Context: an optimization exercise on an open-source flow, tuned for small area and a short achievable clock period. The choices shown serve that exercise and are no tape-out recipe. At most, simulation tests tie the RTL to the original design; equivalence was not proved. Not every run is shown, and edits may drop behaviour that the tests do not exercise. For runs 11 to 14, only the layout was checked, not whether the RTL still works.

Run 1, wires at chosen ports, followed through buffers:
Scale bar: 50 µm.
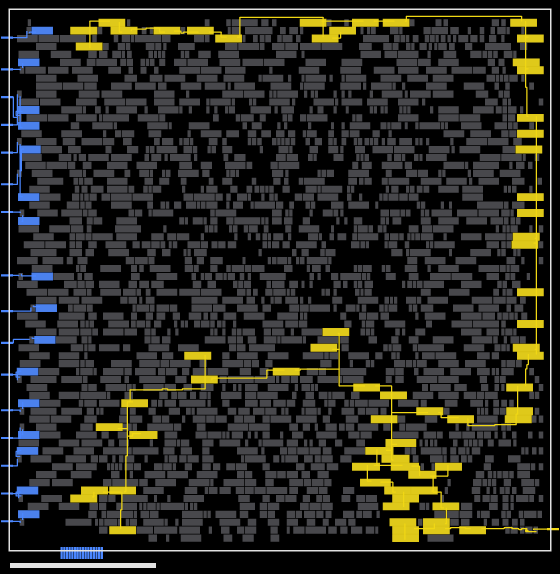
Run 1, PDN straps and rails:
Pins as bars on the die edge.
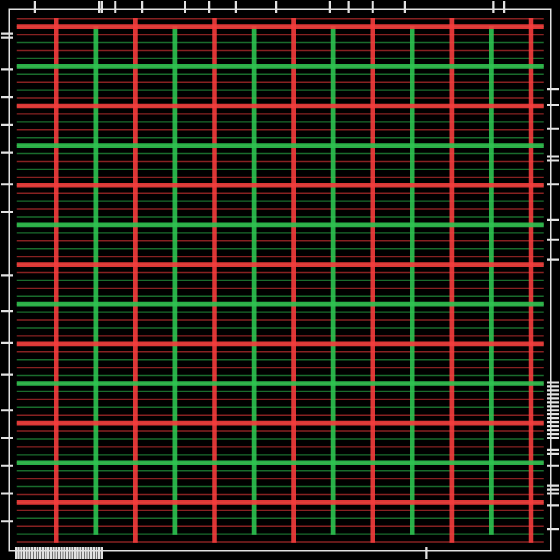
Run 1, M2 wires:
Cells faint in the background.
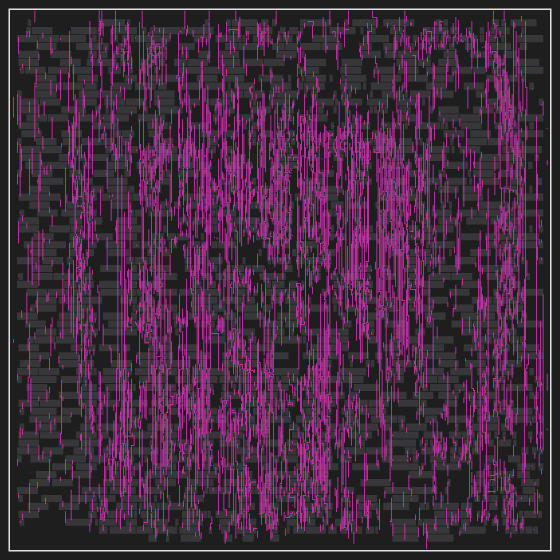
Run 1, placed standard cells:
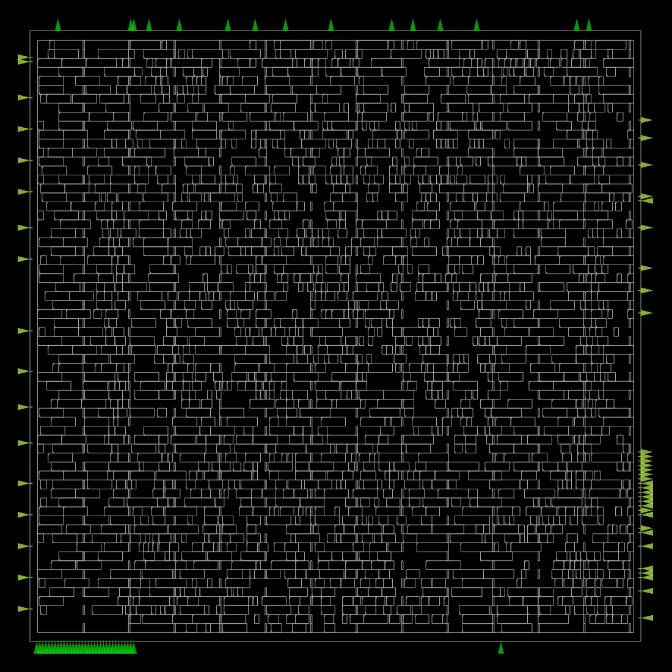
==> flow/design.v, too long to show whole: its modules and the start of the top module <==
// module adaptive_filter: 379 lines
module adaptive_filter(
    input wire clk,
    input wire rst_n,
    input wire [31:0] input_signal,
    input wire [31:0] desired_signal,
    output wire [31:0] filtered_signal
);
  // ...
==> flow/flow/run.sh <==
#!/bin/bash
# Own layout flow: the standard flow (standard.sh, standard synthesis)
# with two changes:
# 1. Each input and output port gets a plain sky130_fd_sc_hd__buf_2 as its
#    port buffer (the standard flow picks clkdlybuf4s50_1, a slower and
#    larger delay cell). Every port is still buffered.
# 2. Clock tree synthesis runs with ORFS's usual arguments plus
#    -dont_use_dummy_load (no extra load cells hung on the clock tree).
set -euo pipefail
cd "$(dirname "$0")/.."
sed -e 's#^make \(.*\) "\${@:-finish}"$#make \1 "BUFFER_PORTS_ARGS=-buffer_cell sky130_fd_sc_hd__buf_2" "CTS_ARGS=-sink_clustering_enable -repair_clock_nets -dont_use_dummy_load" "${@:-finish}"#' \
  standard.sh > own_standard.sh
bash own_standard.sh finish > own_flow.log 2>&1
==> flow/standard.sh <==
#!/bin/bash
# synth_recipe.tcl (not shown) runs the flow's synth.tcl, then flattens the netlist and writes it again
# the make line also repeats each setting of config.mk as NAME=value (left out here)
make -C /OpenROAD-flow-scripts/flow DESIGN_CONFIG=/design/flow/config.mk WORK_HOME=/design/flow/orfs CLKGATE_MAP_FILE= SYNTH_SCRIPT=/design/flow/synth_recipe.tcl "${@:-finish}"
==> flow/config.mk <==
export PLATFORM = sky130hd
export DESIGN_NAME = adaptive_filter
export DESIGN_NICKNAME = adaptive_filter
export VERILOG_FILES = /design/flow/design.v
export SDC_FILE = /design/flow/constraint.sdc
export NUM_CORES = 4
export LEC_CHECK = 0
export CAP_MARGIN = 20
export CORE_MARGIN = 2
export CORE_UTILIZATION = 55
export SETUP_SLACK_MARGIN = 3.5
export SLEW_MARGIN = 20
==> flow/constraint.sdc <==
create_clock -name core_clock -period 7.5 [get_ports {clk}]
set_input_delay 1.5000 -clock core_clock [delete_from_list [all_inputs] [get_ports {clk}]]
set_output_delay 1.5000 -clock core_clock [all_outputs]
set_load 0.01 [all_outputs]
==> impl_metrics.ini, run 1 <==
[global_route]
grt_max_degree = 67
grt_pass1_vias = 13100
antenna_found_initial = 0
met3_usage_pct = 3.48
grt.total_usage_pct = 26.5

[logic_synthesis]
ys_top_cells_by_count = dfxtp_1, inv_1, fa_1
synth-xor-area-share_pct = 4.56
ys_warn_count = 1
yosysSeqAreaShare_pct = 33.2
synth_cell_types = 61
synth_compound_area_share_pct = 14.3
yosys.area.top_type = dfxtp_1
ys_ff_latch = 283
synth.area.top_cells = dfxtp_1, fa_1, dfrtp_1, ha_1, mux2_2

[die]
start_util_pct = 55.7
num_rows = 66
die_h_um = 185

[final_layout]
nNonClkBuffers = 111
antenna_cells = 0
layout_common_cells = dfxtp_1, inv_1, fa_1, ha_1, nand2_1
layout.nonclk_buf_share_pct = 3.46
syn_to_final_growth_pct = 10.3
layout_commonest_cell = dfxtp_1
drive_above_1_share_pct = 14.5
area_dominant_class = multi-input gates
multiInputGateArea_mm2 = 0.0112
fin_area_mm2 = 0.0199
regArea_mm2 = 0.00601

[placed_design]
place_inst = 2247
dp_worst_setup_slack_ns = 2.44

[cts]
clk_path_buf_depth = 3
tritoncts = built
clk_pin_slew_worst_paths_ns = 0.06
clock_latency_ns = 0.54
cts_hold_buf = 0
cts_buffers = 29
cts_root_buffer = clkbuf_16

[worst_setup_path]
path_cells = buf_4, mux2_2, a22o_1, fa_1, inv_1, fa_1, fa_1, inv_1, ha_4, nor3_1, nor2_1, a31o_2, a21oi_2, xnor2_1
cp.arrival_ns = 4.37
cp_slowest_cell = dfrtp_4
r2r.worst_path.cells = 14
critPathKind = reg2reg
endpoint_kind = flip-flop
crit_buf_inv = 3
critPathMaxFanout = 7
path_depth = 14
crit_top_cell = fa_1
crit_family = adder cells

[sta]
slew_violations = 0
min_period_ns = 3.90
setup-tns-final_ns = 0
setup_ws_ns = 3.60
whs_ns = 0.325
setup_viol_count_final = 0

[route]
drcViolationCount = 0
drt-pass1-iter-count = 7
ant_nets = 0

[run_status]
outcome = no timing/DRC/antenna violations

[hold_path]
hold_class = reg2reg
-- 'wires at chosen ports, followed through buffers' (at the start) --
Key: blue = input_signal [bits 32, direction input, end cells 16, buffers 16, wire 172 µm]; yellow = rst_n [bits 1, direction input, end cells 66, buffers 2, wire 686 µm]

-- 'PDN straps and rails' (at the start) --
Key: red = VSS; green = VDD
13 straps on met5. 98 signal pins sit on the boundary.

-- 'M2 wires' (at the start) --
The wires run mostly vertical. 1,795 nets have wire on it.
drt total wl: 44.4 mm
grt met2 use: 42.2%
vias: 13,200

-- 'placed standard cells' (at the start) --
fillers: 2,850
Core ar.: 0.0325 mm²
utilization after layout: 61.4%
post-route insts no fill: 2,306
number of flip-flops and latches: 283

Run 1, worst path highlighted:
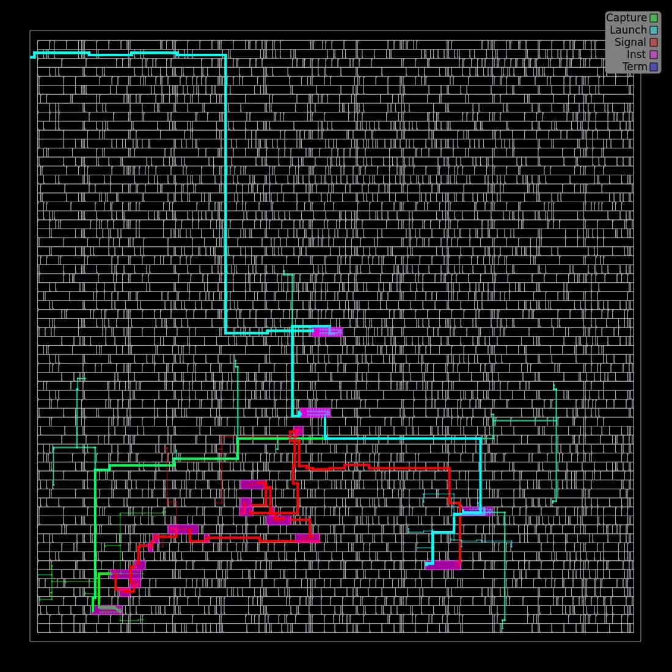

--- run 2 (diff from run 1) ---
==> flow/flow/run.sh (replaced) <==
#!/bin/bash
# Own layout flow: the standard flow (standard.sh) with two changes:
# 1. The synthesis skips the generic 'abc -fast' pass that Yosys's synth runs
#    before ORFS extracts full/half adders, so the adder trees written in the
#    RTL reach extract_fa as written; ABC still maps all remaining logic at
#    the end, as in the standard flow. Registers and their names are the
#    standard synthesis's.
# 2. Each input and output port gets a plain sky130_fd_sc_hd__buf_2 as its
#    port buffer (the standard flow picks clkdlybuf4s50_1, a slower and
#    larger delay cell). Every port is still buffered.
set -euo pipefail
cd "$(dirname "$0")/.."
sed '1s/.*/proc synth {args} { if {[lsearch -exact $args fine:] >= 0} { yosys synth -nofsm -noshare -noabc {*}$args } else { yosys synth -nofsm -noshare {*}$args } }/' \
  synth_recipe.tcl > own_synth.tcl
sed -e 's#synth_recipe\.tcl#own_synth.tcl#g' \
    -e 's#^make \(.*\) "\${@:-finish}"$#make \1 "BUFFER_PORTS_ARGS=-buffer_cell sky130_fd_sc_hd__buf_2" "${@:-finish}"#' \
  standard.sh > own_standard.sh
bash own_standard.sh finish > own_flow.log 2>&1
--- a/flow/config.mk
+++ b/flow/config.mk
@@ -10,3 +10,3 @@
 export CORE_UTILIZATION = 55
-export SETUP_SLACK_MARGIN = 3.5
+export SETUP_SLACK_MARGIN = 3.7
 export SLEW_MARGIN = 20
Run 2, worst path highlighted:
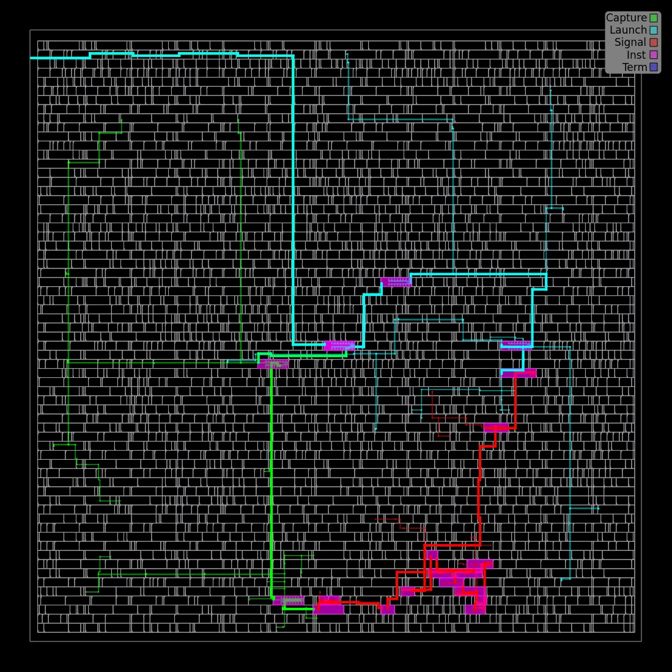
post-route insts no fill: 2,101
worst setup margin: 3.57 ns
utilization after layout: 61.8%
Period minus WS final: 3.93 ns
setup TNS: 0 ns

Run 2, PDN straps and rails:
Pins as bars on the die edge.
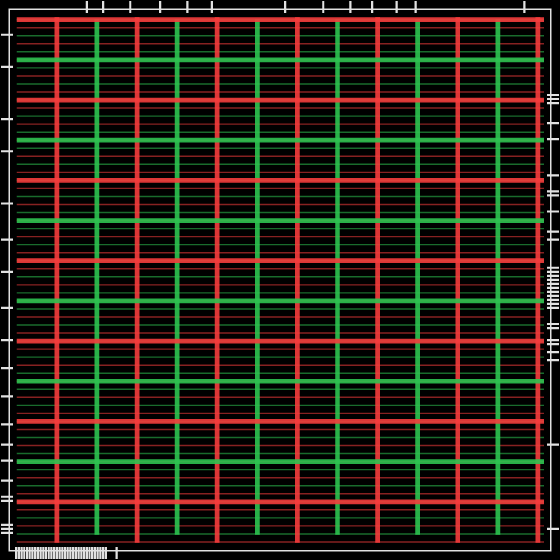
Key: red = VSS; green = VDD
66 met1 rails follow the rows. 98 signal pins sit on the boundary. 13 straps on met4.
Core ar.: 0.0316 mm²
die height: 183 µm
Die Wd: 183 µm

==> run 2 against run 1 <==
  * Clock-buffer cell count grew 10
  * First-iteration DRC count down 11%
  * Sequential share of layout area rose by 0.62 points
  * Register-to-register slack got worse by 0.03 ns
  * Wire length shrank 2.8%
==> impl_metrics.ini, run 2 <==
[global_route]
grt.total_usage_pct = 26.7
met2_usage_pct = 44.1
grt.overflow.total = 0
top_usage_layer = met2
grt_pass1_vias = 12600
gr-usage-met1_pct = 36.5
antenna_found_initial = 0
grt_first_pass_wirelength_mm = 69.4
met3_usage_pct = 3.79
grt_max_degree = 53

[placed_design]
dp_worst_setup_slack_ns = 2.67
dp.final_hpwl_mm = 31.6
placed_area_mm2 = 0.0183
place_inst = 2036
routabilityCongestion = 0.911
port_buffers = 63

[logic_synthesis]
synth-xor-area-share_pct = 4.83
synth_edf_count = 0
synth_top_area_share_pct = 24.7
yosysSeqAreaShare_pct = 34.1
yosys.cell_count.top_type = dfxtp_1
yosys.area.top_type = dfxtp_1
synth_compound_area_share_pct = 17.4
synth_top_family_by_area = adder cells
synth.avg_cell_area_um2 = 10.8
muxShareOfSynthArea_pct = 5.96
synthCells = 1634
ys.flop_type = dfxtp_1
synth_cell_types = 64
synth_fa_ha_area_share_pct = 25.8
ys_ff_latch = 283
synth.area.top_cells = dfxtp_1, fa_1, dfrtp_1, ha_1, a22o_1
ys_top_cells_by_count = dfxtp_1, a22o_1, fa_1
synth-simple-area-share_pct = 8.82
syn_nets = 1971
synth-async-reset-ratio_pct = 23.3
ys_warn_count = 1

[final_layout]
clock_area_share_pct = 5.00
multi_input_gates = 1213
fin_area_mm2 = 0.0195
area.share.sequential_pct = 30.8
design.seq.count = 283
regArea_mm2 = 0.00601
nClkBuffers = 39
layout_common_cells = dfxtp_1, a22o_1, fa_1, ha_1, nand2_1
multiInputGateArea_mm2 = 0.0112
nets = 2013
drive_above_1_share_pct = 16.5
fill_cells = 2673
nNonClkBuffers = 101
layout_commonest_cell = dfxtp_1
inverters_excl_clock = 48
syn_to_final_growth_pct = 11.0
multi_input_area_share_pct = 57.4
antenna_cells = 0
layout.nonclk_buf_share_pct = 3.29
area_dominant_class = multi-input gates

[route]
wl_per_cell_um = 20.6
highest_layer = met4
drcViolationCount = 0
ant_nets = 0
drt-pass1-iter-count = 5
totalWireLength_mm = 43.2
drt_iter0_markers = 826
wl_met2_mm = 20.2
viasPerCell = 5.98
wl_met1_mm = 19.0
route.vias.total = 12600

[worst_setup_path]
crit_path_start_kind = flip-flop
cp_slowest_stage_delay_ns = 0.57
crit_buf_inv = 2
cp_slowest_cell = fa_1
r2r.worst_path.cells = 13
crit_top_cell = fa_1
critPathKind = reg2reg
cp.arrival_ns = 4.37
path_depth = 13
critPathMaxFanout = 6
rrSetupSlack_ns = 3.57
path_cells = buf_12, mux2_2, a22o_1, fa_2, fa_1, fa_1, ha_4, and2_4, o21ai_4, o31ai_4, o41a_1, buf_4, xor2_1
crit_family = adder cells
endpoint_kind = flip-flop
cp.required_ns = 7.94

[hold_path]
hold_depth = 0
hold_class = reg2reg

[sta]
tightest_slew_ns = 0.856
whs_ns = 0.324
max_freq_mhz = 254
slew_violations = 0
slew_headroom_pct = 42.6
finClkSkew_ns = 0.0159
rsz0062_at_grt = yes
finalHoldViolCount = 0
setup_viol_count_final = 0
finalCritPeriodShare_pct = 52.4

[cts]
clock_latency_ns = 0.57
cts_setup_buffers = 10
clock_sinks = 283
h-tree-depth = 1
cts_hold_buf = 0
cts_resized = 19
cts_buffers = 29
clk_pin_slew_worst_paths_ns = 0.06
clk_path_buf_depth = 3
cts_root_buffer = clkbuf_16
tritoncts = built

[die]
die-area_mm2 = 0.0334
ios = 98
num_rows = 65
start_util_pct = 55.7
num_tap_cells = 402

[job]
drv_cap = 0

[run_status]
outcome = no timing/DRC/antenna violations
Run 2, wiring heat map:
The die is cut into 37 by 37 equal tiles; white is low, dark blue is high, scaled to the fullest tile. Values are wire area over tile area, all layers added.
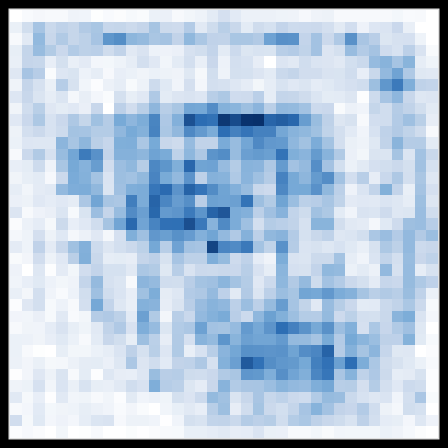
The emptiest ninth of the die: south-west. The fullest tile reaches 0.77. 2.6% of the tiles are nearly empty.

Run 2, placed standard cells:
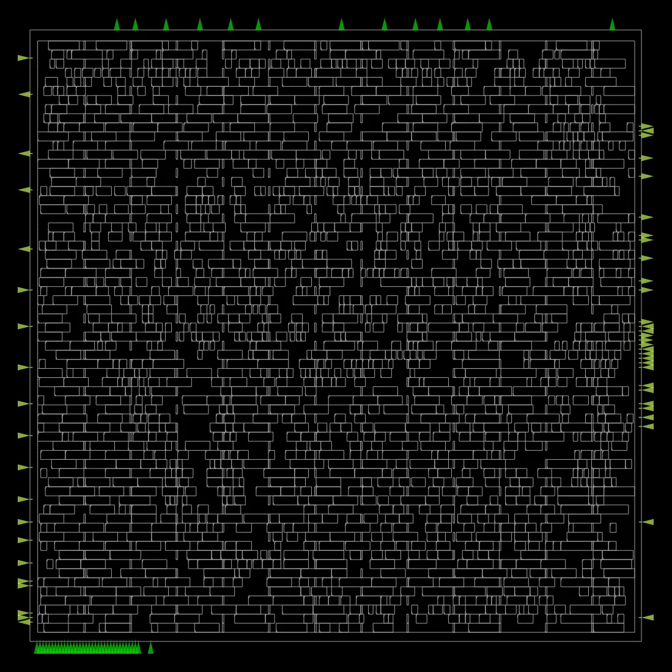

--- run 3 (diff from run 2) ---
--- a/flow/config.mk
+++ b/flow/config.mk
@@ -10,3 +10,4 @@
 export CORE_UTILIZATION = 55
-export SETUP_SLACK_MARGIN = 3.7
+export PLACE_DENSITY = 0.75
+export SETUP_SLACK_MARGIN = 3.5
 export SLEW_MARGIN = 20
Run 3, placed standard cells:
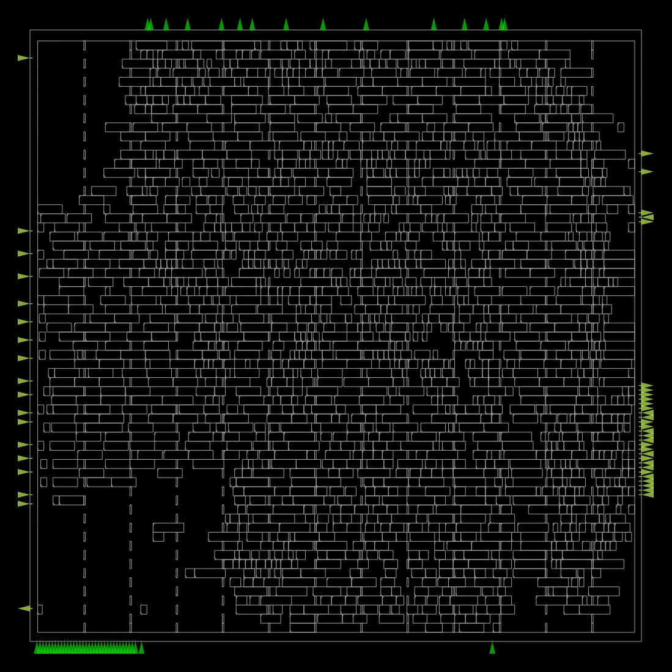
Seq/total area: 30.7%
tapcells inserted: 402
row count: 65
fillers: 2,501

Run 3, PDN straps and rails:
Pins as bars on the die edge.
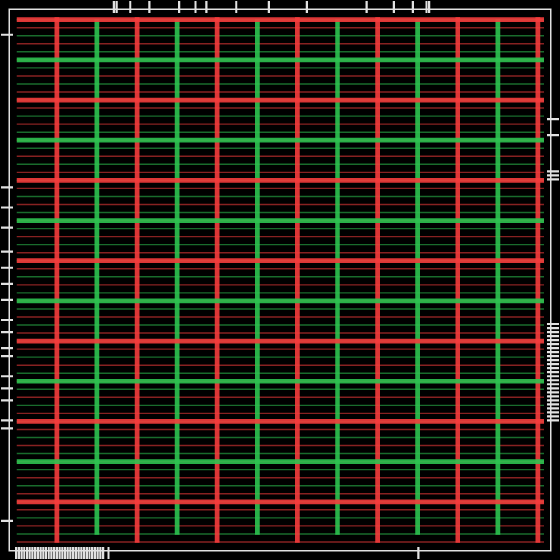
Key: red = VSS; green = VDD
13 straps on met4. 98 signal pins sit on the boundary. The core has 65 rows. 13 straps on met5. 66 met1 rails follow the rows.

==> run 3 against run 2 <==
  * Final cell count hardly changed
  * Still clean on timing, DRC and antenna
  * Hold slack worse by 0.0045 ns
  * Core utilization is 0.19 points higher
  * Clock skew is 0.0070 ns lower
  * First-iteration DRC count is 1.1% higher
  * Critical path depth is 1 lower
  * Fmax is 2.5% lower
  * Wire length is 0.80% lower
==> impl_metrics.ini, run 3 <==
[sta]
min_period_ns = 4.03
rsz0062_at_grt = yes
slew_headroom_pct = 30.2
finalHoldViolCount = 0
setup_viol_count_final = 0
max_freq_mhz = 248
whs_ns = 0.319
setup_ws_ns = 3.47
slew_violations = 0

[worst_setup_path]
critPathMaxFanout = 8
crit_buf_inv = 1
cp_slowest_cell = fa_1
path_cells = buf_6, mux2_4, a22o_1, fa_1, fa_1, fa_1, ha_4, o21ai_4, o31ai_4, o41a_1, a31oi_2, xnor2_1
endpoint_kind = flip-flop
critPathKind = reg2reg
cp.arrival_ns = 4.52
cp.required_ns = 7.98
cp_slowest_stage_delay_ns = 0.55

[placed_design]
dp_worst_setup_slack_ns = 2.91
dp.final_hpwl_mm = 30.0
place_inst = 2026
placed_area_mm2 = 0.0182
routabilityCongestion = 0.939

[route]
totalWireLength_mm = 42.9
wl_per_cell_um = 20.4
ant_nets = 0
highest_layer = met5
wl_met1_mm = 17.6
drt_iter0_markers = 835
viasPerCell = 6.12
drt-pass1-iter-count = 6

[global_route]
antenna_found_initial = 1
grt_max_degree = 63
grt.overflow.total = 0
met2_usage_pct = 41.9
met3_usage_pct = 4.65
grt_first_pass_wirelength_mm = 68.5
grt.total_usage_pct = 25.9

[final_layout]
fin_util_pct = 62.0
multiInputGateArea_mm2 = 0.0112
nClkBuffers = 40
layout_common_cells = dfxtp_1, a22o_1, fa_1, ha_1, nand2_1
design.seq.count = 283
layout_commonest_cell = dfxtp_1
multi_input_area_share_pct = 57.4
nets = 2013
drive_above_1_share_pct = 16.7
nNonClkBuffers = 101
regArea_mm2 = 0.00601
fin_area_mm2 = 0.0196
multi_input_gates = 1213
inverters_excl_clock = 48
area_dominant_class = multi-input gates
syn_to_final_growth_pct = 11.3

[die]
die-area_mm2 = 0.0334
ios = 98
start_util_pct = 55.7
die_w_um = 183

[logic_synthesis]
synth-xor-area-share_pct = 4.83
synth_cell_types = 64
ys.flop_type = dfxtp_1
synth_top_area_share_pct = 24.7
synthCells = 1634
synth_top_family_by_area = adder cells
synth-simple-area-share_pct = 8.82
synth.area.top_cells = dfxtp_1, fa_1, dfrtp_1, ha_1, a22o_1
ys_top_cells_by_count = dfxtp_1, a22o_1, fa_1
synth.avg_cell_area_um2 = 10.8
synth-async-reset-ratio_pct = 23.3
yosysSeqAreaShare_pct = 34.1

[cts]
h-tree-depth = 1
clock_sinks = 283
tritoncts = built
clock_latency_ns = 0.56
cts_setup_buffers = 10
cts_hold_buf = 0

[hold_path]
hold_class = reg2reg
hold_depth = 0

[run_status]
outcome = no timing/DRC/antenna violations
Run 3, wires at chosen ports, followed through buffers:
Scale bar: 50 µm.
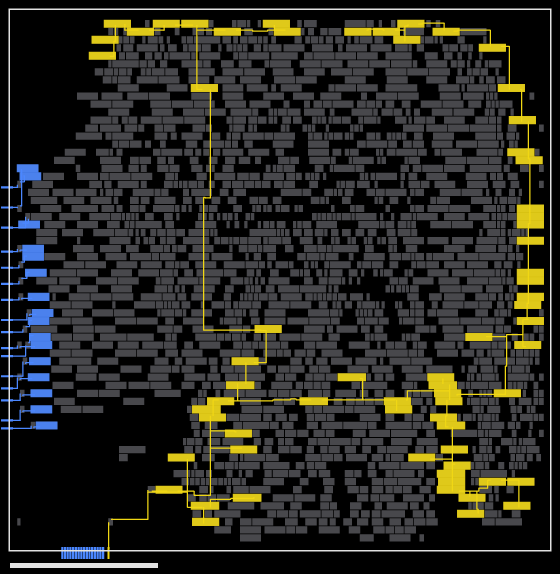
Key: yellow = rst_n [bits 1, direction input, end cells 66, buffers 2, wire 754 µm]; blue = input_signal [bits 32, direction input, end cells 16, buffers 16, wire 153 µm]

Run 3, worst path highlighted:
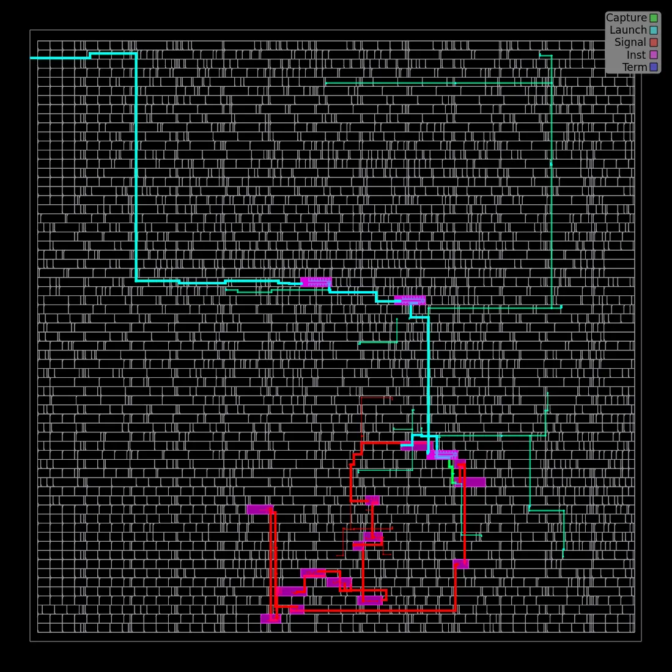

--- run 4 (diff from run 3) ---
--- a/flow/config.mk
+++ b/flow/config.mk
@@ -10,3 +10,2 @@
 export CORE_UTILIZATION = 55
-export PLACE_DENSITY = 0.75
 export SETUP_SLACK_MARGIN = 3.5
Run 4, worst path highlighted:
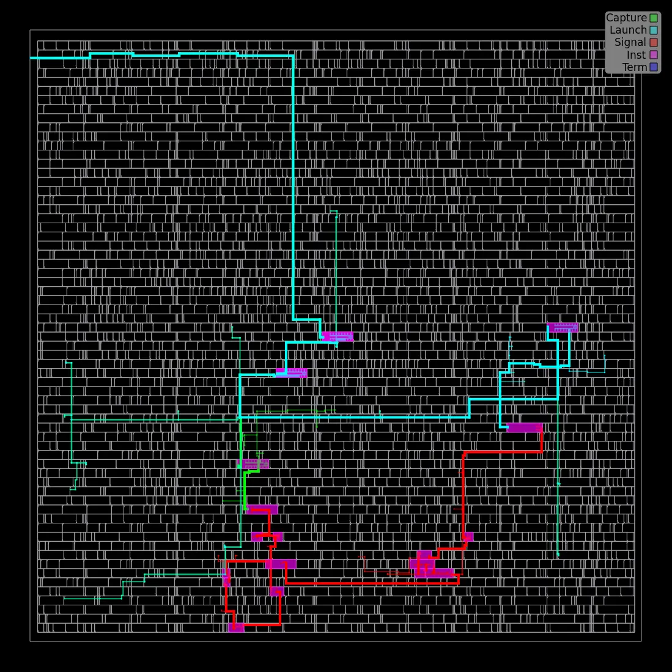
utilization after layout: 61.6%
Period minus WS final: 3.93 ns

Run 4, M2 wires:
Cells faint in the background.
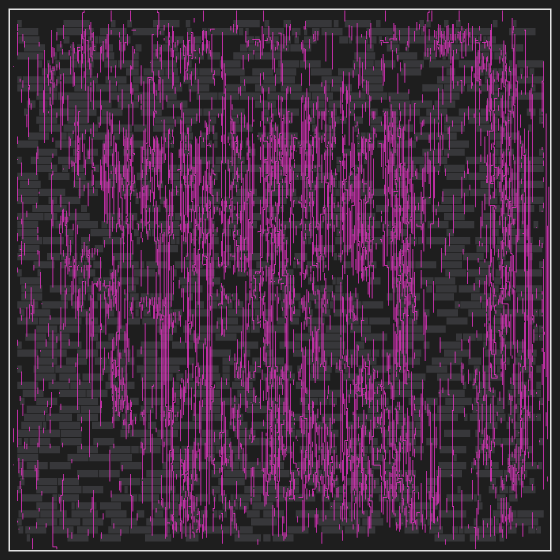
The layer carries 19,400 µm of wire. The layer holds 45% of the routed length. The wires run mostly vertical.

Run 4, placed standard cells:
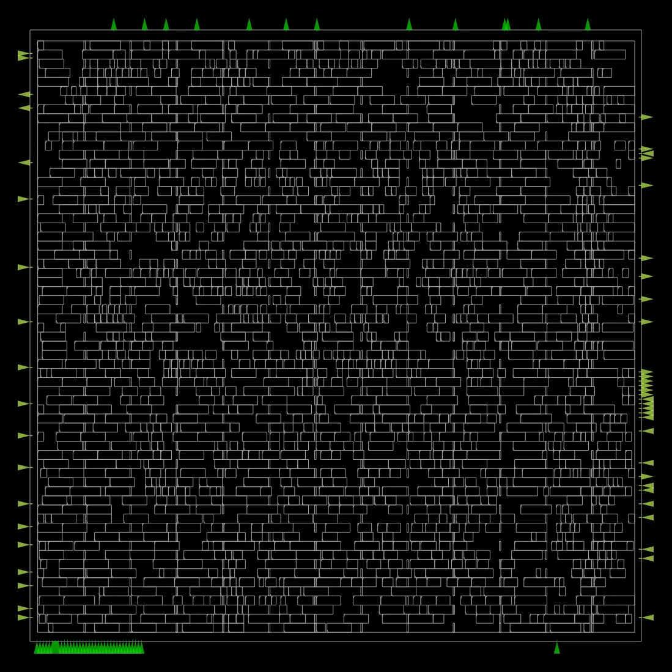
fillers: 2,609
Seq/total area: 30.9%

==> run 4 against run 3 <==
  * Still clean on timing, DRC and antenna
  * Fmax up 2.5%
  * Area after synthesis unchanged
==> impl_metrics.ini, run 4 <==
[sta]
finClkSkew_ns = 0.0102
setup_viol_count_final = 0
setup-tns-final_ns = 0
slew_headroom_pct = 31.8
finalHoldViolCount = 0
slew_violations = 0
max_freq_mhz = 254
whs_ns = 0.320
rsz0062_at_grt = no
setup_ws_ns = 3.57
tightest_slew_ns = 1.02
finalCritPeriodShare_pct = 52.5

[final_layout]
layout.cells.non_filler = 2095
syn_to_final_growth_pct = 10.6
inverters_excl_clock = 48
layout.nonclk_buf_share_pct = 2.90
clock_area_share_pct = 5.25
multi_input_gates = 1213
antenna_cells = 0
fin_area_mm2 = 0.0194
multi_input_area_share_pct = 57.4
nets = 2008
nNonClkBuffers = 95
nClkBuffers = 37
design.seq.count = 283
layout_common_cells = dfxtp_1, a22o_1, fa_1, ha_1, nand2_1
regArea_mm2 = 0.00601
multiInputGateArea_mm2 = 0.0112
area_dominant_class = multi-input gates
layout_commonest_cell = dfxtp_1
drive_above_1_share_pct = 15.9

[logic_synthesis]
yosysSeqAreaShare_pct = 34.1
yosys.cell_count.top_type = dfxtp_1
ys.flop_type = dfxtp_1
synth-async-reset-ratio_pct = 23.3
synth_cell_types = 64
synth-simple-area-share_pct = 8.82
syn_area_mm2 = 0.0176
synth_compound_area_share_pct = 17.4
synthCells = 1634
syn_nets = 1971
synth.area.top_cells = dfxtp_1, fa_1, dfrtp_1, ha_1, a22o_1
synth_top_family_by_area = adder cells
synth_top_area_share_pct = 24.7
yosys.area.top_type = dfxtp_1
synth.avg_cell_area_um2 = 10.8
ys_top_cells_by_count = dfxtp_1, a22o_1, fa_1
synth-xor-area-share_pct = 4.83
ys_ff_latch = 283
synth_edf_count = 0
muxShareOfSynthArea_pct = 5.96
synth_fa_ha_area_share_pct = 25.8
ys_warn_count = 1

[cts]
cts_hold_buf = 0
clock_latency_ns = 0.57
tritoncts = built
clk_pin_slew_worst_paths_ns = 0.06
cts_setup_buffers = 6
cts_root_buffer = clkbuf_16
clock_sinks = 283
cts_resized = 19
clk_path_buf_depth = 3
h-tree-depth = 1
cts_buffers = 30

[global_route]
met3_usage_pct = 4.45
grt_max_degree = 67
grt.total_usage_pct = 26.8
grt_pass1_vias = 12500
top_usage_layer = met2
grt.overflow.total = 0
met2_usage_pct = 43.0
grt_first_pass_wirelength_mm = 69.8
antenna_found_initial = 0
gr-usage-met1_pct = 37.8

[route]
wl_met2_mm = 19.4
wl_per_cell_um = 20.5
drt_iter0_markers = 818
totalWireLength_mm = 43.0
route.vias.total = 12300
drcViolationCount = 0
highest_layer = met4
wl_met3_mm = 2.89
wl_met1_mm = 19.7
drt-pass1-iter-count = 5
viasPerCell = 5.89
ant_nets = 0

[die]
ios = 98
die_h_um = 183
die_w_um = 183
die-area_mm2 = 0.0334
num_rows = 65
start_util_pct = 55.7
core_mm2 = 0.0316
num_tap_cells = 402

[hold_path]
hold_depth = 0
hold_class = reg2reg

[worst_setup_path]
crit_top_cell = buf_4
cp.arrival_ns = 4.38
crit_path_start_kind = flip-flop
crit_family = adder cells
critPathMaxFanout = 5
path_cells = buf_4, mux2_2, a22o_1, fa_1, fa_2, ha_4, or2_2, a21oi_1, o31ai_2, o41a_1, buf_4, xor2_1
cp_slowest_cell = fa_2
cp_slowest_stage_delay_ns = 0.62
crit_buf_inv = 2
path_depth = 12
rrSetupSlack_ns = 3.57
endpoint_kind = flip-flop
cp.required_ns = 7.95
r2r.worst_path.cells = 12
critPathKind = reg2reg

[run_status]
outcome = no timing/DRC/antenna violations

[placed_design]
place_inst = 2032
placed_area_mm2 = 0.0182
routabilityCongestion = 0.909
port_buffers = 63
dp.final_hpwl_mm = 31.4
dp_worst_setup_slack_ns = 2.63

[job]
drv_cap = 0
Run 4, PDN straps and rails:
Pins as bars on the die edge.
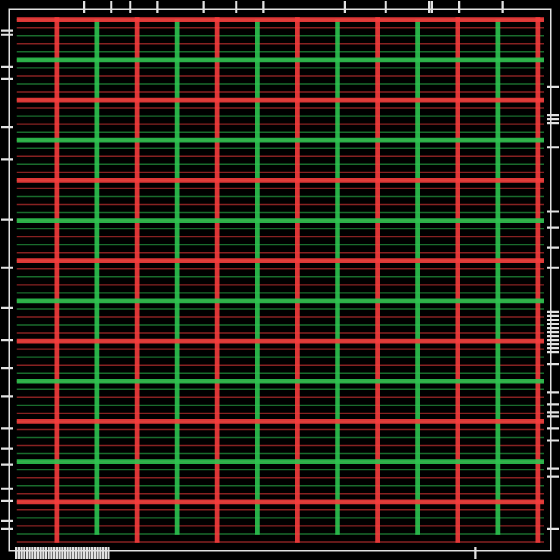

--- run 5 (diff from run 4) ---
--- a/flow/config.mk
+++ b/flow/config.mk
@@ -9,3 +9,3 @@
 export CORE_MARGIN = 2
-export CORE_UTILIZATION = 55
+export CORE_UTILIZATION = 45
 export SETUP_SLACK_MARGIN = 3.5
Run 5, PDN straps and rails:
Pins as bars on the die edge.
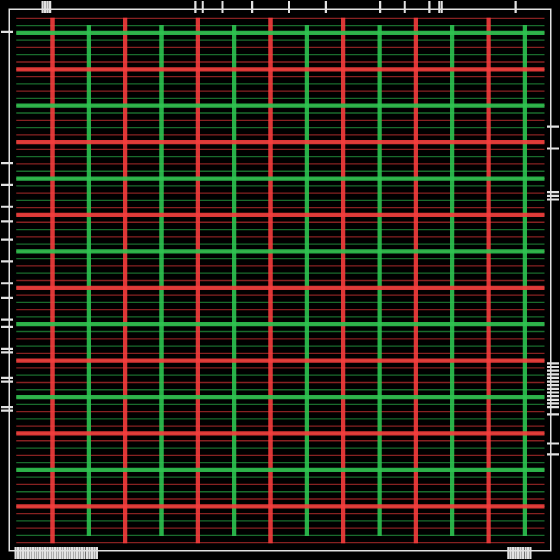
die height: 202 µm
Core ar.: 0.0386 mm²
Die Wd: 202 µm

Run 5, worst path highlighted:
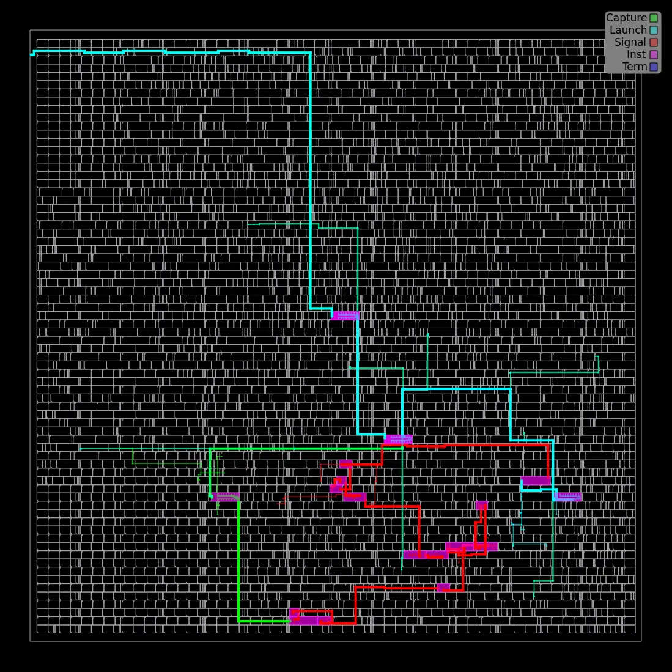
utilization after layout: 50.9%
post-route insts no fill: 2,216

==> run 5 against run 4 <==
  * Largest cell class unchanged
  * Critical path type unchanged
  * Highest routed layer unchanged
  * Still clean on timing, DRC and antenna
  * Final area up 1.1%
  * Worst setup slack better by 0.010 ns
  * Synthesized cell count unchanged
==> impl_metrics.ini, run 5 <==
[route]
route.vias.total = 12400
drcViolationCount = 0
wl_met2_mm = 19.5
wl_met3_mm = 2.35
drt_iter0_markers = 793
viasPerCell = 5.60
totalWireLength_mm = 42.7
highest_layer = met4
drt-pass1-iter-count = 5
wl_per_cell_um = 19.3
wl_met1_mm = 19.2
ant_nets = 0

[cts]
cts_resized = 18
h-tree-depth = 1
clock_latency_ns = 0.59
cts_setup_buffers = 8
cts_hold_buf = 0
clk_path_buf_depth = 3
clock_sinks = 283
tritoncts = built
cts_buffers = 30
clk_pin_slew_worst_paths_ns = 0.06
cts_root_buffer = clkbuf_16

[final_layout]
layout.nonclk_buf_share_pct = 3.02
layout_commonest_cell = dfxtp_1
clock_area_share_pct = 5.33
multi_input_gates = 1213
multiInputGateArea_mm2 = 0.0112
area_dominant_class = multi-input gates
multi_input_area_share_pct = 56.9
regArea_mm2 = 0.00601
drive_above_1_share_pct = 16.3
inverters_excl_clock = 48
nClkBuffers = 38
syn_to_final_growth_pct = 11.8
layout_common_cells = dfxtp_1, a22o_1, fa_1, ha_1, nand2_1
design.seq.count = 283
antenna_cells = 0
nets = 2011
nNonClkBuffers = 98
fin_area_mm2 = 0.0197

[sta]
setup-tns-final_ns = 0
finalCritPeriodShare_pct = 52.3
finClkSkew_ns = 0.0174
min_period_ns = 3.92
setup_ws_ns = 3.58
tightest_slew_ns = 1.05
slew_violations = 0
rsz0062_at_grt = yes
finalHoldViolCount = 0
whs_ns = 0.320
slew_headroom_pct = 29.9
setup_viol_count_final = 0
max_freq_mhz = 255

[worst_setup_path]
crit_buf_inv = 1
crit_path_start_kind = flip-flop
r2r.worst_path.cells = 12
crit_top_cell = fa_1
endpoint_kind = flip-flop
cp.required_ns = 7.96
cp_slowest_cell = fa_1
crit_family = adder cells
critPathMaxFanout = 7
path_depth = 12
critPathKind = reg2reg
cp_slowest_stage_delay_ns = 0.54
rrSetupSlack_ns = 3.58
cp.arrival_ns = 4.38
path_cells = buf_6, mux2_2, a22o_1, fa_1, fa_1, fa_1, ha_4, nand3_2, o31ai_4, o41a_1, a31oi_2, xnor2_1

[logic_synthesis]
ys_top_cells_by_count = dfxtp_1, a22o_1, fa_1
syn_area_mm2 = 0.0176
synth_compound_area_share_pct = 17.4
synth.avg_cell_area_um2 = 10.8
synth_cell_types = 64
synth.area.top_cells = dfxtp_1, fa_1, dfrtp_1, ha_1, a22o_1
ys_warn_count = 1
muxShareOfSynthArea_pct = 5.96
ys.flop_type = dfxtp_1
syn_nets = 1971
synth_edf_count = 0
synthCells = 1634
synth-xor-area-share_pct = 4.83
ys_ff_latch = 283
yosys.area.top_type = dfxtp_1
synth_fa_ha_area_share_pct = 25.8
synth-simple-area-share_pct = 8.82
synth_top_area_share_pct = 24.7
yosysSeqAreaShare_pct = 34.1
synth_top_family_by_area = adder cells
yosys.cell_count.top_type = dfxtp_1
synth-async-reset-ratio_pct = 23.3

[global_route]
grt.overflow.total = 0
grt.total_usage_pct = 21.4
grt_max_degree = 67
grt_first_pass_wirelength_mm = 69.0
grt_pass1_vias = 12800
antenna_found_initial = 0
met2_usage_pct = 34.2
gr-usage-met1_pct = 29.4
top_usage_layer = met2
met3_usage_pct = 2.98

[job]
drv_cap = 0

[placed_design]
placed_area_mm2 = 0.0184
dp.final_hpwl_mm = 31.1
routabilityCongestion = 0.851
dp_worst_setup_slack_ns = 2.72
port_buffers = 63
place_inst = 2149

[die]
ios = 98
die-area_mm2 = 0.0407
start_util_pct = 45.5

[run_status]
outcome = no timing/DRC/antenna violations

[hold_path]
hold_depth = 0
hold_class = reg2reg
Run 5, placed standard cells:
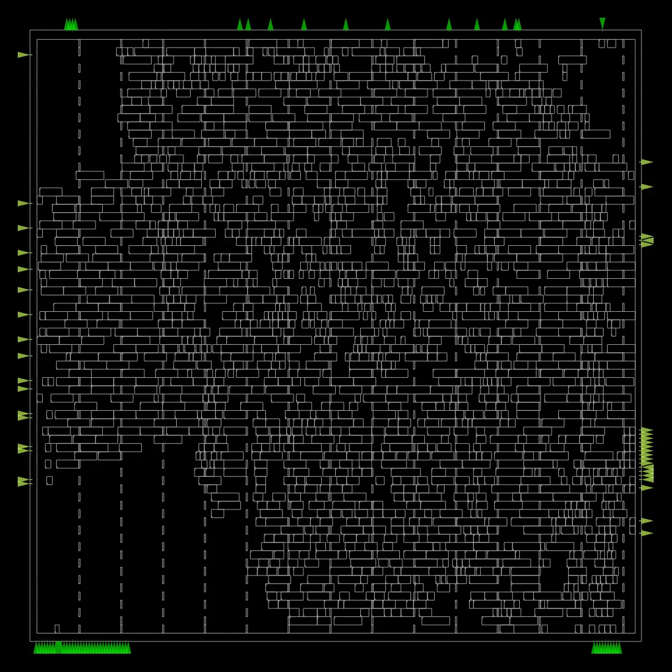
fillers: 3,408
row count: 72
tapcells inserted: 518
Seq/total area: 30.6%

Run 5, wiring heat map:
The die is cut into 20 by 20 equal tiles; white is low, dark blue is high, scaled to the fullest tile. Values are wire area over tile area, all layers added.
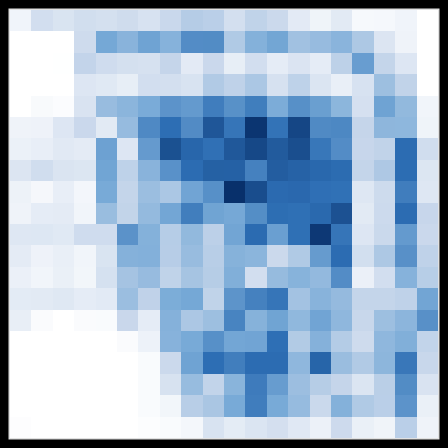

--- run 6 (diff from run 5) ---
--- a/flow/flow/run.sh
+++ b/flow/flow/run.sh
@@ -1,3 +1,3 @@
 #!/bin/bash
-# Own layout flow: the standard flow (standard.sh) with two changes:
+# Own layout flow: the standard flow (standard.sh) with three changes:
 # 1. The synthesis skips the generic 'abc -fast' pass that Yosys's synth runs
@@ -7,5 +7,7 @@
 #    standard synthesis's.
-# 2. Each input and output port gets a plain sky130_fd_sc_hd__buf_2 as its
+# 2. Each input and output port gets a plain sky130_fd_sc_hd__buf_1 as its
 #    port buffer (the standard flow picks clkdlybuf4s50_1, a slower and
 #    larger delay cell). Every port is still buffered.
+# 3. Clock tree synthesis runs with ORFS's usual arguments plus
+#    -dont_use_dummy_load (no extra load cells hung on the clock tree).
 set -euo pipefail
@@ -15,3 +17,3 @@
 sed -e 's#synth_recipe\.tcl#own_synth.tcl#g' \
-    -e 's#^make \(.*\) "\${@:-finish}"$#make \1 "BUFFER_PORTS_ARGS=-buffer_cell sky130_fd_sc_hd__buf_2" "${@:-finish}"#' \
+    -e 's#^make \(.*\) "\${@:-finish}"$#make \1 "BUFFER_PORTS_ARGS=-buffer_cell sky130_fd_sc_hd__buf_1" "CTS_ARGS=-sink_clustering_enable -repair_clock_nets -dont_use_dummy_load" "${@:-finish}"#' \
   standard.sh > own_standard.sh
--- a/flow/config.mk
+++ b/flow/config.mk
@@ -9,3 +9,3 @@
 export CORE_MARGIN = 2
-export CORE_UTILIZATION = 45
+export CORE_UTILIZATION = 55
 export SETUP_SLACK_MARGIN = 3.5
Run 6, wiring heat map:
The die is cut into 37 by 37 equal tiles; white is low, dark blue is high, scaled to the fullest tile. Values are wire area over tile area, all layers added.
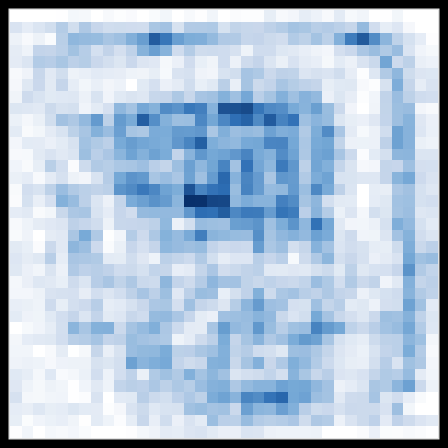
The emptiest ninth of the die: south-west. The mean over all tiles is 0.20. The fullest tile reaches 0.75. 4.0% of the tiles are nearly empty. The densest ninth of the die: centre. 11% of the tiles are over half the peak.
GRT Overall Usage: 26.4%
vias: 12,300
drt total wl: 42.7 mm

Run 6, placed standard cells:
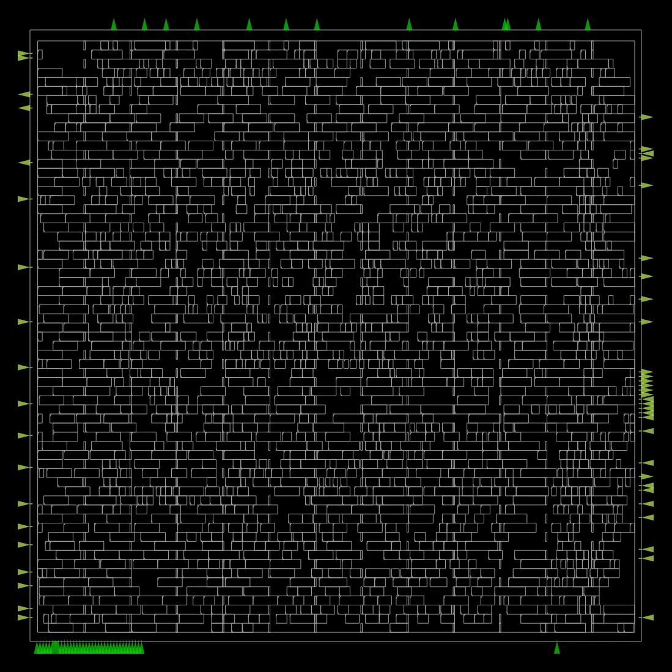
post-route insts no fill: 2,079
utilization after layout: 60.9%
Seq/total area: 31.3%

==> run 6 against run 5 <==
  * Worst setup slack got worse by 0.015 ns
  * Highest routed layer unchanged
  * Clock skew increased by 0.0033 ns
  * Area after synthesis unchanged
  * Critical path type unchanged
  * Critical endpoint unchanged
  * Global-route usage increased by 5.1 points
==> impl_metrics.ini, run 6 <==
[logic_synthesis]
ys.flop_type = dfxtp_1
synth_top_family_by_area = adder cells
yosysSeqAreaShare_pct = 34.1
synth-simple-area-share_pct = 8.82
synthCells = 1634
yosys.area.top_type = dfxtp_1
synth-xor-area-share_pct = 4.83
muxShareOfSynthArea_pct = 5.96
synth_fa_ha_area_share_pct = 25.8
syn_area_mm2 = 0.0176
synth_edf_count = 0
yosys.cell_count.top_type = dfxtp_1
ys_top_cells_by_count = dfxtp_1, a22o_1, fa_1
synth.area.top_cells = dfxtp_1, fa_1, dfrtp_1, ha_1, a22o_1
synth.avg_cell_area_um2 = 10.8
synth-async-reset-ratio_pct = 23.3

[final_layout]
layout.nonclk_buf_share_pct = 2.94
fill_cells = 2677
inverters_excl_clock = 48
drive_above_1_share_pct = 12.0
regArea_mm2 = 0.00601
multi_input_area_share_pct = 58.3
layout_common_cells = dfxtp_1, a22o_1, fa_1, ha_1, nand2_1
clock_area_share_pct = 3.91
nClkBuffers = 30
multi_input_gates = 1213
layout_commonest_cell = dfxtp_1
antenna_cells = 0
fin_area_mm2 = 0.0192
nNonClkBuffers = 103
nets = 2016
design.seq.count = 283
syn_to_final_growth_pct = 9.24

[cts]
cts_root_buffer = clkbuf_16
clock_sinks = 283
h-tree-depth = 1
cts_buffers = 30
clk_path_buf_depth = 3
clock_latency_ns = 0.56
clk_pin_slew_worst_paths_ns = 0.06
cts_resized = 16
cts_hold_buf = 0

[worst_setup_path]
cp.arrival_ns = 4.41
crit_family = adder cells
cp.required_ns = 7.97
critPathMaxFanout = 14
crit_top_cell = fa_1
cp_slowest_stage_delay_ns = 0.56
crit_path_start_kind = flip-flop
path_cells = nor2b_1, buf_6, a22o_1, fa_2, fa_1, fa_1, ha_4, and2_4, o21ai_4, o31ai_4, o41a_1, a31oi_2, xnor2_1
endpoint_kind = flip-flop
crit_buf_inv = 1
critPathKind = reg2reg
cp_slowest_cell = fa_1
path_depth = 13
r2r.worst_path.cells = 13

[route]
wl_met2_mm = 19.6
drt_iter0_markers = 734
wl_met1_mm = 19.4
wl_met3_mm = 2.59
viasPerCell = 5.92
drcViolationCount = 0
drt-pass1-iter-count = 5
highest_layer = met4

[global_route]
grt_pass1_vias = 12500
gr-usage-met1_pct = 36.6
met2_usage_pct = 43.4
top_usage_layer = met2
met3_usage_pct = 3.81
grt_max_degree = 67

[die]
die_w_um = 183
num_rows = 65
start_util_pct = 55.7
core_mm2 = 0.0316
die-area_mm2 = 0.0334
num_tap_cells = 402

[placed_design]
place_inst = 2033
routabilityCongestion = 0.886
dp_worst_setup_slack_ns = 2.93
placed_area_mm2 = 0.0181

[sta]
whs_ns = 0.316
rsz0062_at_grt = yes
setup-tns-final_ns = 0
tightest_slew_ns = 1.04
setup_viol_count_final = 0
finClkSkew_ns = 0.0208
max_freq_mhz = 254
slew_violations = 0
slew_headroom_pct = 30.7
setup_ws_ns = 3.56
min_period_ns = 3.94

[run_status]
outcome = no timing/DRC/antenna violations

[job]
drv_cap = 0
Run 6, wires at chosen ports, followed through buffers:
Scale bar: 50 µm.
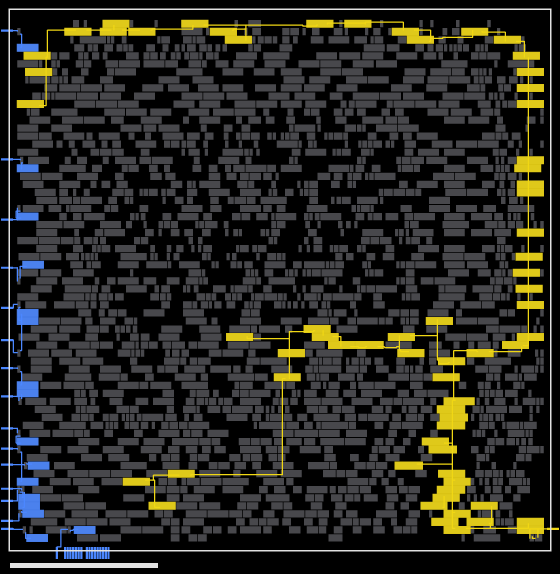
Key: yellow = rst_n [bits 1, direction input, end cells 66, buffers 2, wire 634 µm]; blue = input_signal [bits 32, direction input, end cells 16, buffers 16, wire 153 µm]
IO Pins: 98
number of port buffers: 63

Run 6, worst path highlighted:
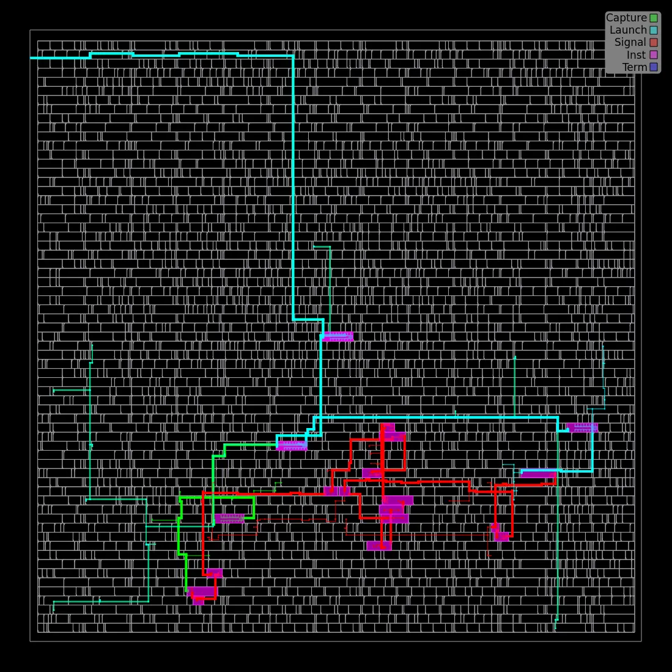

--- run 7 (diff from run 6) ---
--- a/flow/flow/run.sh
+++ b/flow/flow/run.sh
@@ -11,3 +11,4 @@
 # 3. Clock tree synthesis runs with ORFS's usual arguments plus
-#    -dont_use_dummy_load (no extra load cells hung on the clock tree).
+#    -dont_use_dummy_load (no extra load cells hung on the clock tree),
+#    and sink clusters of up to 20 registers within 60 um.
 set -euo pipefail
@@ -17,3 +18,3 @@
 sed -e 's#synth_recipe\.tcl#own_synth.tcl#g' \
-    -e 's#^make \(.*\) "\${@:-finish}"$#make \1 "BUFFER_PORTS_ARGS=-buffer_cell sky130_fd_sc_hd__buf_1" "CTS_ARGS=-sink_clustering_enable -repair_clock_nets -dont_use_dummy_load" "${@:-finish}"#' \
+    -e 's#^make \(.*\) "\${@:-finish}"$#make \1 "BUFFER_PORTS_ARGS=-buffer_cell sky130_fd_sc_hd__buf_1" "CTS_ARGS=-sink_clustering_enable -repair_clock_nets -dont_use_dummy_load -sink_clustering_size 20 -sink_clustering_max_diameter 60" "${@:-finish}"#' \
   standard.sh > own_standard.sh
Run 7, worst path highlighted:
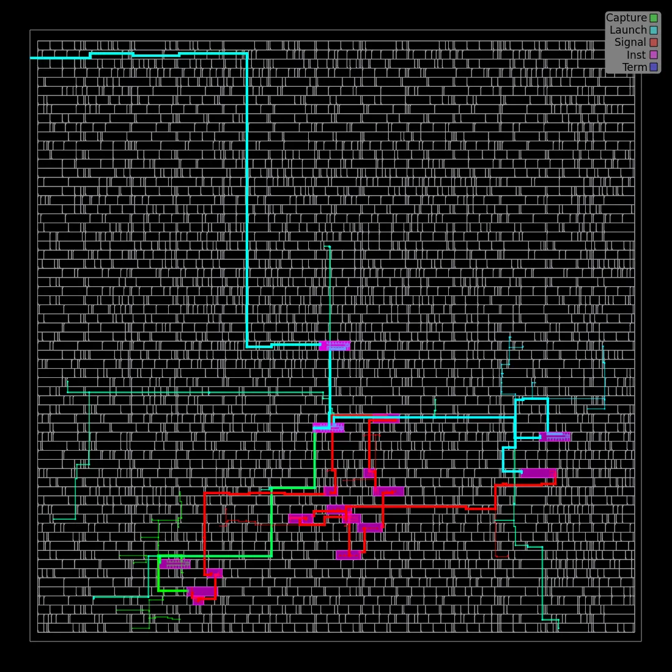
Period minus WS final: 4.01 ns
worst setup margin: 3.49 ns
utilization after layout: 60.1%
post-route insts no fill: 2,069

Run 7, M2 wires:
Cells faint in the background.
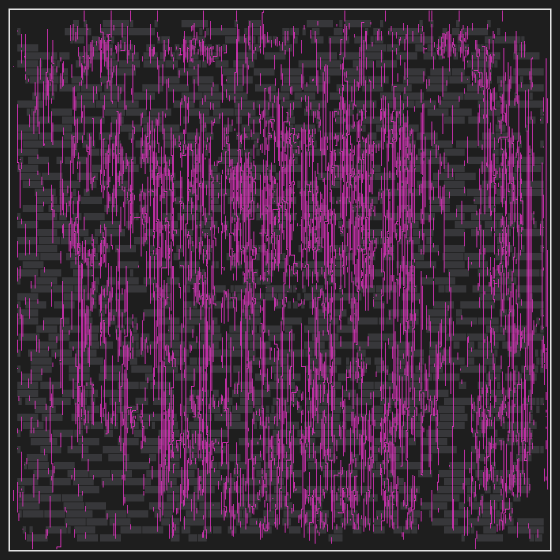
The wires run mostly vertical. The longest straight run is 92.5 µm.
grt met2 use: 43.2%
drt total wl: 42.6 mm
vias: 12,200

Run 7, placed standard cells:
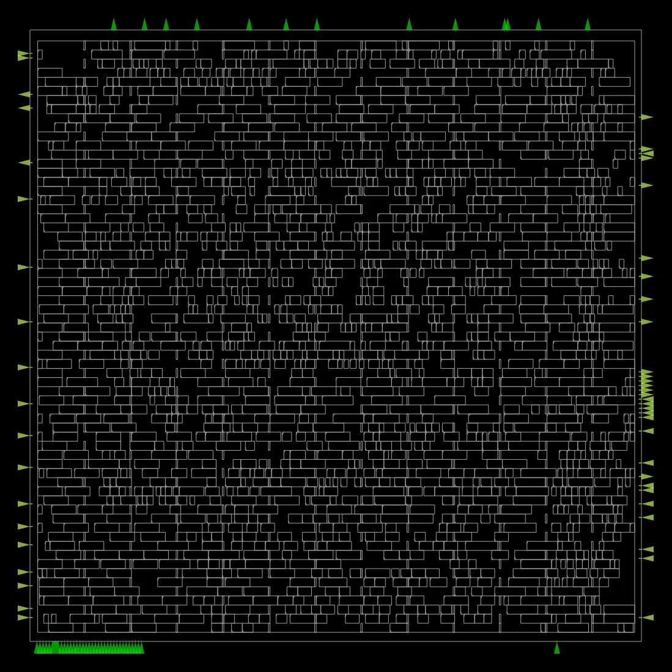
Seq/total area: 31.7%
row count: 65
fillers: 2,698

==> run 7 against run 6 <==
  * Area after synthesis unchanged
  * Register-to-register slack worse by 0.07 ns
  * Clock-buffer cell count decreased by 6
  * Die area did not move
  * Fmax decreased by 1.8%
  * Hold slack lost 0.024 ns
  * Sequential cell count stayed put
  * Non-clock buffer count shrank 4
  * Via count shrank 0.48%
==> impl_metrics.ini, run 7 <==
[cts]
cts_buffers = 24
clock_sinks = 283
cts_hold_buf = 0
tritoncts = built
cts_root_buffer = clkbuf_16
clock_latency_ns = 0.56
cts_resized = 14
clk_path_buf_depth = 3
h-tree-depth = 1
cts_setup_buffers = 2
clk_pin_slew_worst_paths_ns = 0.08

[logic_synthesis]
ys_warn_count = 1
synth_top_family_by_area = adder cells
synth_fa_ha_area_share_pct = 25.8
synth_top_area_share_pct = 24.7
syn_nets = 1971
synth.avg_cell_area_um2 = 10.8
yosys.cell_count.top_type = dfxtp_1
muxShareOfSynthArea_pct = 5.96
synth-simple-area-share_pct = 8.82
yosysSeqAreaShare_pct = 34.1
synth_compound_area_share_pct = 17.4
synth_edf_count = 0
ys_top_cells_by_count = dfxtp_1, a22o_1, fa_1
synthCells = 1634
synth_cell_types = 64
synth.area.top_cells = dfxtp_1, fa_1, dfrtp_1, ha_1, a22o_1
synth-async-reset-ratio_pct = 23.3
ys_ff_latch = 283
ys.flop_type = dfxtp_1
synth-xor-area-share_pct = 4.83
yosys.area.top_type = dfxtp_1
syn_area_mm2 = 0.0176

[route]
wl_met1_mm = 19.6
drcViolationCount = 0
viasPerCell = 5.92
ant_nets = 0
wl_met3_mm = 2.27
wl_met2_mm = 19.7
drt_iter0_markers = 735
wl_per_cell_um = 20.6
highest_layer = met4
drt-pass1-iter-count = 5

[sta]
rsz0062_at_grt = yes
setup_viol_count_final = 0
finalHoldViolCount = 0
finalCritPeriodShare_pct = 53.4
finClkSkew_ns = 0.0727
max_freq_mhz = 249
whs_ns = 0.293
slew_headroom_pct = 29.5
tightest_slew_ns = 1.06
setup-tns-final_ns = 0
slew_violations = 0

[die]
start_util_pct = 55.7
die_h_um = 183
core_mm2 = 0.0316
die_w_um = 183
num_tap_cells = 402
die-area_mm2 = 0.0334
ios = 98

[run_status]
outcome = no timing/DRC/antenna violations

[final_layout]
nClkBuffers = 24
layout_common_cells = dfxtp_1, a22o_1, fa_1, ha_1, nand2_1
area_dominant_class = multi-input gates
multiInputGateArea_mm2 = 0.0112
design.seq.count = 283
inverters_excl_clock = 48
multi_input_gates = 1213
fin_area_mm2 = 0.0190
syn_to_final_growth_pct = 7.94
nets = 2006
layout_commonest_cell = dfxtp_1
multi_input_area_share_pct = 58.9
clock_area_share_pct = 3.16
layout.nonclk_buf_share_pct = 2.72
drive_above_1_share_pct = 11.3
regArea_mm2 = 0.00601
antenna_cells = 0
nNonClkBuffers = 99

[placed_design]
dp_worst_setup_slack_ns = 2.93
routabilityCongestion = 0.886
port_buffers = 63
place_inst = 2033
placed_area_mm2 = 0.0181
dp.final_hpwl_mm = 31.3

[worst_setup_path]
crit_buf_inv = 1
critPathMaxFanout = 6
cp_slowest_cell = fa_1
rrSetupSlack_ns = 3.49
endpoint_kind = flip-flop
crit_path_start_kind = flip-flop
crit_top_cell = fa_1
cp_slowest_stage_delay_ns = 0.58
critPathKind = reg2reg
r2r.worst_path.cells = 12
path_cells = buf_8, mux2_2, a22o_1, fa_1, fa_1, fa_1, ha_4, o21ai_2, o31ai_4, o41a_1, a31oi_2, xnor2_1
path_depth = 12
cp.required_ns = 7.98
crit_family = adder cells
cp.arrival_ns = 4.49

[global_route]
grt_pass1_vias = 12400
grt.total_usage_pct = 26.2
met3_usage_pct = 3.55
grt.overflow.total = 0
grt_max_degree = 67
top_usage_layer = met2
gr-usage-met1_pct = 36.4
antenna_found_initial = 0
grt_first_pass_wirelength_mm = 68.9

[job]
drv_cap = 0

[hold_path]
hold_depth = 0
hold_class = reg2reg
Run 7, wires at chosen ports, followed through buffers:
Scale bar: 50 µm.
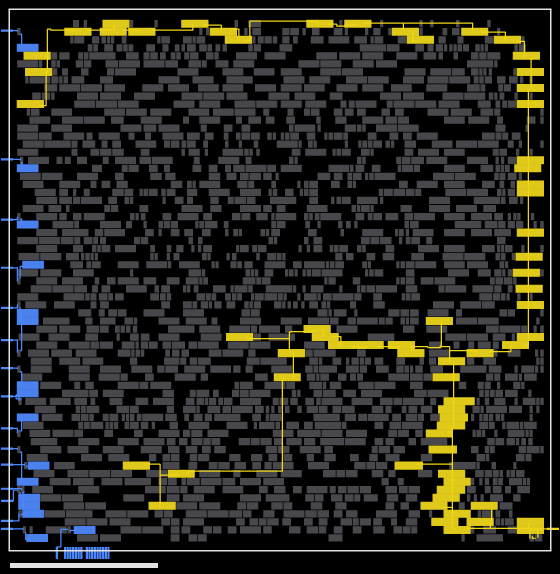

--- run 8 (diff from run 7) ---
--- a/flow/flow/run.sh
+++ b/flow/flow/run.sh
@@ -7,3 +7,3 @@
 #    standard synthesis's.
-# 2. Each input and output port gets a plain sky130_fd_sc_hd__buf_1 as its
+# 2. Each input and output port gets a plain sky130_fd_sc_hd__buf_2 as its
 #    port buffer (the standard flow picks clkdlybuf4s50_1, a slower and
@@ -11,4 +11,3 @@
 # 3. Clock tree synthesis runs with ORFS's usual arguments plus
-#    -dont_use_dummy_load (no extra load cells hung on the clock tree),
-#    and sink clusters of up to 20 registers within 60 um.
+#    -dont_use_dummy_load (no extra load cells hung on the clock tree).
 set -euo pipefail
@@ -18,3 +17,3 @@
 sed -e 's#synth_recipe\.tcl#own_synth.tcl#g' \
-    -e 's#^make \(.*\) "\${@:-finish}"$#make \1 "BUFFER_PORTS_ARGS=-buffer_cell sky130_fd_sc_hd__buf_1" "CTS_ARGS=-sink_clustering_enable -repair_clock_nets -dont_use_dummy_load -sink_clustering_size 20 -sink_clustering_max_diameter 60" "${@:-finish}"#' \
+    -e 's#^make \(.*\) "\${@:-finish}"$#make \1 "BUFFER_PORTS_ARGS=-buffer_cell sky130_fd_sc_hd__buf_2" "CTS_ARGS=-sink_clustering_enable -repair_clock_nets -dont_use_dummy_load" "${@:-finish}"#' \
   standard.sh > own_standard.sh
Run 8, wires at chosen ports, followed through buffers:
Scale bar: 50 µm.
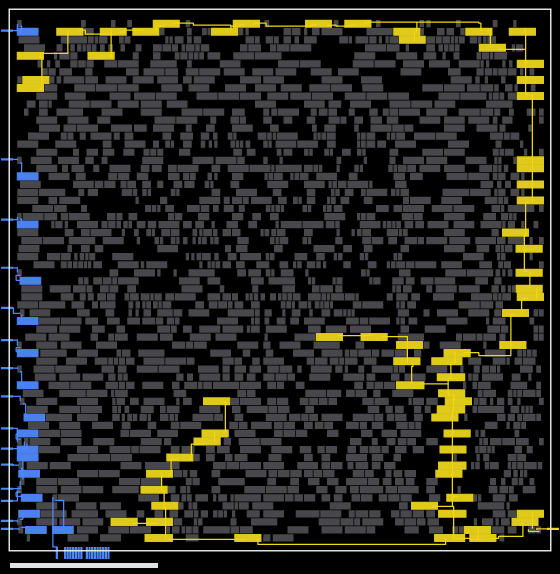
Key: yellow = rst_n [bits 1, direction input, end cells 66, buffers 2, wire 654 µm]; blue = input_signal [bits 32, direction input, end cells 16, buffers 16, wire 160 µm]

Run 8, wiring heat map:
The die is cut into 37 by 37 equal tiles; white is low, dark blue is high, scaled to the fullest tile. Values are wire area over tile area, all layers added.
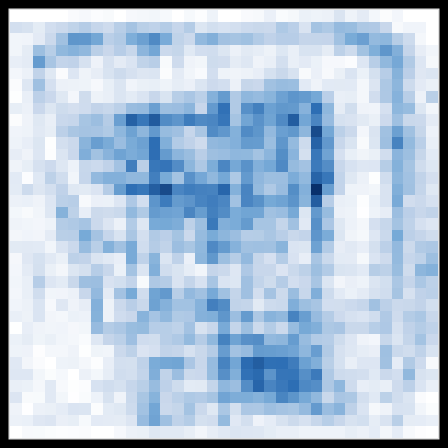
vias: 12,300
GRT Overall Usage: 26.7%

Run 8, M2 wires:
Cells faint in the background.
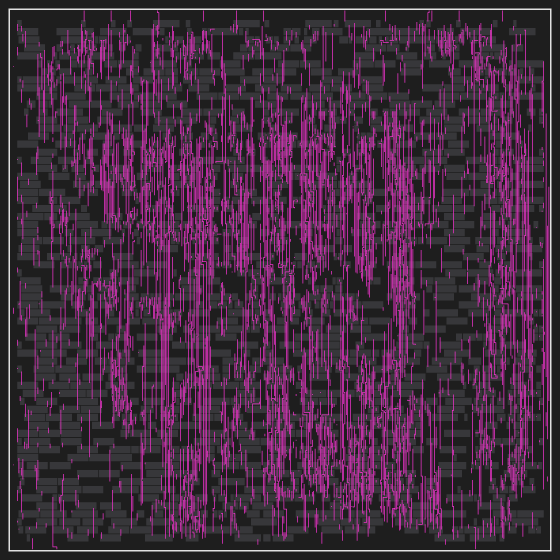
The layer holds 45% of the routed length. The wires run mostly vertical. The longest straight run is 89.1 µm. 1,607 nets have wire on it. The layer carries 19,200 µm of wire.

==> run 8 against run 7 <==
  * Sequential cell count did not move
  * Sequential share of layout area fell by 0.29 points
  * Via count increased by 0.67%
  * Worst setup slack better by 0.072 ns
  * Critical path depth decreased by 1
  * Synthesized cell count is the same
  * Register-to-register slack improved by 0.07 ns
  * Clock skew is 0.019 ns lower
  * Final cell count is essentially flat
  * Non-clock buffer count down 4
==> impl_metrics.ini, run 8 <==
[global_route]
met2_usage_pct = 42.7
top_usage_layer = met2
grt_first_pass_wirelength_mm = 69.6
met3_usage_pct = 4.01
antenna_found_initial = 0
grt_max_degree = 67
grt_pass1_vias = 12500
gr-usage-met1_pct = 38.1
grt.overflow.total = 0

[final_layout]
layout.nonclk_buf_share_pct = 2.94
multi_input_area_share_pct = 58.2
multi_input_gates = 1213
nNonClkBuffers = 95
multiInputGateArea_mm2 = 0.0112
layout_common_cells = dfxtp_1, a22o_1, fa_1, ha_1, nand2_1
layout.cells.non_filler = 2071
design.seq.count = 283
area.share.sequential_pct = 31.4
inverters_excl_clock = 48
layout_commonest_cell = dfxtp_1
nClkBuffers = 30
syn_to_final_growth_pct = 9.00
fill_cells = 2623
fin_util_pct = 60.7
clock_area_share_pct = 3.92
drive_above_1_share_pct = 15.0
area_dominant_class = multi-input gates
fin_area_mm2 = 0.0192
regArea_mm2 = 0.00601
nets = 2008
antenna_cells = 0

[worst_setup_path]
critPathKind = reg2reg
cp.arrival_ns = 4.42
cp_slowest_cell = dfrtp_4
cp_slowest_stage_delay_ns = 0.53
endpoint_kind = flip-flop
rrSetupSlack_ns = 3.56
crit_family = adder cells
r2r.worst_path.cells = 11
critPathMaxFanout = 7
crit_buf_inv = 1
crit_path_start_kind = flip-flop
path_depth = 11
path_cells = buf_8, mux2_2, a22o_1, fa_1, fa_1, fa_1, fa_1, ha_1, a21o_1, a31oi_2, xnor2_1
cp.required_ns = 7.98
crit_top_cell = fa_1

[cts]
cts_hold_buf = 0
tritoncts = built
clk_pin_slew_worst_paths_ns = 0.06
cts_resized = 19
cts_root_buffer = clkbuf_16
cts_buffers = 30
h-tree-depth = 1
clock_latency_ns = 0.56
clock_sinks = 283
cts_setup_buffers = 6
clk_path_buf_depth = 3

[logic_synthesis]
synth_cell_types = 64
synth.avg_cell_area_um2 = 10.8
yosysSeqAreaShare_pct = 34.1
ys_top_cells_by_count = dfxtp_1, a22o_1, fa_1
yosys.cell_count.top_type = dfxtp_1
ys_warn_count = 1
synthCells = 1634
syn_nets = 1971
synth_compound_area_share_pct = 17.4
synth_top_family_by_area = adder cells
muxShareOfSynthArea_pct = 5.96
synth-async-reset-ratio_pct = 23.3
synth-xor-area-share_pct = 4.83
ys.flop_type = dfxtp_1
synth_edf_count = 0
yosys.area.top_type = dfxtp_1
synth_fa_ha_area_share_pct = 25.8
synth-simple-area-share_pct = 8.82
syn_area_mm2 = 0.0176
ys_ff_latch = 283
synth.area.top_cells = dfxtp_1, fa_1, dfrtp_1, ha_1, a22o_1
synth_top_area_share_pct = 24.7

[route]
wl_met3_mm = 2.79
drt-pass1-iter-count = 5
wl_per_cell_um = 20.6
highest_layer = met4
wl_met2_mm = 19.2
ant_nets = 0
totalWireLength_mm = 42.7
wl_met1_mm = 19.7
drt_iter0_markers = 805
drcViolationCount = 0
viasPerCell = 5.95

[sta]
finalHoldViolCount = 0
setup_viol_count_final = 0
min_period_ns = 3.94
slew_headroom_pct = 31.7
whs_ns = 0.318
slew_violations = 0
setup-tns-final_ns = 0
rsz0062_at_grt = yes
tightest_slew_ns = 1.02
max_freq_mhz = 254
setup_ws_ns = 3.56
finClkSkew_ns = 0.0538
finalCritPeriodShare_pct = 52.5

[die]
die_h_um = 183
ios = 98
num_rows = 65
core_mm2 = 0.0316
num_tap_cells = 402
die-area_mm2 = 0.0334
start_util_pct = 55.7
die_w_um = 183

[placed_design]
dp.final_hpwl_mm = 31.4
dp_worst_setup_slack_ns = 2.63
place_inst = 2032
placed_area_mm2 = 0.0182
routabilityCongestion = 0.909
port_buffers = 63

[hold_path]
hold_class = reg2reg
hold_depth = 0

[job]
drv_cap = 0

[run_status]
outcome = no timing/DRC/antenna violations
Run 8, placed standard cells:
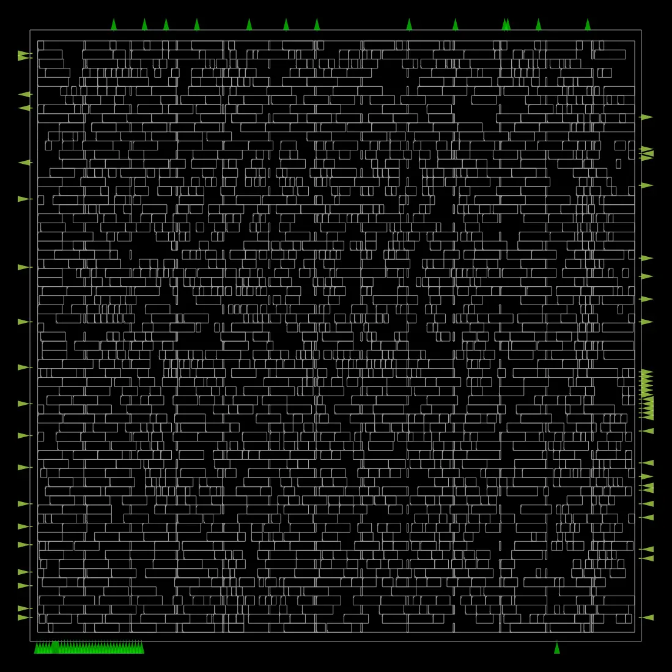

--- run 9 (diff from run 8) ---
--- a/flow/config.mk
+++ b/flow/config.mk
@@ -9,3 +9,3 @@
 export CORE_MARGIN = 2
-export CORE_UTILIZATION = 55
+export CORE_UTILIZATION = 50
 export SETUP_SLACK_MARGIN = 3.5
Run 9, placed standard cells:
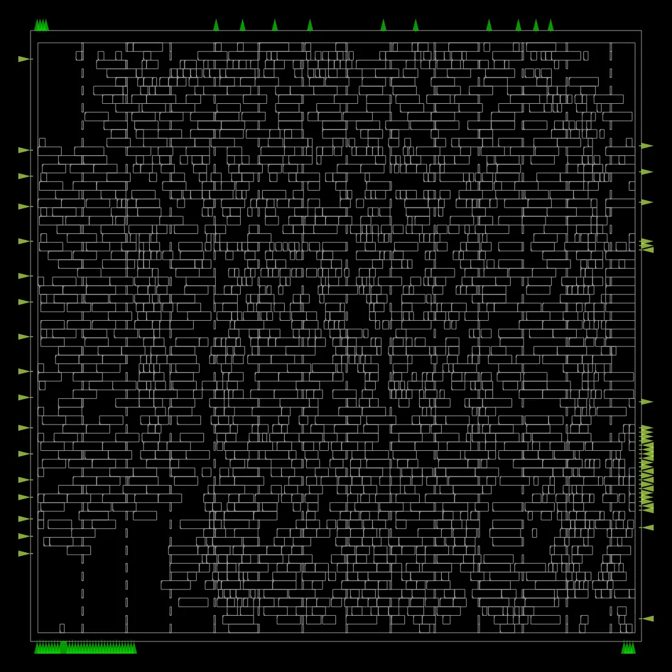
Core ar.: 0.0346 mm²
Seq/total area: 31.0%
post-route insts no fill: 2,141
row count: 68
tapcells inserted: 455

Run 9, wires at chosen ports, followed through buffers:
Scale bar: 50 µm.
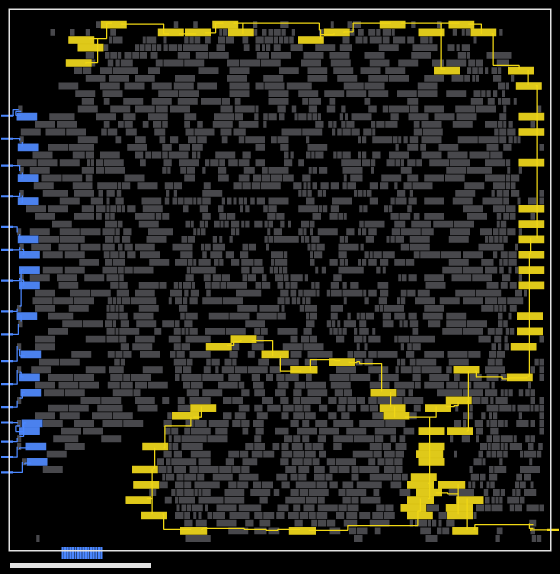

Run 9, M2 wires:
Cells faint in the background.
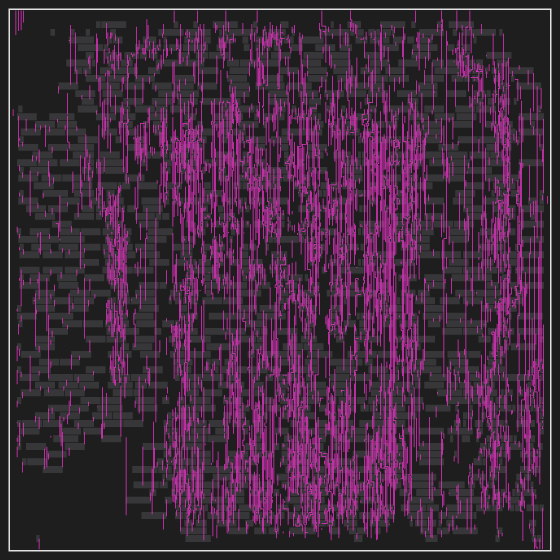
grt met2 use: 39.1%
vias: 12,500
drt total wl: 43.9 mm

==> run 9 against run 8 <==
  * Clock skew down 0.015 ns
  * Hold slack better by 0.00074 ns
  * Clock-buffer cell count down 1
  * First-iteration DRC count up 14%
  * Via count up 1.7%
  * Still clean
  * Critical path type unchanged
  * Non-clock buffer count up 18
  * Core utilization down 4.6 points
  * Die area up 9.8%
  * Area after synthesis unchanged
  * Critical path depth up 3
  * Final cell count up 3.4%
==> impl_metrics.ini, run 9 <==
[worst_setup_path]
path_cells = buf_6, mux2_4, a22o_1, fa_2, fa_1, fa_1, ha_4, and2_4, o21ai_4, o31ai_4, o41a_1, buf_6, buf_6, xor2_1
path_depth = 14
rrSetupSlack_ns = 3.43
crit_top_cell = buf_6
cp.required_ns = 7.91
r2r.worst_path.cells = 14
critPathMaxFanout = 5
crit_family = adder cells
crit_path_start_kind = flip-flop
endpoint_kind = flip-flop
cp_slowest_stage_delay_ns = 0.56
cp.arrival_ns = 4.47
critPathKind = reg2reg
cp_slowest_cell = fa_1
crit_buf_inv = 3

[sta]
setup_viol_count_final = 0
finalCritPeriodShare_pct = 54.2
setup-tns-final_ns = 0
tightest_slew_ns = 1.06
whs_ns = 0.319
slew_violations = 0
max_freq_mhz = 246
rsz0062_at_grt = yes
min_period_ns = 4.07
setup_ws_ns = 3.43
slew_headroom_pct = 29.5
finalHoldViolCount = 0
finClkSkew_ns = 0.0384

[global_route]
met3_usage_pct = 2.97
gr-usage-met1_pct = 34.2
grt_max_degree = 67
antenna_found_initial = 0
grt_first_pass_wirelength_mm = 69.8
grt_pass1_vias = 12700
grt.total_usage_pct = 24.4
grt.overflow.total = 0
top_usage_layer = met2

[final_layout]
area_dominant_class = multi-input gates
drive_above_1_share_pct = 16.5
antenna_cells = 0
nClkBuffers = 29
clock_area_share_pct = 3.74
layout_commonest_cell = dfxtp_1
fill_cells = 3000
nets = 2025
syn_to_final_growth_pct = 10.5
nNonClkBuffers = 113
multi_input_area_share_pct = 57.8
inverters_excl_clock = 48
layout.nonclk_buf_share_pct = 3.65
multiInputGateArea_mm2 = 0.0112
layout_common_cells = dfxtp_1, a22o_1, fa_1, ha_1, nand2_1
regArea_mm2 = 0.00601
fin_util_pct = 56.1
design.seq.count = 283
multi_input_gates = 1213
fin_area_mm2 = 0.0194

[logic_synthesis]
synth_edf_count = 0
ys.flop_type = dfxtp_1
synth_top_family_by_area = adder cells
synth.area.top_cells = dfxtp_1, fa_1, dfrtp_1, ha_1, a22o_1
ys_ff_latch = 283
ys_warn_count = 1
syn_nets = 1971
muxShareOfSynthArea_pct = 5.96
synth_fa_ha_area_share_pct = 25.8
synth-async-reset-ratio_pct = 23.3
yosys.area.top_type = dfxtp_1
synth.avg_cell_area_um2 = 10.8
ys_top_cells_by_count = dfxtp_1, a22o_1, fa_1
synth_top_area_share_pct = 24.7
synth-simple-area-share_pct = 8.82
yosysSeqAreaShare_pct = 34.1
synth_compound_area_share_pct = 17.4
syn_area_mm2 = 0.0176
synthCells = 1634
synth_cell_types = 64
synth-xor-area-share_pct = 4.83
yosys.cell_count.top_type = dfxtp_1

[cts]
h-tree-depth = 1
clock_latency_ns = 0.55
cts_resized = 28
cts_hold_buf = 0
tritoncts = built
cts_buffers = 29
clock_sinks = 283
clk_path_buf_depth = 3
cts_root_buffer = clkbuf_16
cts_setup_buffers = 10
clk_pin_slew_worst_paths_ns = 0.06

[die]
die_w_um = 192
die_h_um = 192
start_util_pct = 50.8
ios = 98
die-area_mm2 = 0.0367

[route]
wl_met2_mm = 19.9
drcViolationCount = 0
ant_nets = 0
drt_iter0_markers = 917
wl_met3_mm = 2.39
wl_met1_mm = 20.0
highest_layer = met4
wl_per_cell_um = 20.5
drt-pass1-iter-count = 5
viasPerCell = 5.86

[run_status]
outcome = no timing/DRC/antenna violations

[hold_path]
hold_depth = 0
hold_class = reg2reg

[placed_design]
dp_worst_setup_slack_ns = 2.68
routabilityCongestion = 0.894
place_inst = 2085
port_buffers = 63
placed_area_mm2 = 0.0183
dp.final_hpwl_mm = 31.5

[job]
drv_cap = 0
Run 9, worst path highlighted:
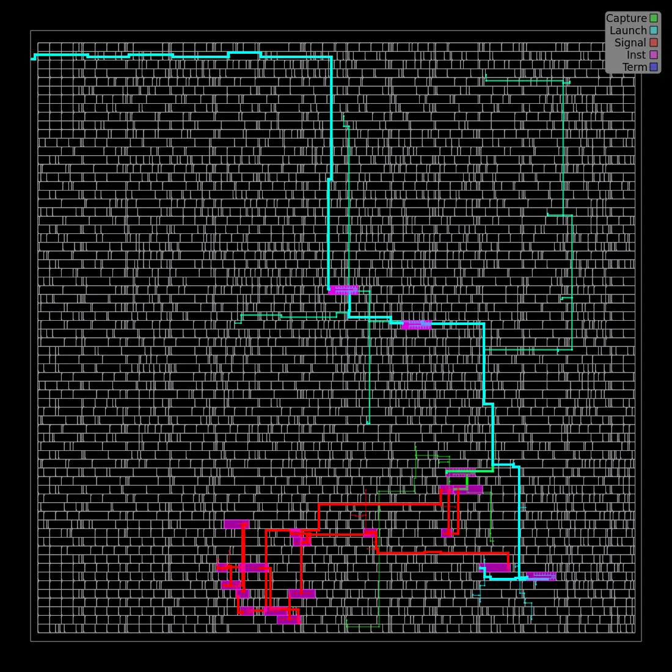

--- run 10 (diff from run 9) ---
--- a/flow/config.mk
+++ b/flow/config.mk
@@ -9,3 +9,3 @@
 export CORE_MARGIN = 2
-export CORE_UTILIZATION = 50
+export CORE_UTILIZATION = 60
 export SETUP_SLACK_MARGIN = 3.5
Run 10, worst path highlighted:
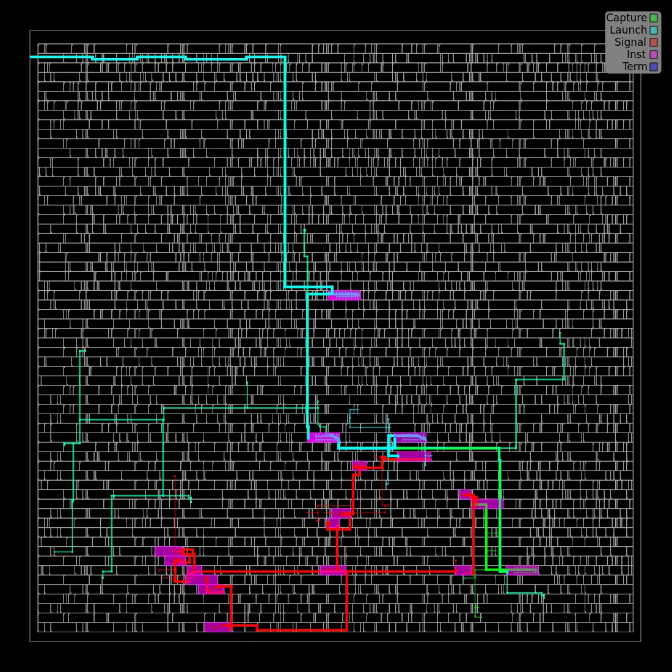
utilization after layout: 66.8%
post-route insts no fill: 2,055
worst setup margin: 3.49 ns
Period minus WS final: 4.01 ns

Run 10, placed standard cells:
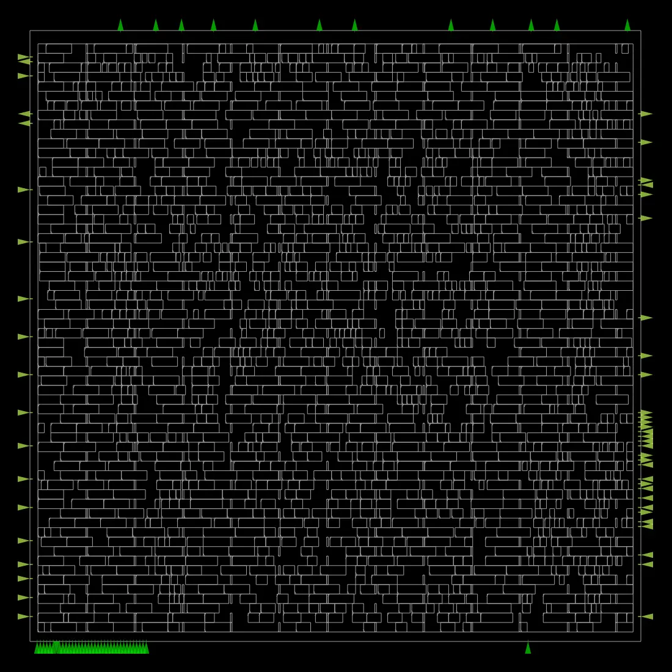
Core ar.: 0.0288 mm²
Seq/total area: 31.2%
fillers: 2,231
row count: 62

==> run 10 against run 9 <==
  * Still clean on timing, DRC and antenna
  * Final area down 0.98%
  * Critical path depth is 2 lower
  * Wire length fell by 1.9%
  * Sequential cell count unchanged
  * Hold slack gained 0.0031 ns
  * Global-route usage rose by 4.3 points
  * Clock-buffer cell count is 1 higher
  * Die area fell by 16%
  * Non-clock buffer count shrank 16
  * Largest cell class unchanged
==> impl_metrics.ini, run 10 <==
[cts]
cts_setup_buffers = 8
cts_buffers = 30
tritoncts = built
cts_root_buffer = clkbuf_16
cts_hold_buf = 0
clk_path_buf_depth = 3
clock_sinks = 283
h-tree-depth = 1
clk_pin_slew_worst_paths_ns = 0.06
cts_resized = 23
clock_latency_ns = 0.55

[worst_setup_path]
crit_buf_inv = 1
cp_slowest_stage_delay_ns = 0.58
endpoint_kind = flip-flop
crit_top_cell = fa_1
path_cells = buf_6, mux2_4, a22o_1, fa_1, fa_1, fa_1, ha_4, o21ai_4, o31ai_4, o41a_1, a31oi_2, xnor2_1
rrSetupSlack_ns = 3.49
crit_path_start_kind = flip-flop
path_depth = 12
critPathMaxFanout = 5
r2r.worst_path.cells = 12
critPathKind = reg2reg
cp.arrival_ns = 4.44
cp_slowest_cell = fa_1
cp.required_ns = 7.93
crit_family = adder cells

[final_layout]
inverters_excl_clock = 48
multi_input_gates = 1213
layout.nonclk_buf_share_pct = 3.09
regArea_mm2 = 0.00601
syn_to_final_growth_pct = 9.37
nets = 2010
area_dominant_class = multi-input gates
design.seq.count = 283
nNonClkBuffers = 97
nClkBuffers = 30
drive_above_1_share_pct = 15.4
clock_area_share_pct = 3.90
fin_area_mm2 = 0.0192
multi_input_area_share_pct = 58.3
layout_common_cells = dfxtp_1, a22o_1, fa_1, ha_1, nand2_1
antenna_cells = 0
multiInputGateArea_mm2 = 0.0112
layout_commonest_cell = dfxtp_1

[logic_synthesis]
yosys.area.top_type = dfxtp_1
yosysSeqAreaShare_pct = 34.1
syn_area_mm2 = 0.0176
ys.flop_type = dfxtp_1
synth.avg_cell_area_um2 = 10.8
synth_top_area_share_pct = 24.7
synth_fa_ha_area_share_pct = 25.8
synth_cell_types = 64
ys_top_cells_by_count = dfxtp_1, a22o_1, fa_1
yosys.cell_count.top_type = dfxtp_1
synth_edf_count = 0
ys_ff_latch = 283
synthCells = 1634
synth-simple-area-share_pct = 8.82
synth_top_family_by_area = adder cells
muxShareOfSynthArea_pct = 5.96
synth_compound_area_share_pct = 17.4
syn_nets = 1971
synth.area.top_cells = dfxtp_1, fa_1, dfrtp_1, ha_1, a22o_1
synth-async-reset-ratio_pct = 23.3
ys_warn_count = 1
synth-xor-area-share_pct = 4.83

[global_route]
antenna_found_initial = 0
grt.total_usage_pct = 28.7
grt_max_degree = 67
grt_first_pass_wirelength_mm = 69.3
gr-usage-met1_pct = 40.5
grt_pass1_vias = 12800
met3_usage_pct = 4.31
grt.overflow.total = 0
top_usage_layer = met2
met2_usage_pct = 46.0

[die]
num_tap_cells = 384
die_w_um = 175
ios = 98
die-area_mm2 = 0.0307
start_util_pct = 61.1
die_h_um = 175

[route]
drt_iter0_markers = 862
wl_met1_mm = 19.1
wl_met3_mm = 2.86
viasPerCell = 6.10
wl_per_cell_um = 20.9
route.vias.total = 12500
drcViolationCount = 0
highest_layer = met4
wl_met2_mm = 19.9
drt-pass1-iter-count = 5
ant_nets = 0
totalWireLength_mm = 43.0

[placed_design]
routabilityCongestion = 0.907
dp_worst_setup_slack_ns = 2.69
port_buffers = 63
place_inst = 2010
dp.final_hpwl_mm = 31.0
placed_area_mm2 = 0.0182

[run_status]
outcome = no timing/DRC/antenna violations

[sta]
finalCritPeriodShare_pct = 53.5
whs_ns = 0.322
slew_violations = 0
finClkSkew_ns = 0.0312
tightest_slew_ns = 1.07
setup-tns-final_ns = 0
finalHoldViolCount = 0
slew_headroom_pct = 28.9
rsz0062_at_grt = yes
max_freq_mhz = 249
setup_viol_count_final = 0

[job]
drv_cap = 0

[hold_path]
hold_depth = 0
hold_class = reg2reg
Run 10, M2 wires:
Cells faint in the background.
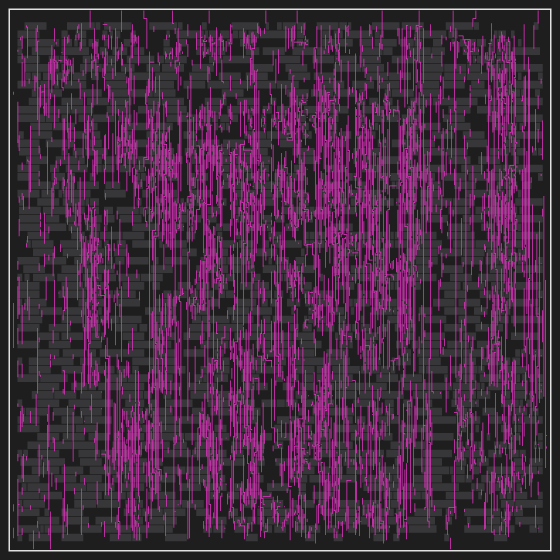
The layer holds 46% of the routed length. The layer carries 19,900 µm of wire. The longest straight run is 112 µm. 1,640 nets have wire on it.

Run 10, wiring heat map:
The die is cut into 35 by 35 equal tiles; white is low, dark blue is high, scaled to the fullest tile. Values are wire area over tile area, all layers added.
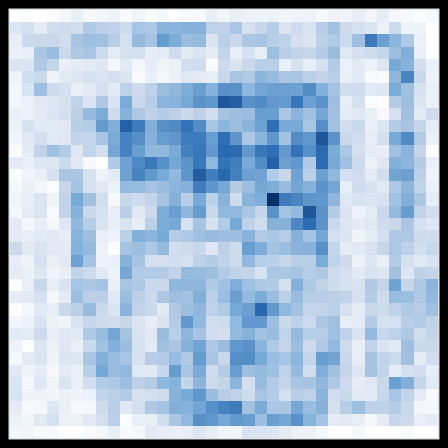

## Run 11: large edit since run 10, in outline
flow/design.v: 379 -> 368 lines; modules unchanged: 0
  adaptive_filter: edited, 379 -> 368 lines
==> flow/run.sh (new file) <==
#!/bin/bash
# synth_recipe.tcl (not shown) runs the flow's synth.tcl, then flattens the netlist and writes it again
# the make line also repeats each setting of config.mk as NAME=value (left out here)
make -C /OpenROAD-flow-scripts/flow DESIGN_CONFIG=/design/flow/config.mk WORK_HOME=/design/flow/orfs CLKGATE_MAP_FILE= SYNTH_SCRIPT=/design/flow/synth_recipe.tcl finish
--- a/flow/config.mk
+++ b/flow/config.mk
@@ -8,5 +8,5 @@
 export CAP_MARGIN = 20
 export CORE_MARGIN = 2
-export CORE_UTILIZATION = 60
+export CORE_UTILIZATION = 55
 export SETUP_SLACK_MARGIN = 3.5
 export SLEW_MARGIN = 20
removed: flow/flow/run.sh
removed: flow/standard.sh
Run 11, wiring heat map:
The die is cut into 37 by 37 equal tiles; white is low, dark blue is high, scaled to the fullest tile. Values are wire area over tile area, all layers added.
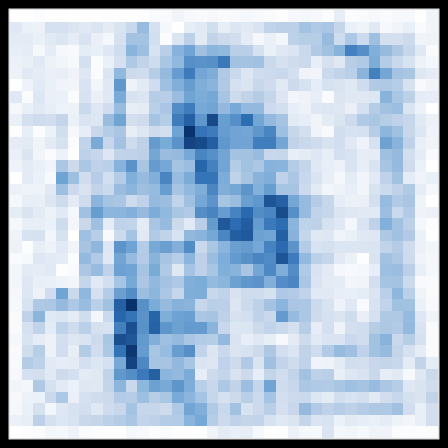
The mean over all tiles is 0.23. The densest ninth of the die: centre. 3.4% of the tiles are nearly empty. The emptiest ninth of the die: north-west. 13% of the tiles are over half the peak. The fullest tile reaches 0.85.

Run 11, PDN straps and rails:
Pins as bars on the die edge.
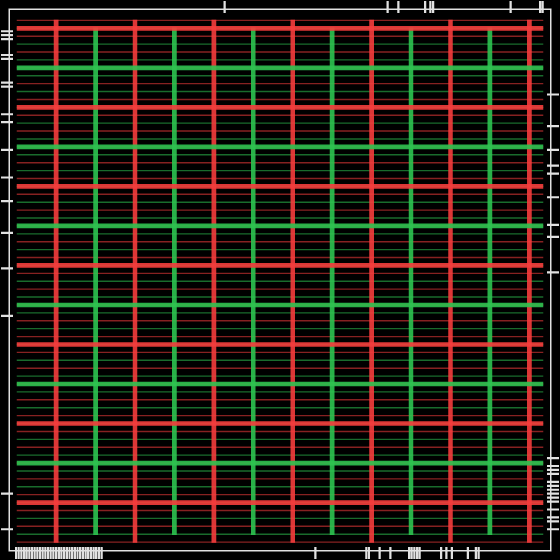
Key: red = VSS; green = VDD
98 signal pins sit on the boundary. 13 straps on met5. The core has 66 rows. 13 straps on met4.

==> run 11 against run 10 <==
  * Via count grew 10%
  * Worst setup slack improved by 0.081 ns
  * Critical path depth fell by 1
  * First-iteration DRC count up 66%
  * Area after synthesis up 3.4%
  * Final area rose by 6.6%
  * Clock skew grew 0.011 ns
  * Clock-buffer cell count up 9
  * Fmax up 2.0%
==> impl_metrics.ini, run 11 <==
[final_layout]
multi_input_area_share_pct = 53.5
design.seq.count = 290
multiInputGateArea_mm2 = 0.0110
fin_area_mm2 = 0.0205
drive_above_1_share_pct = 7.76
layout.nonclk_buf_share_pct = 4.27
layout.cells.non_filler = 2349
fin_util_pct = 63.0
multi_input_gates = 1239
layout_commonest_cell = inv_1
clock_area_share_pct = 5.24
nNonClkBuffers = 95

[worst_setup_path]
cp.required_ns = 8.03
critPathMaxFanout = 5
cp_slowest_stage_delay_ns = 0.54
path_cells = buf_4, a222oi_1, fa_1, fa_2, fa_1, fa_1, inv_1, ha_4, or4_1, o311ai_1, a211o_1
path_depth = 11
critPathKind = reg2reg
crit_family = adder cells
cp.arrival_ns = 4.46
crit_buf_inv = 2
crit_top_cell = fa_1
r2r.worst_path.cells = 11
endpoint_kind = flip-flop
crit_path_start_kind = flip-flop

[logic_synthesis]
ys_warn_count = 1
synth-async-reset-ratio_pct = 25.2
synth-simple-area-share_pct = 9.64
muxShareOfSynthArea_pct = 3.81
synth.avg_cell_area_um2 = 9.87
synth.area.top_cells = dfxtp_1, fa_1, dfrtp_1, ha_1, inv_1
synth_fa_ha_area_share_pct = 24.9
ys.flop_type = dfxtp_1
synth_cell_types = 75
synth_compound_area_share_pct = 16.9
syn_area_mm2 = 0.0182
yosys.area.top_type = dfxtp_1
synth-xor-area-share_pct = 4.29

[sta]
max_freq_mhz = 254
slew_headroom_pct = 39.1
whs_ns = 0.324
slew_violations = 0
setup_ws_ns = 3.57
finalHoldViolCount = 0
tightest_slew_ns = 0.912
finClkSkew_ns = 0.0420
rsz0062_at_grt = yes

[run_status]
outcome = no timing/DRC/antenna violations

[global_route]
grt.overflow.total = 0
met3_usage_pct = 4.62
met2_usage_pct = 44.1
grt.total_usage_pct = 28.6
grt_pass1_vias = 13700

[cts]
cts_resized = 18
clock_sinks = 290
clock_latency_ns = 0.60
cts_root_buffer = clkbuf_16
h-tree-depth = 1
cts_hold_buf = 0
clk_pin_slew_worst_paths_ns = 0.07

[placed_design]
placed_area_mm2 = 0.0192
port_buffers = 63
place_inst = 2279
dp_worst_setup_slack_ns = 3.10

[die]
ios = 98
num_rows = 66
num_tap_cells = 442
start_util_pct = 55.9

[route]
drt-pass1-iter-count = 13
drt_iter0_markers = 1427
wl_per_cell_um = 20.3
ant_nets = 0
wl_met2_mm = 21.0
totalWireLength_mm = 47.8

[hold_path]
hold_depth = 0
hold_class = reg2reg

[job]
drv_cap = 0
Run 11, wires at chosen ports, followed through buffers:
Scale bar: 50 µm.
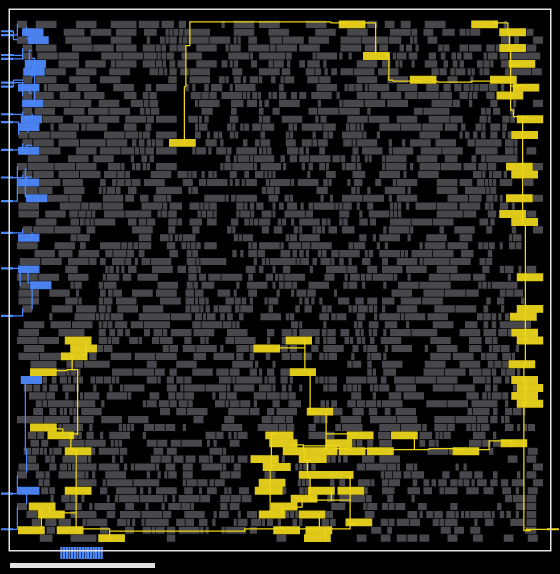
Key: yellow = rst_n [bits 1, direction input, end cells 73, buffers 1, wire 819 µm]; blue = input_signal [bits 32, direction input, end cells 16, buffers 16, wire 237 µm]

Run 11, worst path highlighted:
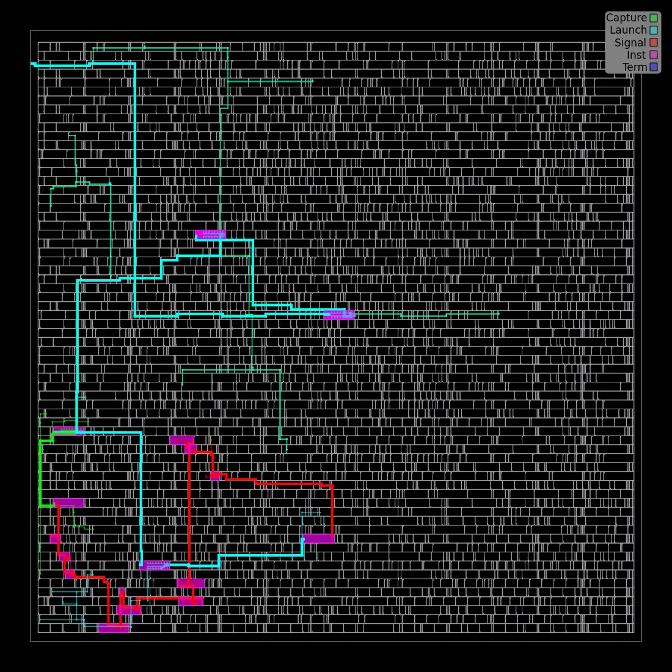

--- run 12 (diff from run 11) ---
==> flow/flow/run.sh (new file) <==
#!/bin/bash
# Own layout flow: the standard flow (standard.sh) unchanged, except that
# the synthesis skips the generic 'abc -fast' pass that Yosys's synth runs
# before ORFS extracts full/half adders. Without it, the adder trees written
# in the RTL reach extract_fa as written, and ABC maps the remaining logic
# once, at the end, as in the standard flow. Registers, names and every
# later step are the standard ones.
set -euo pipefail
cd "$(dirname "$0")/.."
sed '1s/.*/proc synth {args} { if {[lsearch -exact $args fine:] >= 0} { yosys synth -nofsm -noshare -noabc {*}$args } else { yosys synth -nofsm -noshare {*}$args } }/' \
  synth_recipe.tcl > own_synth.tcl
head -1 own_synth.tcl > own_synth.head.log
sed 's#synth_recipe\.tcl#own_synth.tcl#g' standard.sh > own_standard.sh
bash own_standard.sh finish > own_flow.log 2>&1
==> flow/standard.sh (new file) <==
#!/bin/bash
# synth_recipe.tcl (not shown) runs the flow's synth.tcl, then flattens the netlist and writes it again
# the make line also repeats each setting of config.mk as NAME=value (left out here)
make -C /OpenROAD-flow-scripts/flow DESIGN_CONFIG=/design/flow/config.mk WORK_HOME=/design/flow/orfs CLKGATE_MAP_FILE= SYNTH_SCRIPT=/design/flow/synth_recipe.tcl "${@:-finish}"
removed: flow/run.sh
Run 12, worst path highlighted:
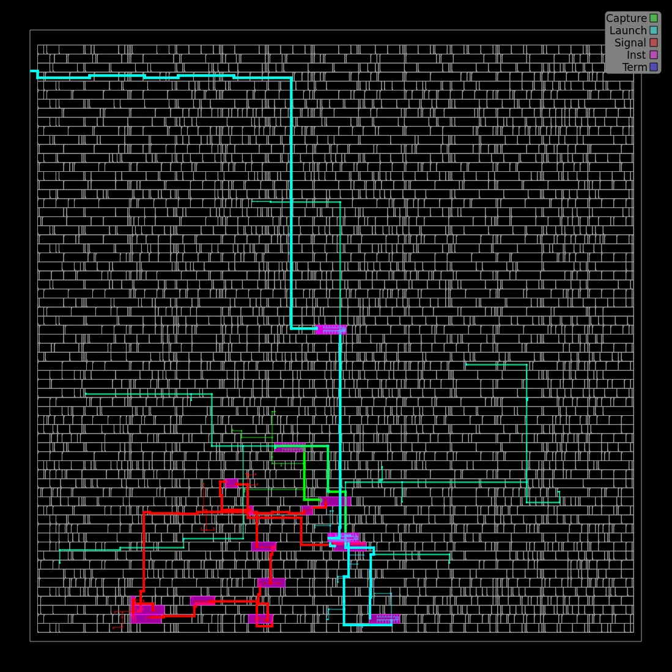
utilization after layout: 63.4%
Period minus WS final: 4.05 ns
post-route insts no fill: 2,154
worst setup margin: 3.45 ns

Run 12, M2 wires:
Cells faint in the background.
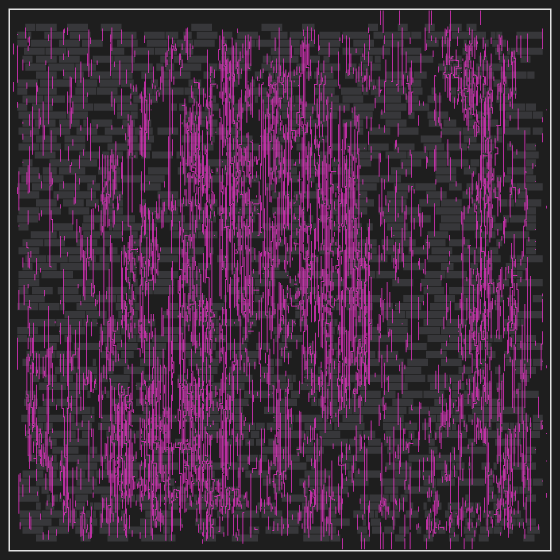
The layer carries 19,400 µm of wire. The wires run mostly vertical. The layer holds 43% of the routed length. The longest straight run is 60.5 µm.

==> run 12 against run 11 <==
  * Area after synthesis shrank 1.9%
  * Sequential cell count is the same
  * Global-route usage shrank 1.5 points
  * Wire length shrank 5.9%
  * Final area shrank 1.9%
  * Worst setup slack lost 0.12 ns
  * Die area shrank 1.9%
  * First-iteration DRC count grew 4.4%
==> impl_metrics.ini, run 12 <==
[run_status]
outcome = no timing/DRC/antenna violations

[logic_synthesis]
ys.flop_type = dfxtp_1
synth_fa_ha_area_share_pct = 25.4
synth.area.top_cells = dfxtp_1, fa_1, dfrtp_1, ha_1, a22o_1
muxShareOfSynthArea_pct = 2.62
synth-async-reset-ratio_pct = 25.2
yosys.area.top_type = dfxtp_1
synth_compound_area_share_pct = 19.2
syn_area_mm2 = 0.0178
ys_ff_latch = 290
synth-xor-area-share_pct = 4.18
syn_nets = 2037
ys_warn_count = 1
synth_top_family_by_area = adder cells
synth_cell_types = 66
synthCells = 1700
ys_top_cells_by_count = dfxtp_1, fa_1, nand2_1
yosysSeqAreaShare_pct = 34.6
yosys.cell_count.top_type = dfxtp_1
synth.avg_cell_area_um2 = 10.5
synth-simple-area-share_pct = 9.86
synth_top_area_share_pct = 24.4
synth_edf_count = 0

[global_route]
met3_usage_pct = 4.34
gr-usage-met1_pct = 40.2
grt.total_usage_pct = 27.1
top_usage_layer = met2
grt.overflow.total = 0
grt_first_pass_wirelength_mm = 71.6
grt_pass1_vias = 12900
grt_max_degree = 74
met2_usage_pct = 40.8
antenna_found_initial = 0

[route]
wl_met3_mm = 3.60
route.vias.total = 13200
wl_met2_mm = 19.4
viasPerCell = 6.12
drt_iter0_markers = 1490
highest_layer = met4
wl_per_cell_um = 20.9
drcViolationCount = 0
ant_nets = 0
wl_met1_mm = 20.8
totalWireLength_mm = 45.0
drt-pass1-iter-count = 12

[worst_setup_path]
cp.required_ns = 8.01
cp_slowest_cell = fa_1
path_cells = a222oi_1, inv_1, fa_1, fa_2, fa_1, fa_1, ha_4, nand2_1, o41ai_4, xnor2_1
cp.arrival_ns = 4.56
critPathKind = reg2reg
rrSetupSlack_ns = 3.45
path_depth = 10
cp_slowest_stage_delay_ns = 0.54
endpoint_kind = flip-flop
r2r.worst_path.cells = 10
crit_path_start_kind = flip-flop
crit_top_cell = fa_1
crit_family = adder cells
crit_buf_inv = 1
critPathMaxFanout = 8

[job]
drv_cap = 0

[placed_design]
dp_worst_setup_slack_ns = 3.11
dp.final_hpwl_mm = 32.1
routabilityCongestion = 0.915
place_inst = 2087
port_buffers = 63
placed_area_mm2 = 0.0187

[final_layout]
clock_area_share_pct = 5.69
fin_area_mm2 = 0.0201
area_dominant_class = multi-input gates
layout_commonest_cell = dfxtp_1
antenna_cells = 0
area.share.sequential_pct = 30.7
syn_to_final_growth_pct = 12.7
inverters_excl_clock = 90
multiInputGateArea_mm2 = 0.0111
nets = 2064
layout_common_cells = dfxtp_1, fa_1, nand2_1, ha_1, o21ai_0
multi_input_area_share_pct = 55.1
fill_cells = 2597
regArea_mm2 = 0.00618
drive_above_1_share_pct = 8.50
nClkBuffers = 41
nNonClkBuffers = 91
design.seq.count = 290
layout.nonclk_buf_share_pct = 4.25
multi_input_gates = 1223

[sta]
finalCritPeriodShare_pct = 54.0
finClkSkew_ns = 0.0133
setup_viol_count_final = 0
finalHoldViolCount = 0
setup-tns-final_ns = 0
whs_ns = 0.319
max_freq_mhz = 247
tightest_slew_ns = 0.976
slew_headroom_pct = 35.0
slew_violations = 0
rsz0062_at_grt = yes

[cts]
cts_root_buffer = clkbuf_16
tritoncts = built
h-tree-depth = 1
clock_latency_ns = 0.59
clock_sinks = 290
cts_buffers = 31
clk_pin_slew_worst_paths_ns = 0.06
cts_hold_buf = 0
cts_setup_buffers = 2
clk_path_buf_depth = 3
cts_resized = 10

[die]
die_h_um = 184
start_util_pct = 56.2
die-area_mm2 = 0.0339
die_w_um = 184
ios = 98
num_tap_cells = 402
num_rows = 65
core_mm2 = 0.0317

[hold_path]
hold_depth = 0
hold_class = reg2reg
Run 12, wires at chosen ports, followed through buffers:
Scale bar: 50 µm.
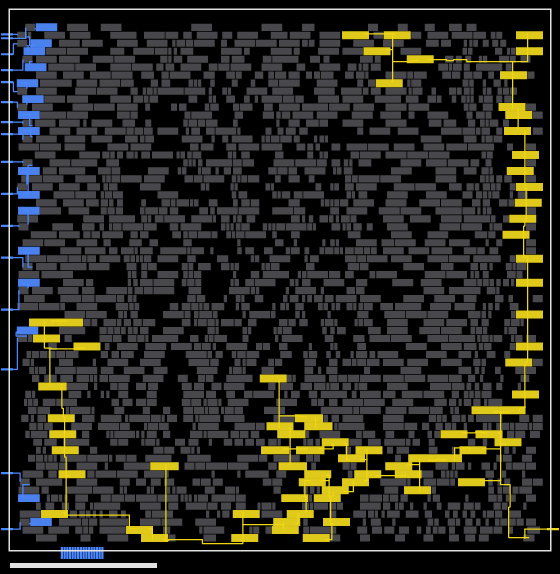
Key: blue = input_signal [bits 32, direction input, end cells 16, buffers 16, wire 176 µm]; yellow = rst_n [bits 1, direction input, end cells 73, buffers 1, wire 690 µm]

Run 12, placed standard cells:
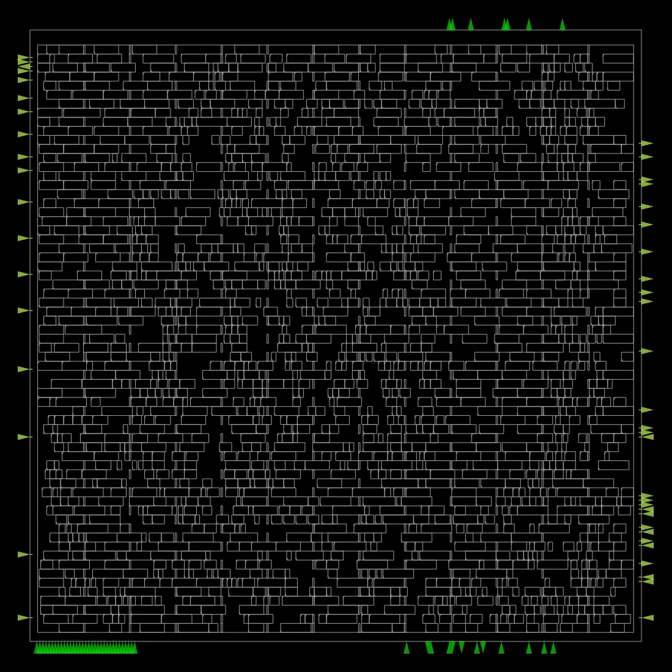

--- run 13 (diff from run 12) ---
==> flow/flow/run.sh (replaced) <==
#!/bin/bash
# Own layout flow: the standard flow (standard.sh, standard synthesis)
# with two changes:
# 1. Each input and output port gets a plain sky130_fd_sc_hd__buf_2 as its
#    port buffer (the standard flow picks clkdlybuf4s50_1, a slower and
#    larger delay cell). Every port is still buffered.
# 2. Clock tree synthesis runs with ORFS's usual arguments plus
#    -dont_use_dummy_load (no extra load cells hung on the clock tree).
set -euo pipefail
cd "$(dirname "$0")/.."
sed -e 's#^make \(.*\) "\${@:-finish}"$#make \1 "BUFFER_PORTS_ARGS=-buffer_cell sky130_fd_sc_hd__buf_2" "CTS_ARGS=-sink_clustering_enable -repair_clock_nets -dont_use_dummy_load" "${@:-finish}"#' \
  standard.sh > own_standard.sh
bash own_standard.sh finish > own_flow.log 2>&1
Run 13, placed standard cells:
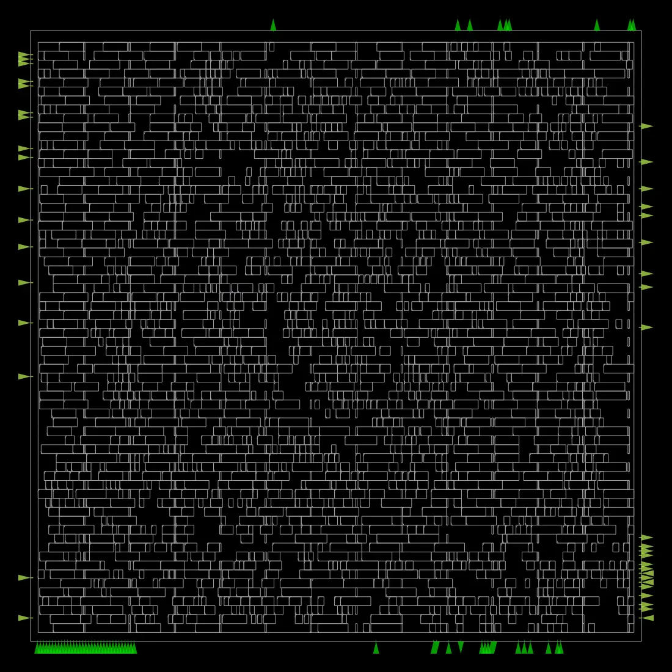
tapcells inserted: 442
post-route insts no fill: 2,327
Core ar.: 0.0325 mm²
Seq/total area: 31.0%

Run 13, wires at chosen ports, followed through buffers:
Scale bar: 50 µm.
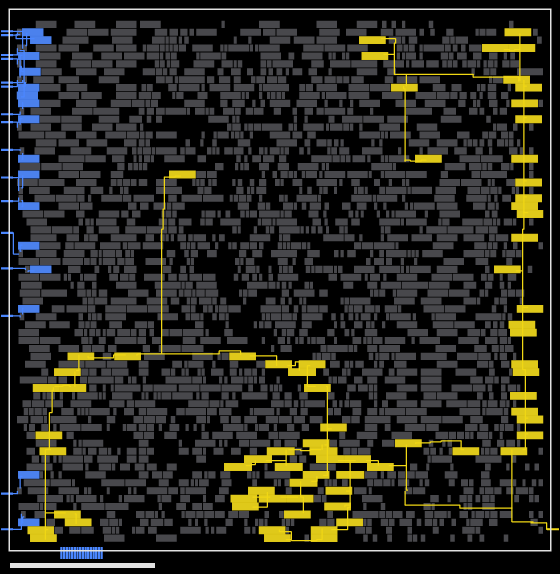
Key: yellow = rst_n [bits 1, direction input, end cells 73, buffers 2, wire 806 µm]; blue = input_signal [bits 32, direction input, end cells 16, buffers 16, wire 157 µm]

Run 13, wiring heat map:
The die is cut into 37 by 37 equal tiles; white is low, dark blue is high, scaled to the fullest tile. Values are wire area over tile area, all layers added.
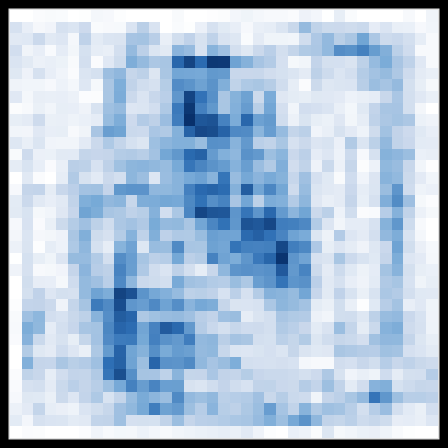
The emptiest ninth of the die: north-west. 3.7% of the tiles are nearly empty. 16% of the tiles are over half the peak. The fullest tile reaches 0.78. The densest ninth of the die: centre. The mean over all tiles is 0.23.

==> run 13 against run 12 <==
  * Die area increased by 1.9%
  * Worst setup slack improved by 0.17 ns
  * Synthesized cell count increased by 8.4%
  * Critical path type unchanged
==> impl_metrics.ini, run 13 <==
[placed_design]
port_buffers = 63
placed_area_mm2 = 0.0189
place_inst = 2279
routabilityCongestion = 0.921
dp.final_hpwl_mm = 34.1

[hold_path]
hold_depth = 0
hold_class = reg2reg

[die]
die_h_um = 186
num_rows = 66
ios = 98
die-area_mm2 = 0.0345
start_util_pct = 55.9
die_w_um = 186

[sta]
rsz0062_at_grt = yes
whs_ns = 0.323
slew_violations = 0
min_period_ns = 3.88
setup-tns-final_ns = 0
setup_ws_ns = 3.62
finalHoldViolCount = 0
max_freq_mhz = 258
finalCritPeriodShare_pct = 51.7
setup_viol_count_final = 0
tightest_slew_ns = 1.02
finClkSkew_ns = 0.0622

[route]
wl_met1_mm = 21.3
highest_layer = met4
drt_iter0_markers = 1555
route.vias.total = 13800
wl_met2_mm = 20.6
ant_nets = 0
wl_met3_mm = 3.96
wl_per_cell_um = 20.4
viasPerCell = 5.92
drt-pass1-iter-count = 7
drcViolationCount = 0
totalWireLength_mm = 47.4

[worst_setup_path]
path_cells = buf_4, nor2b_2, a21oi_1, fa_1, inv_1, fa_1, inv_1, fa_1, inv_1, fa_1
cp_slowest_cell = nor2b_2
critPathKind = reg2reg
crit_path_start_kind = flip-flop
cp.arrival_ns = 4.29
critPathMaxFanout = 21
crit_buf_inv = 4
cp_slowest_stage_delay_ns = 0.72
crit_top_cell = fa_1
r2r.worst_path.cells = 10
path_depth = 10
cp.required_ns = 7.91
rrSetupSlack_ns = 3.62

[logic_synthesis]
muxShareOfSynthArea_pct = 3.81
synth-xor-area-share_pct = 4.29
ys_warn_count = 1
synth.avg_cell_area_um2 = 9.87
synth_fa_ha_area_share_pct = 24.9
synth_cell_types = 75
yosys.area.top_type = dfxtp_1
synth_top_area_share_pct = 23.9
yosys.cell_count.top_type = inv_1
ys_top_cells_by_count = inv_1, dfxtp_1, fa_1
synthCells = 1842
synth-simple-area-share_pct = 9.64
synth-async-reset-ratio_pct = 25.2
syn_nets = 2179
syn_area_mm2 = 0.0182
yosysSeqAreaShare_pct = 33.9
synth_top_family_by_area = adder cells
synth.area.top_cells = dfxtp_1, fa_1, dfrtp_1, ha_1, inv_1
synth_compound_area_share_pct = 16.9
ys_ff_latch = 290
synth_edf_count = 0

[final_layout]
multi_input_area_share_pct = 55.1
layout.nonclk_buf_share_pct = 2.95
syn_to_final_growth_pct = 9.70
fin_area_mm2 = 0.0199
drive_above_1_share_pct = 11.0
clock_area_share_pct = 3.89
multi_input_gates = 1239
design.seq.count = 290
antenna_cells = 0
layout_common_cells = inv_1, dfxtp_1, fa_1, nand2_1, ha_1
regArea_mm2 = 0.00619
layout_commonest_cell = inv_1
fin_util_pct = 61.3
inverters_excl_clock = 227
area_dominant_class = multi-input gates
multiInputGateArea_mm2 = 0.0110
nets = 2224
nClkBuffers = 31
fill_cells = 2855

[global_route]
met3_usage_pct = 4.91
grt.overflow.total = 0
antenna_found_initial = 0
grt_first_pass_wirelength_mm = 75.3
met2_usage_pct = 43.4
grt_max_degree = 46
top_usage_layer = met2
grt_pass1_vias = 13600
grt.total_usage_pct = 28.2

[cts]
h-tree-depth = 1
clock_sinks = 290
clk_path_buf_depth = 3
clock_latency_ns = 0.58
cts_resized = 15
clk_pin_slew_worst_paths_ns = 0.06
tritoncts = built
cts_root_buffer = clkbuf_16
cts_buffers = 31
cts_setup_buffers = 10

[job]
drv_cap = 0

[run_status]
outcome = no timing/DRC/antenna violations
Run 13, M2 wires:
Cells faint in the background.
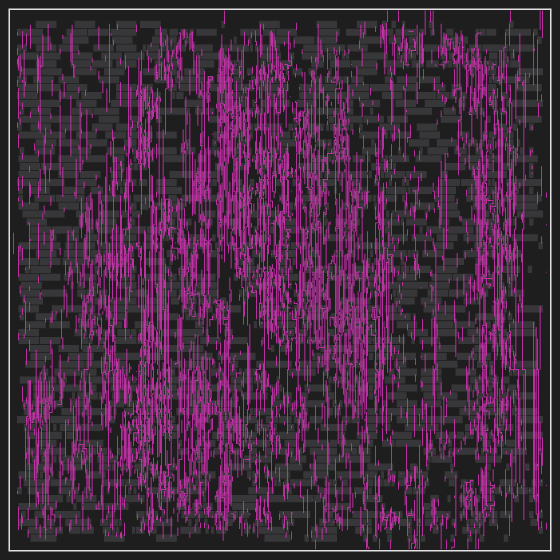

==> run 14: too many edits to list; what changed since run 13 <==
flow/design.v: 368 -> 380 lines; modules unchanged: 0
  adaptive_filter: edited, 368 -> 380 lines
==> flow/flow/run.sh (replaced) <==
#!/bin/bash
# Own layout flow: the standard flow (standard.sh) with three changes:
# 1. The synthesis skips the generic 'abc -fast' pass that Yosys's synth runs
#    before ORFS extracts full/half adders, so the adder trees written in the
#    RTL reach extract_fa as written; ABC still maps all remaining logic at
#    the end, as in the standard flow. Registers and their names are the
#    standard synthesis's.
# 2. Each input and output port gets a plain sky130_fd_sc_hd__buf_2 as its
#    port buffer (the standard flow picks clkdlybuf4s50_1, a slower and
#    larger delay cell). Every port is still buffered.
# 3. Clock tree synthesis runs with ORFS's usual arguments plus
#    -dont_use_dummy_load (no extra load cells hung on the clock tree).
set -euo pipefail
cd "$(dirname "$0")/.."
sed '1s/.*/proc synth {args} { if {[lsearch -exact $args fine:] >= 0} { yosys synth -nofsm -noshare -noabc {*}$args } else { yosys synth -nofsm -noshare {*}$args } }/' \
  synth_recipe.tcl > own_synth.tcl
sed -e 's#synth_recipe\.tcl#own_synth.tcl#g' \
    -e 's#^make \(.*\) "\${@:-finish}"$#make \1 "BUFFER_PORTS_ARGS=-buffer_cell sky130_fd_sc_hd__buf_2" "CTS_ARGS=-sink_clustering_enable -repair_clock_nets -dont_use_dummy_load" "${@:-finish}"#' \
  standard.sh > own_standard.sh
bash own_standard.sh finish > own_flow.log 2>&1
Run 14, M2 wires:
Cells faint in the background.
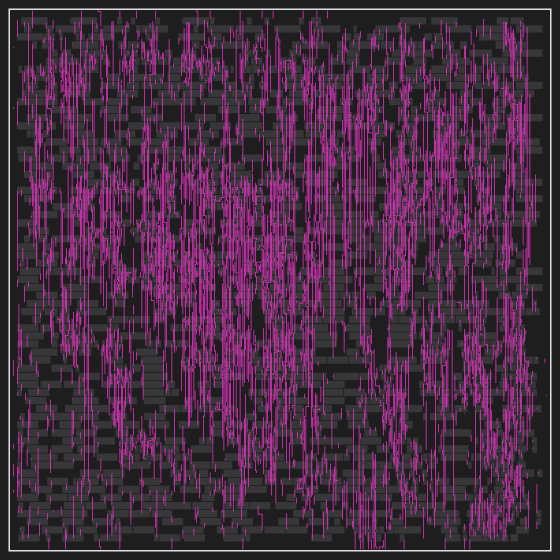
The wires run mostly vertical. 1,614 nets have wire on it.

Run 14, worst path highlighted:
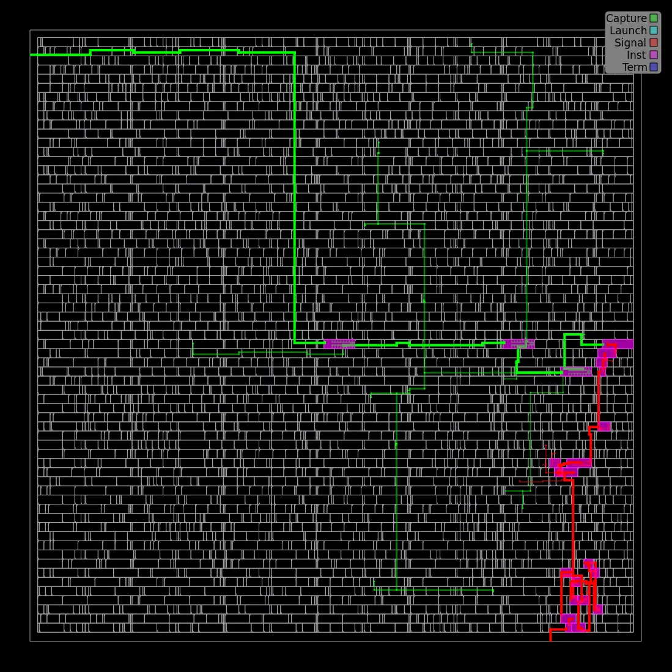
Period minus WS final: 4.27 ns
post-route insts no fill: 1,977
worst setup margin: 3.23 ns

==> run 14 against run 13 <==
  * Critical path type is now in2reg
  * Hold slack got worse by 0.0050 ns
  * Non-clock buffer count rose by 27
  * Clock skew is 0.0074 ns higher
  * Largest cell class unchanged
  * Via count down 13%
  * First-iteration DRC count decreased by 53%
==> impl_metrics.ini, run 14 <==
[sta]
rsz0062_at_grt = yes
finClkSkew_ns = 0.0696
max_freq_mhz = 234
slew_violations = 0
finalCritPeriodShare_pct = 57.0
whs_ns = 0.318

[route]
drt-pass1-iter-count = 5
wl_met3_mm = 2.18
wl_per_cell_um = 21.5
route.vias.total = 11900
wl_met1_mm = 18.4
drcViolationCount = 0
totalWireLength_mm = 42.6
drt_iter0_markers = 738
ant_nets = 0
wl_met2_mm = 20.6

[worst_setup_path]
critPathKind = in2reg
rrSetupSlack_ns = 3.56
cp_slowest_stage_delay_ns = 0.39
crit_buf_inv = 5
cp.arrival_ns = 4.68
cp_slowest_cell = or3_1
cp.required_ns = 7.91
path_cells = buf_2, ha_1, nor2b_2, o21ai_2, a21boi_2, buf_4, buf_4, buf_4, buf_4, nor2_2, ha_1, or3_1, o21ai_2, a211oi_4, nor3_2, o21ai_0, and3b_1, mux2_4
endpoint_kind = flip-flop
crit_path_start_kind = input port
r2r.worst_path.cells = 12
crit_top_cell = buf_4
path_depth = 18
crit_family = simple AND/OR/NAND/NOR gates
critPathMaxFanout = 3

[cts]
cts_root_buffer = clkbuf_16
cts_resized = 23
h-tree-depth = 1
cts_setup_buffers = 19
cts_hold_buf = 0
tritoncts = built
clock_latency_ns = 0.59
clk_path_buf_depth = 3
clk_pin_slew_worst_paths_ns = 0.07
clock_sinks = 283

[logic_synthesis]
ys.flop_type = dfxtp_1
yosys.area.top_type = dfxtp_1
synth_top_area_share_pct = 25.0
syn_area_mm2 = 0.0174
muxShareOfSynthArea_pct = 11.4
synth.avg_cell_area_um2 = 11.6
synth-simple-area-share_pct = 7.49
ys_warn_count = 1
synth_fa_ha_area_share_pct = 25.3
ys_top_cells_by_count = dfxtp_1, mux2_2, a22o_1
synth-xor-area-share_pct = 3.83
yosysSeqAreaShare_pct = 34.5
synthCells = 1499
synth_top_family_by_area = adder cells

[global_route]
gr-usage-met1_pct = 34.1
grt_max_degree = 67
grt.total_usage_pct = 26.5
met2_usage_pct = 45.7
met3_usage_pct = 4.37
grt_first_pass_wirelength_mm = 68.6
grt_pass1_vias = 12600
grt.overflow.total = 0
antenna_found_initial = 0

[final_layout]
nets = 1903
inverters_excl_clock = 39
multi_input_gates = 1097
layout.nonclk_buf_share_pct = 4.23
regArea_mm2 = 0.00600
nClkBuffers = 31
area_dominant_class = multi-input gates
multi_input_area_share_pct = 57.5
fin_util_pct = 62.1
nNonClkBuffers = 125
layout_commonest_cell = dfxtp_1
syn_to_final_growth_pct = 11.9
fin_area_mm2 = 0.0195
fill_cells = 2551
clock_area_share_pct = 3.99
layout_common_cells = dfxtp_1, mux2_2, a22o_1, fa_1, ha_1
design.seq.count = 283

[die]
start_util_pct = 55.5
num_rows = 65
ios = 98
die-area_mm2 = 0.0330
die_h_um = 182

[placed_design]
place_inst = 1910
dp.final_hpwl_mm = 30.0

[hold_path]
hold_class = reg2reg
hold_depth = 0

[run_status]
outcome = no timing/DRC/antenna violations
Run 14, placed standard cells:
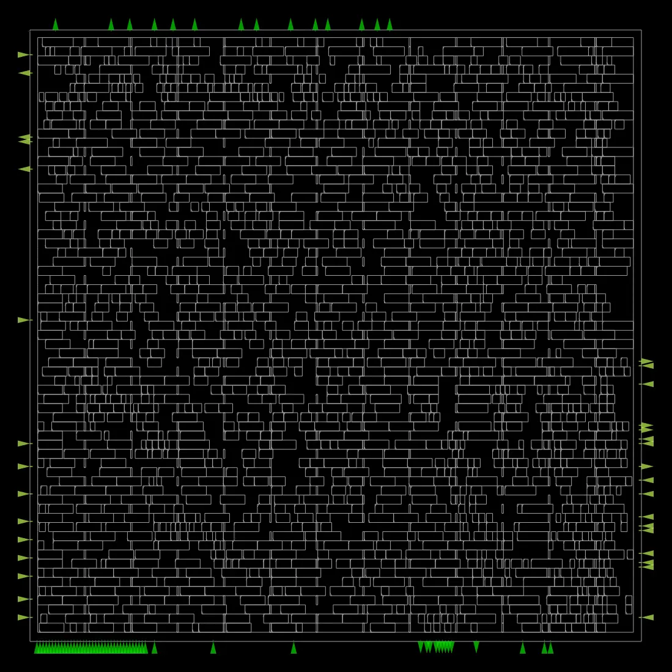
Core ar.: 0.0313 mm²
tapcells inserted: 402
Seq/total area: 30.9%

==> what the ideal ports hide <==
No port has a modelled driver above. Below, the same layouts with a new extraction and two added sets of constraints.
Step 1 (the two cells are an assumption about what drives the block):
set clk [get_ports {clk}]
set_driving_cell -lib_cell sky130_fd_sc_hd__clkbuf_16 $clk
set_driving_cell -lib_cell sky130_fd_sc_hd__buf_2 [delete_from_list [all_inputs] $clk]
Step 2 times the ports against the registers' clock, not the clock port: input delays grow and output delays shrink by t, the midpoint of the rising clock arrivals with the driver on.
Slacks: ideal / step 1 / step 2; pairs: ideal / step 1.
run | t, ns | setup WS [ns] | latest minus earliest clock arrival (ns) | worst data-port slew with drivers (ns)
run 1 | 0.591 | 3.598 / 3.598 / 3.598 | 0.015 / 0.015 | 0.04
run 2 | 0.617 | 3.567 / 3.567 / 3.506 | 0.016 / 0.015 | 0.03
run 3 | 0.604 | 3.466 / 3.466 / 3.466 | 0.011 / 0.010 | 0.04
run 4 | 0.620 | 3.566 / 3.566 / 3.566 | 0.012 / 0.012 | 0.03
run 5 | 0.634 | 3.577 / 3.577 / 3.577 | 0.019 / 0.018 | 0.04
run 6 | 0.598 | 3.562 / 3.562 / 3.562 | 0.021 / 0.022 | 0.03
run 7 | 0.573 | 3.491 / 3.491 / 3.491 | 0.073 / 0.074 | 0.03
run 8 | 0.593 | 3.563 / 3.563 / 3.563 | 0.054 / 0.054 | 0.03
run 9 | 0.589 | 3.434 / 3.434 / 3.434 | 0.040 / 0.040 | 0.03
run 10 | 0.591 | 3.488 / 3.488 / 3.488 | 0.035 / 0.035 | 0.04
run 11 | 0.629 | 3.568 / 3.568 / 3.136 | 0.042 / 0.042 | 0.04
run 12 | 0.636 | 3.451 / 3.451 / 3.214 | 0.017 / 0.016 | 0.04
run 13 | 0.604 | 3.620 / 3.620 / 3.455 | 0.065 / 0.064 | 0.03
run 14 | 0.606 | 3.228 / 3.252 / 2.646 | 0.072 / 0.072 | 0.05
After both steps setup and hold are still met in every run listed. For run 14, which loses most, drivers alone change the setup slack by +0.024 ns; drivers and shift together by -0.582 ns.
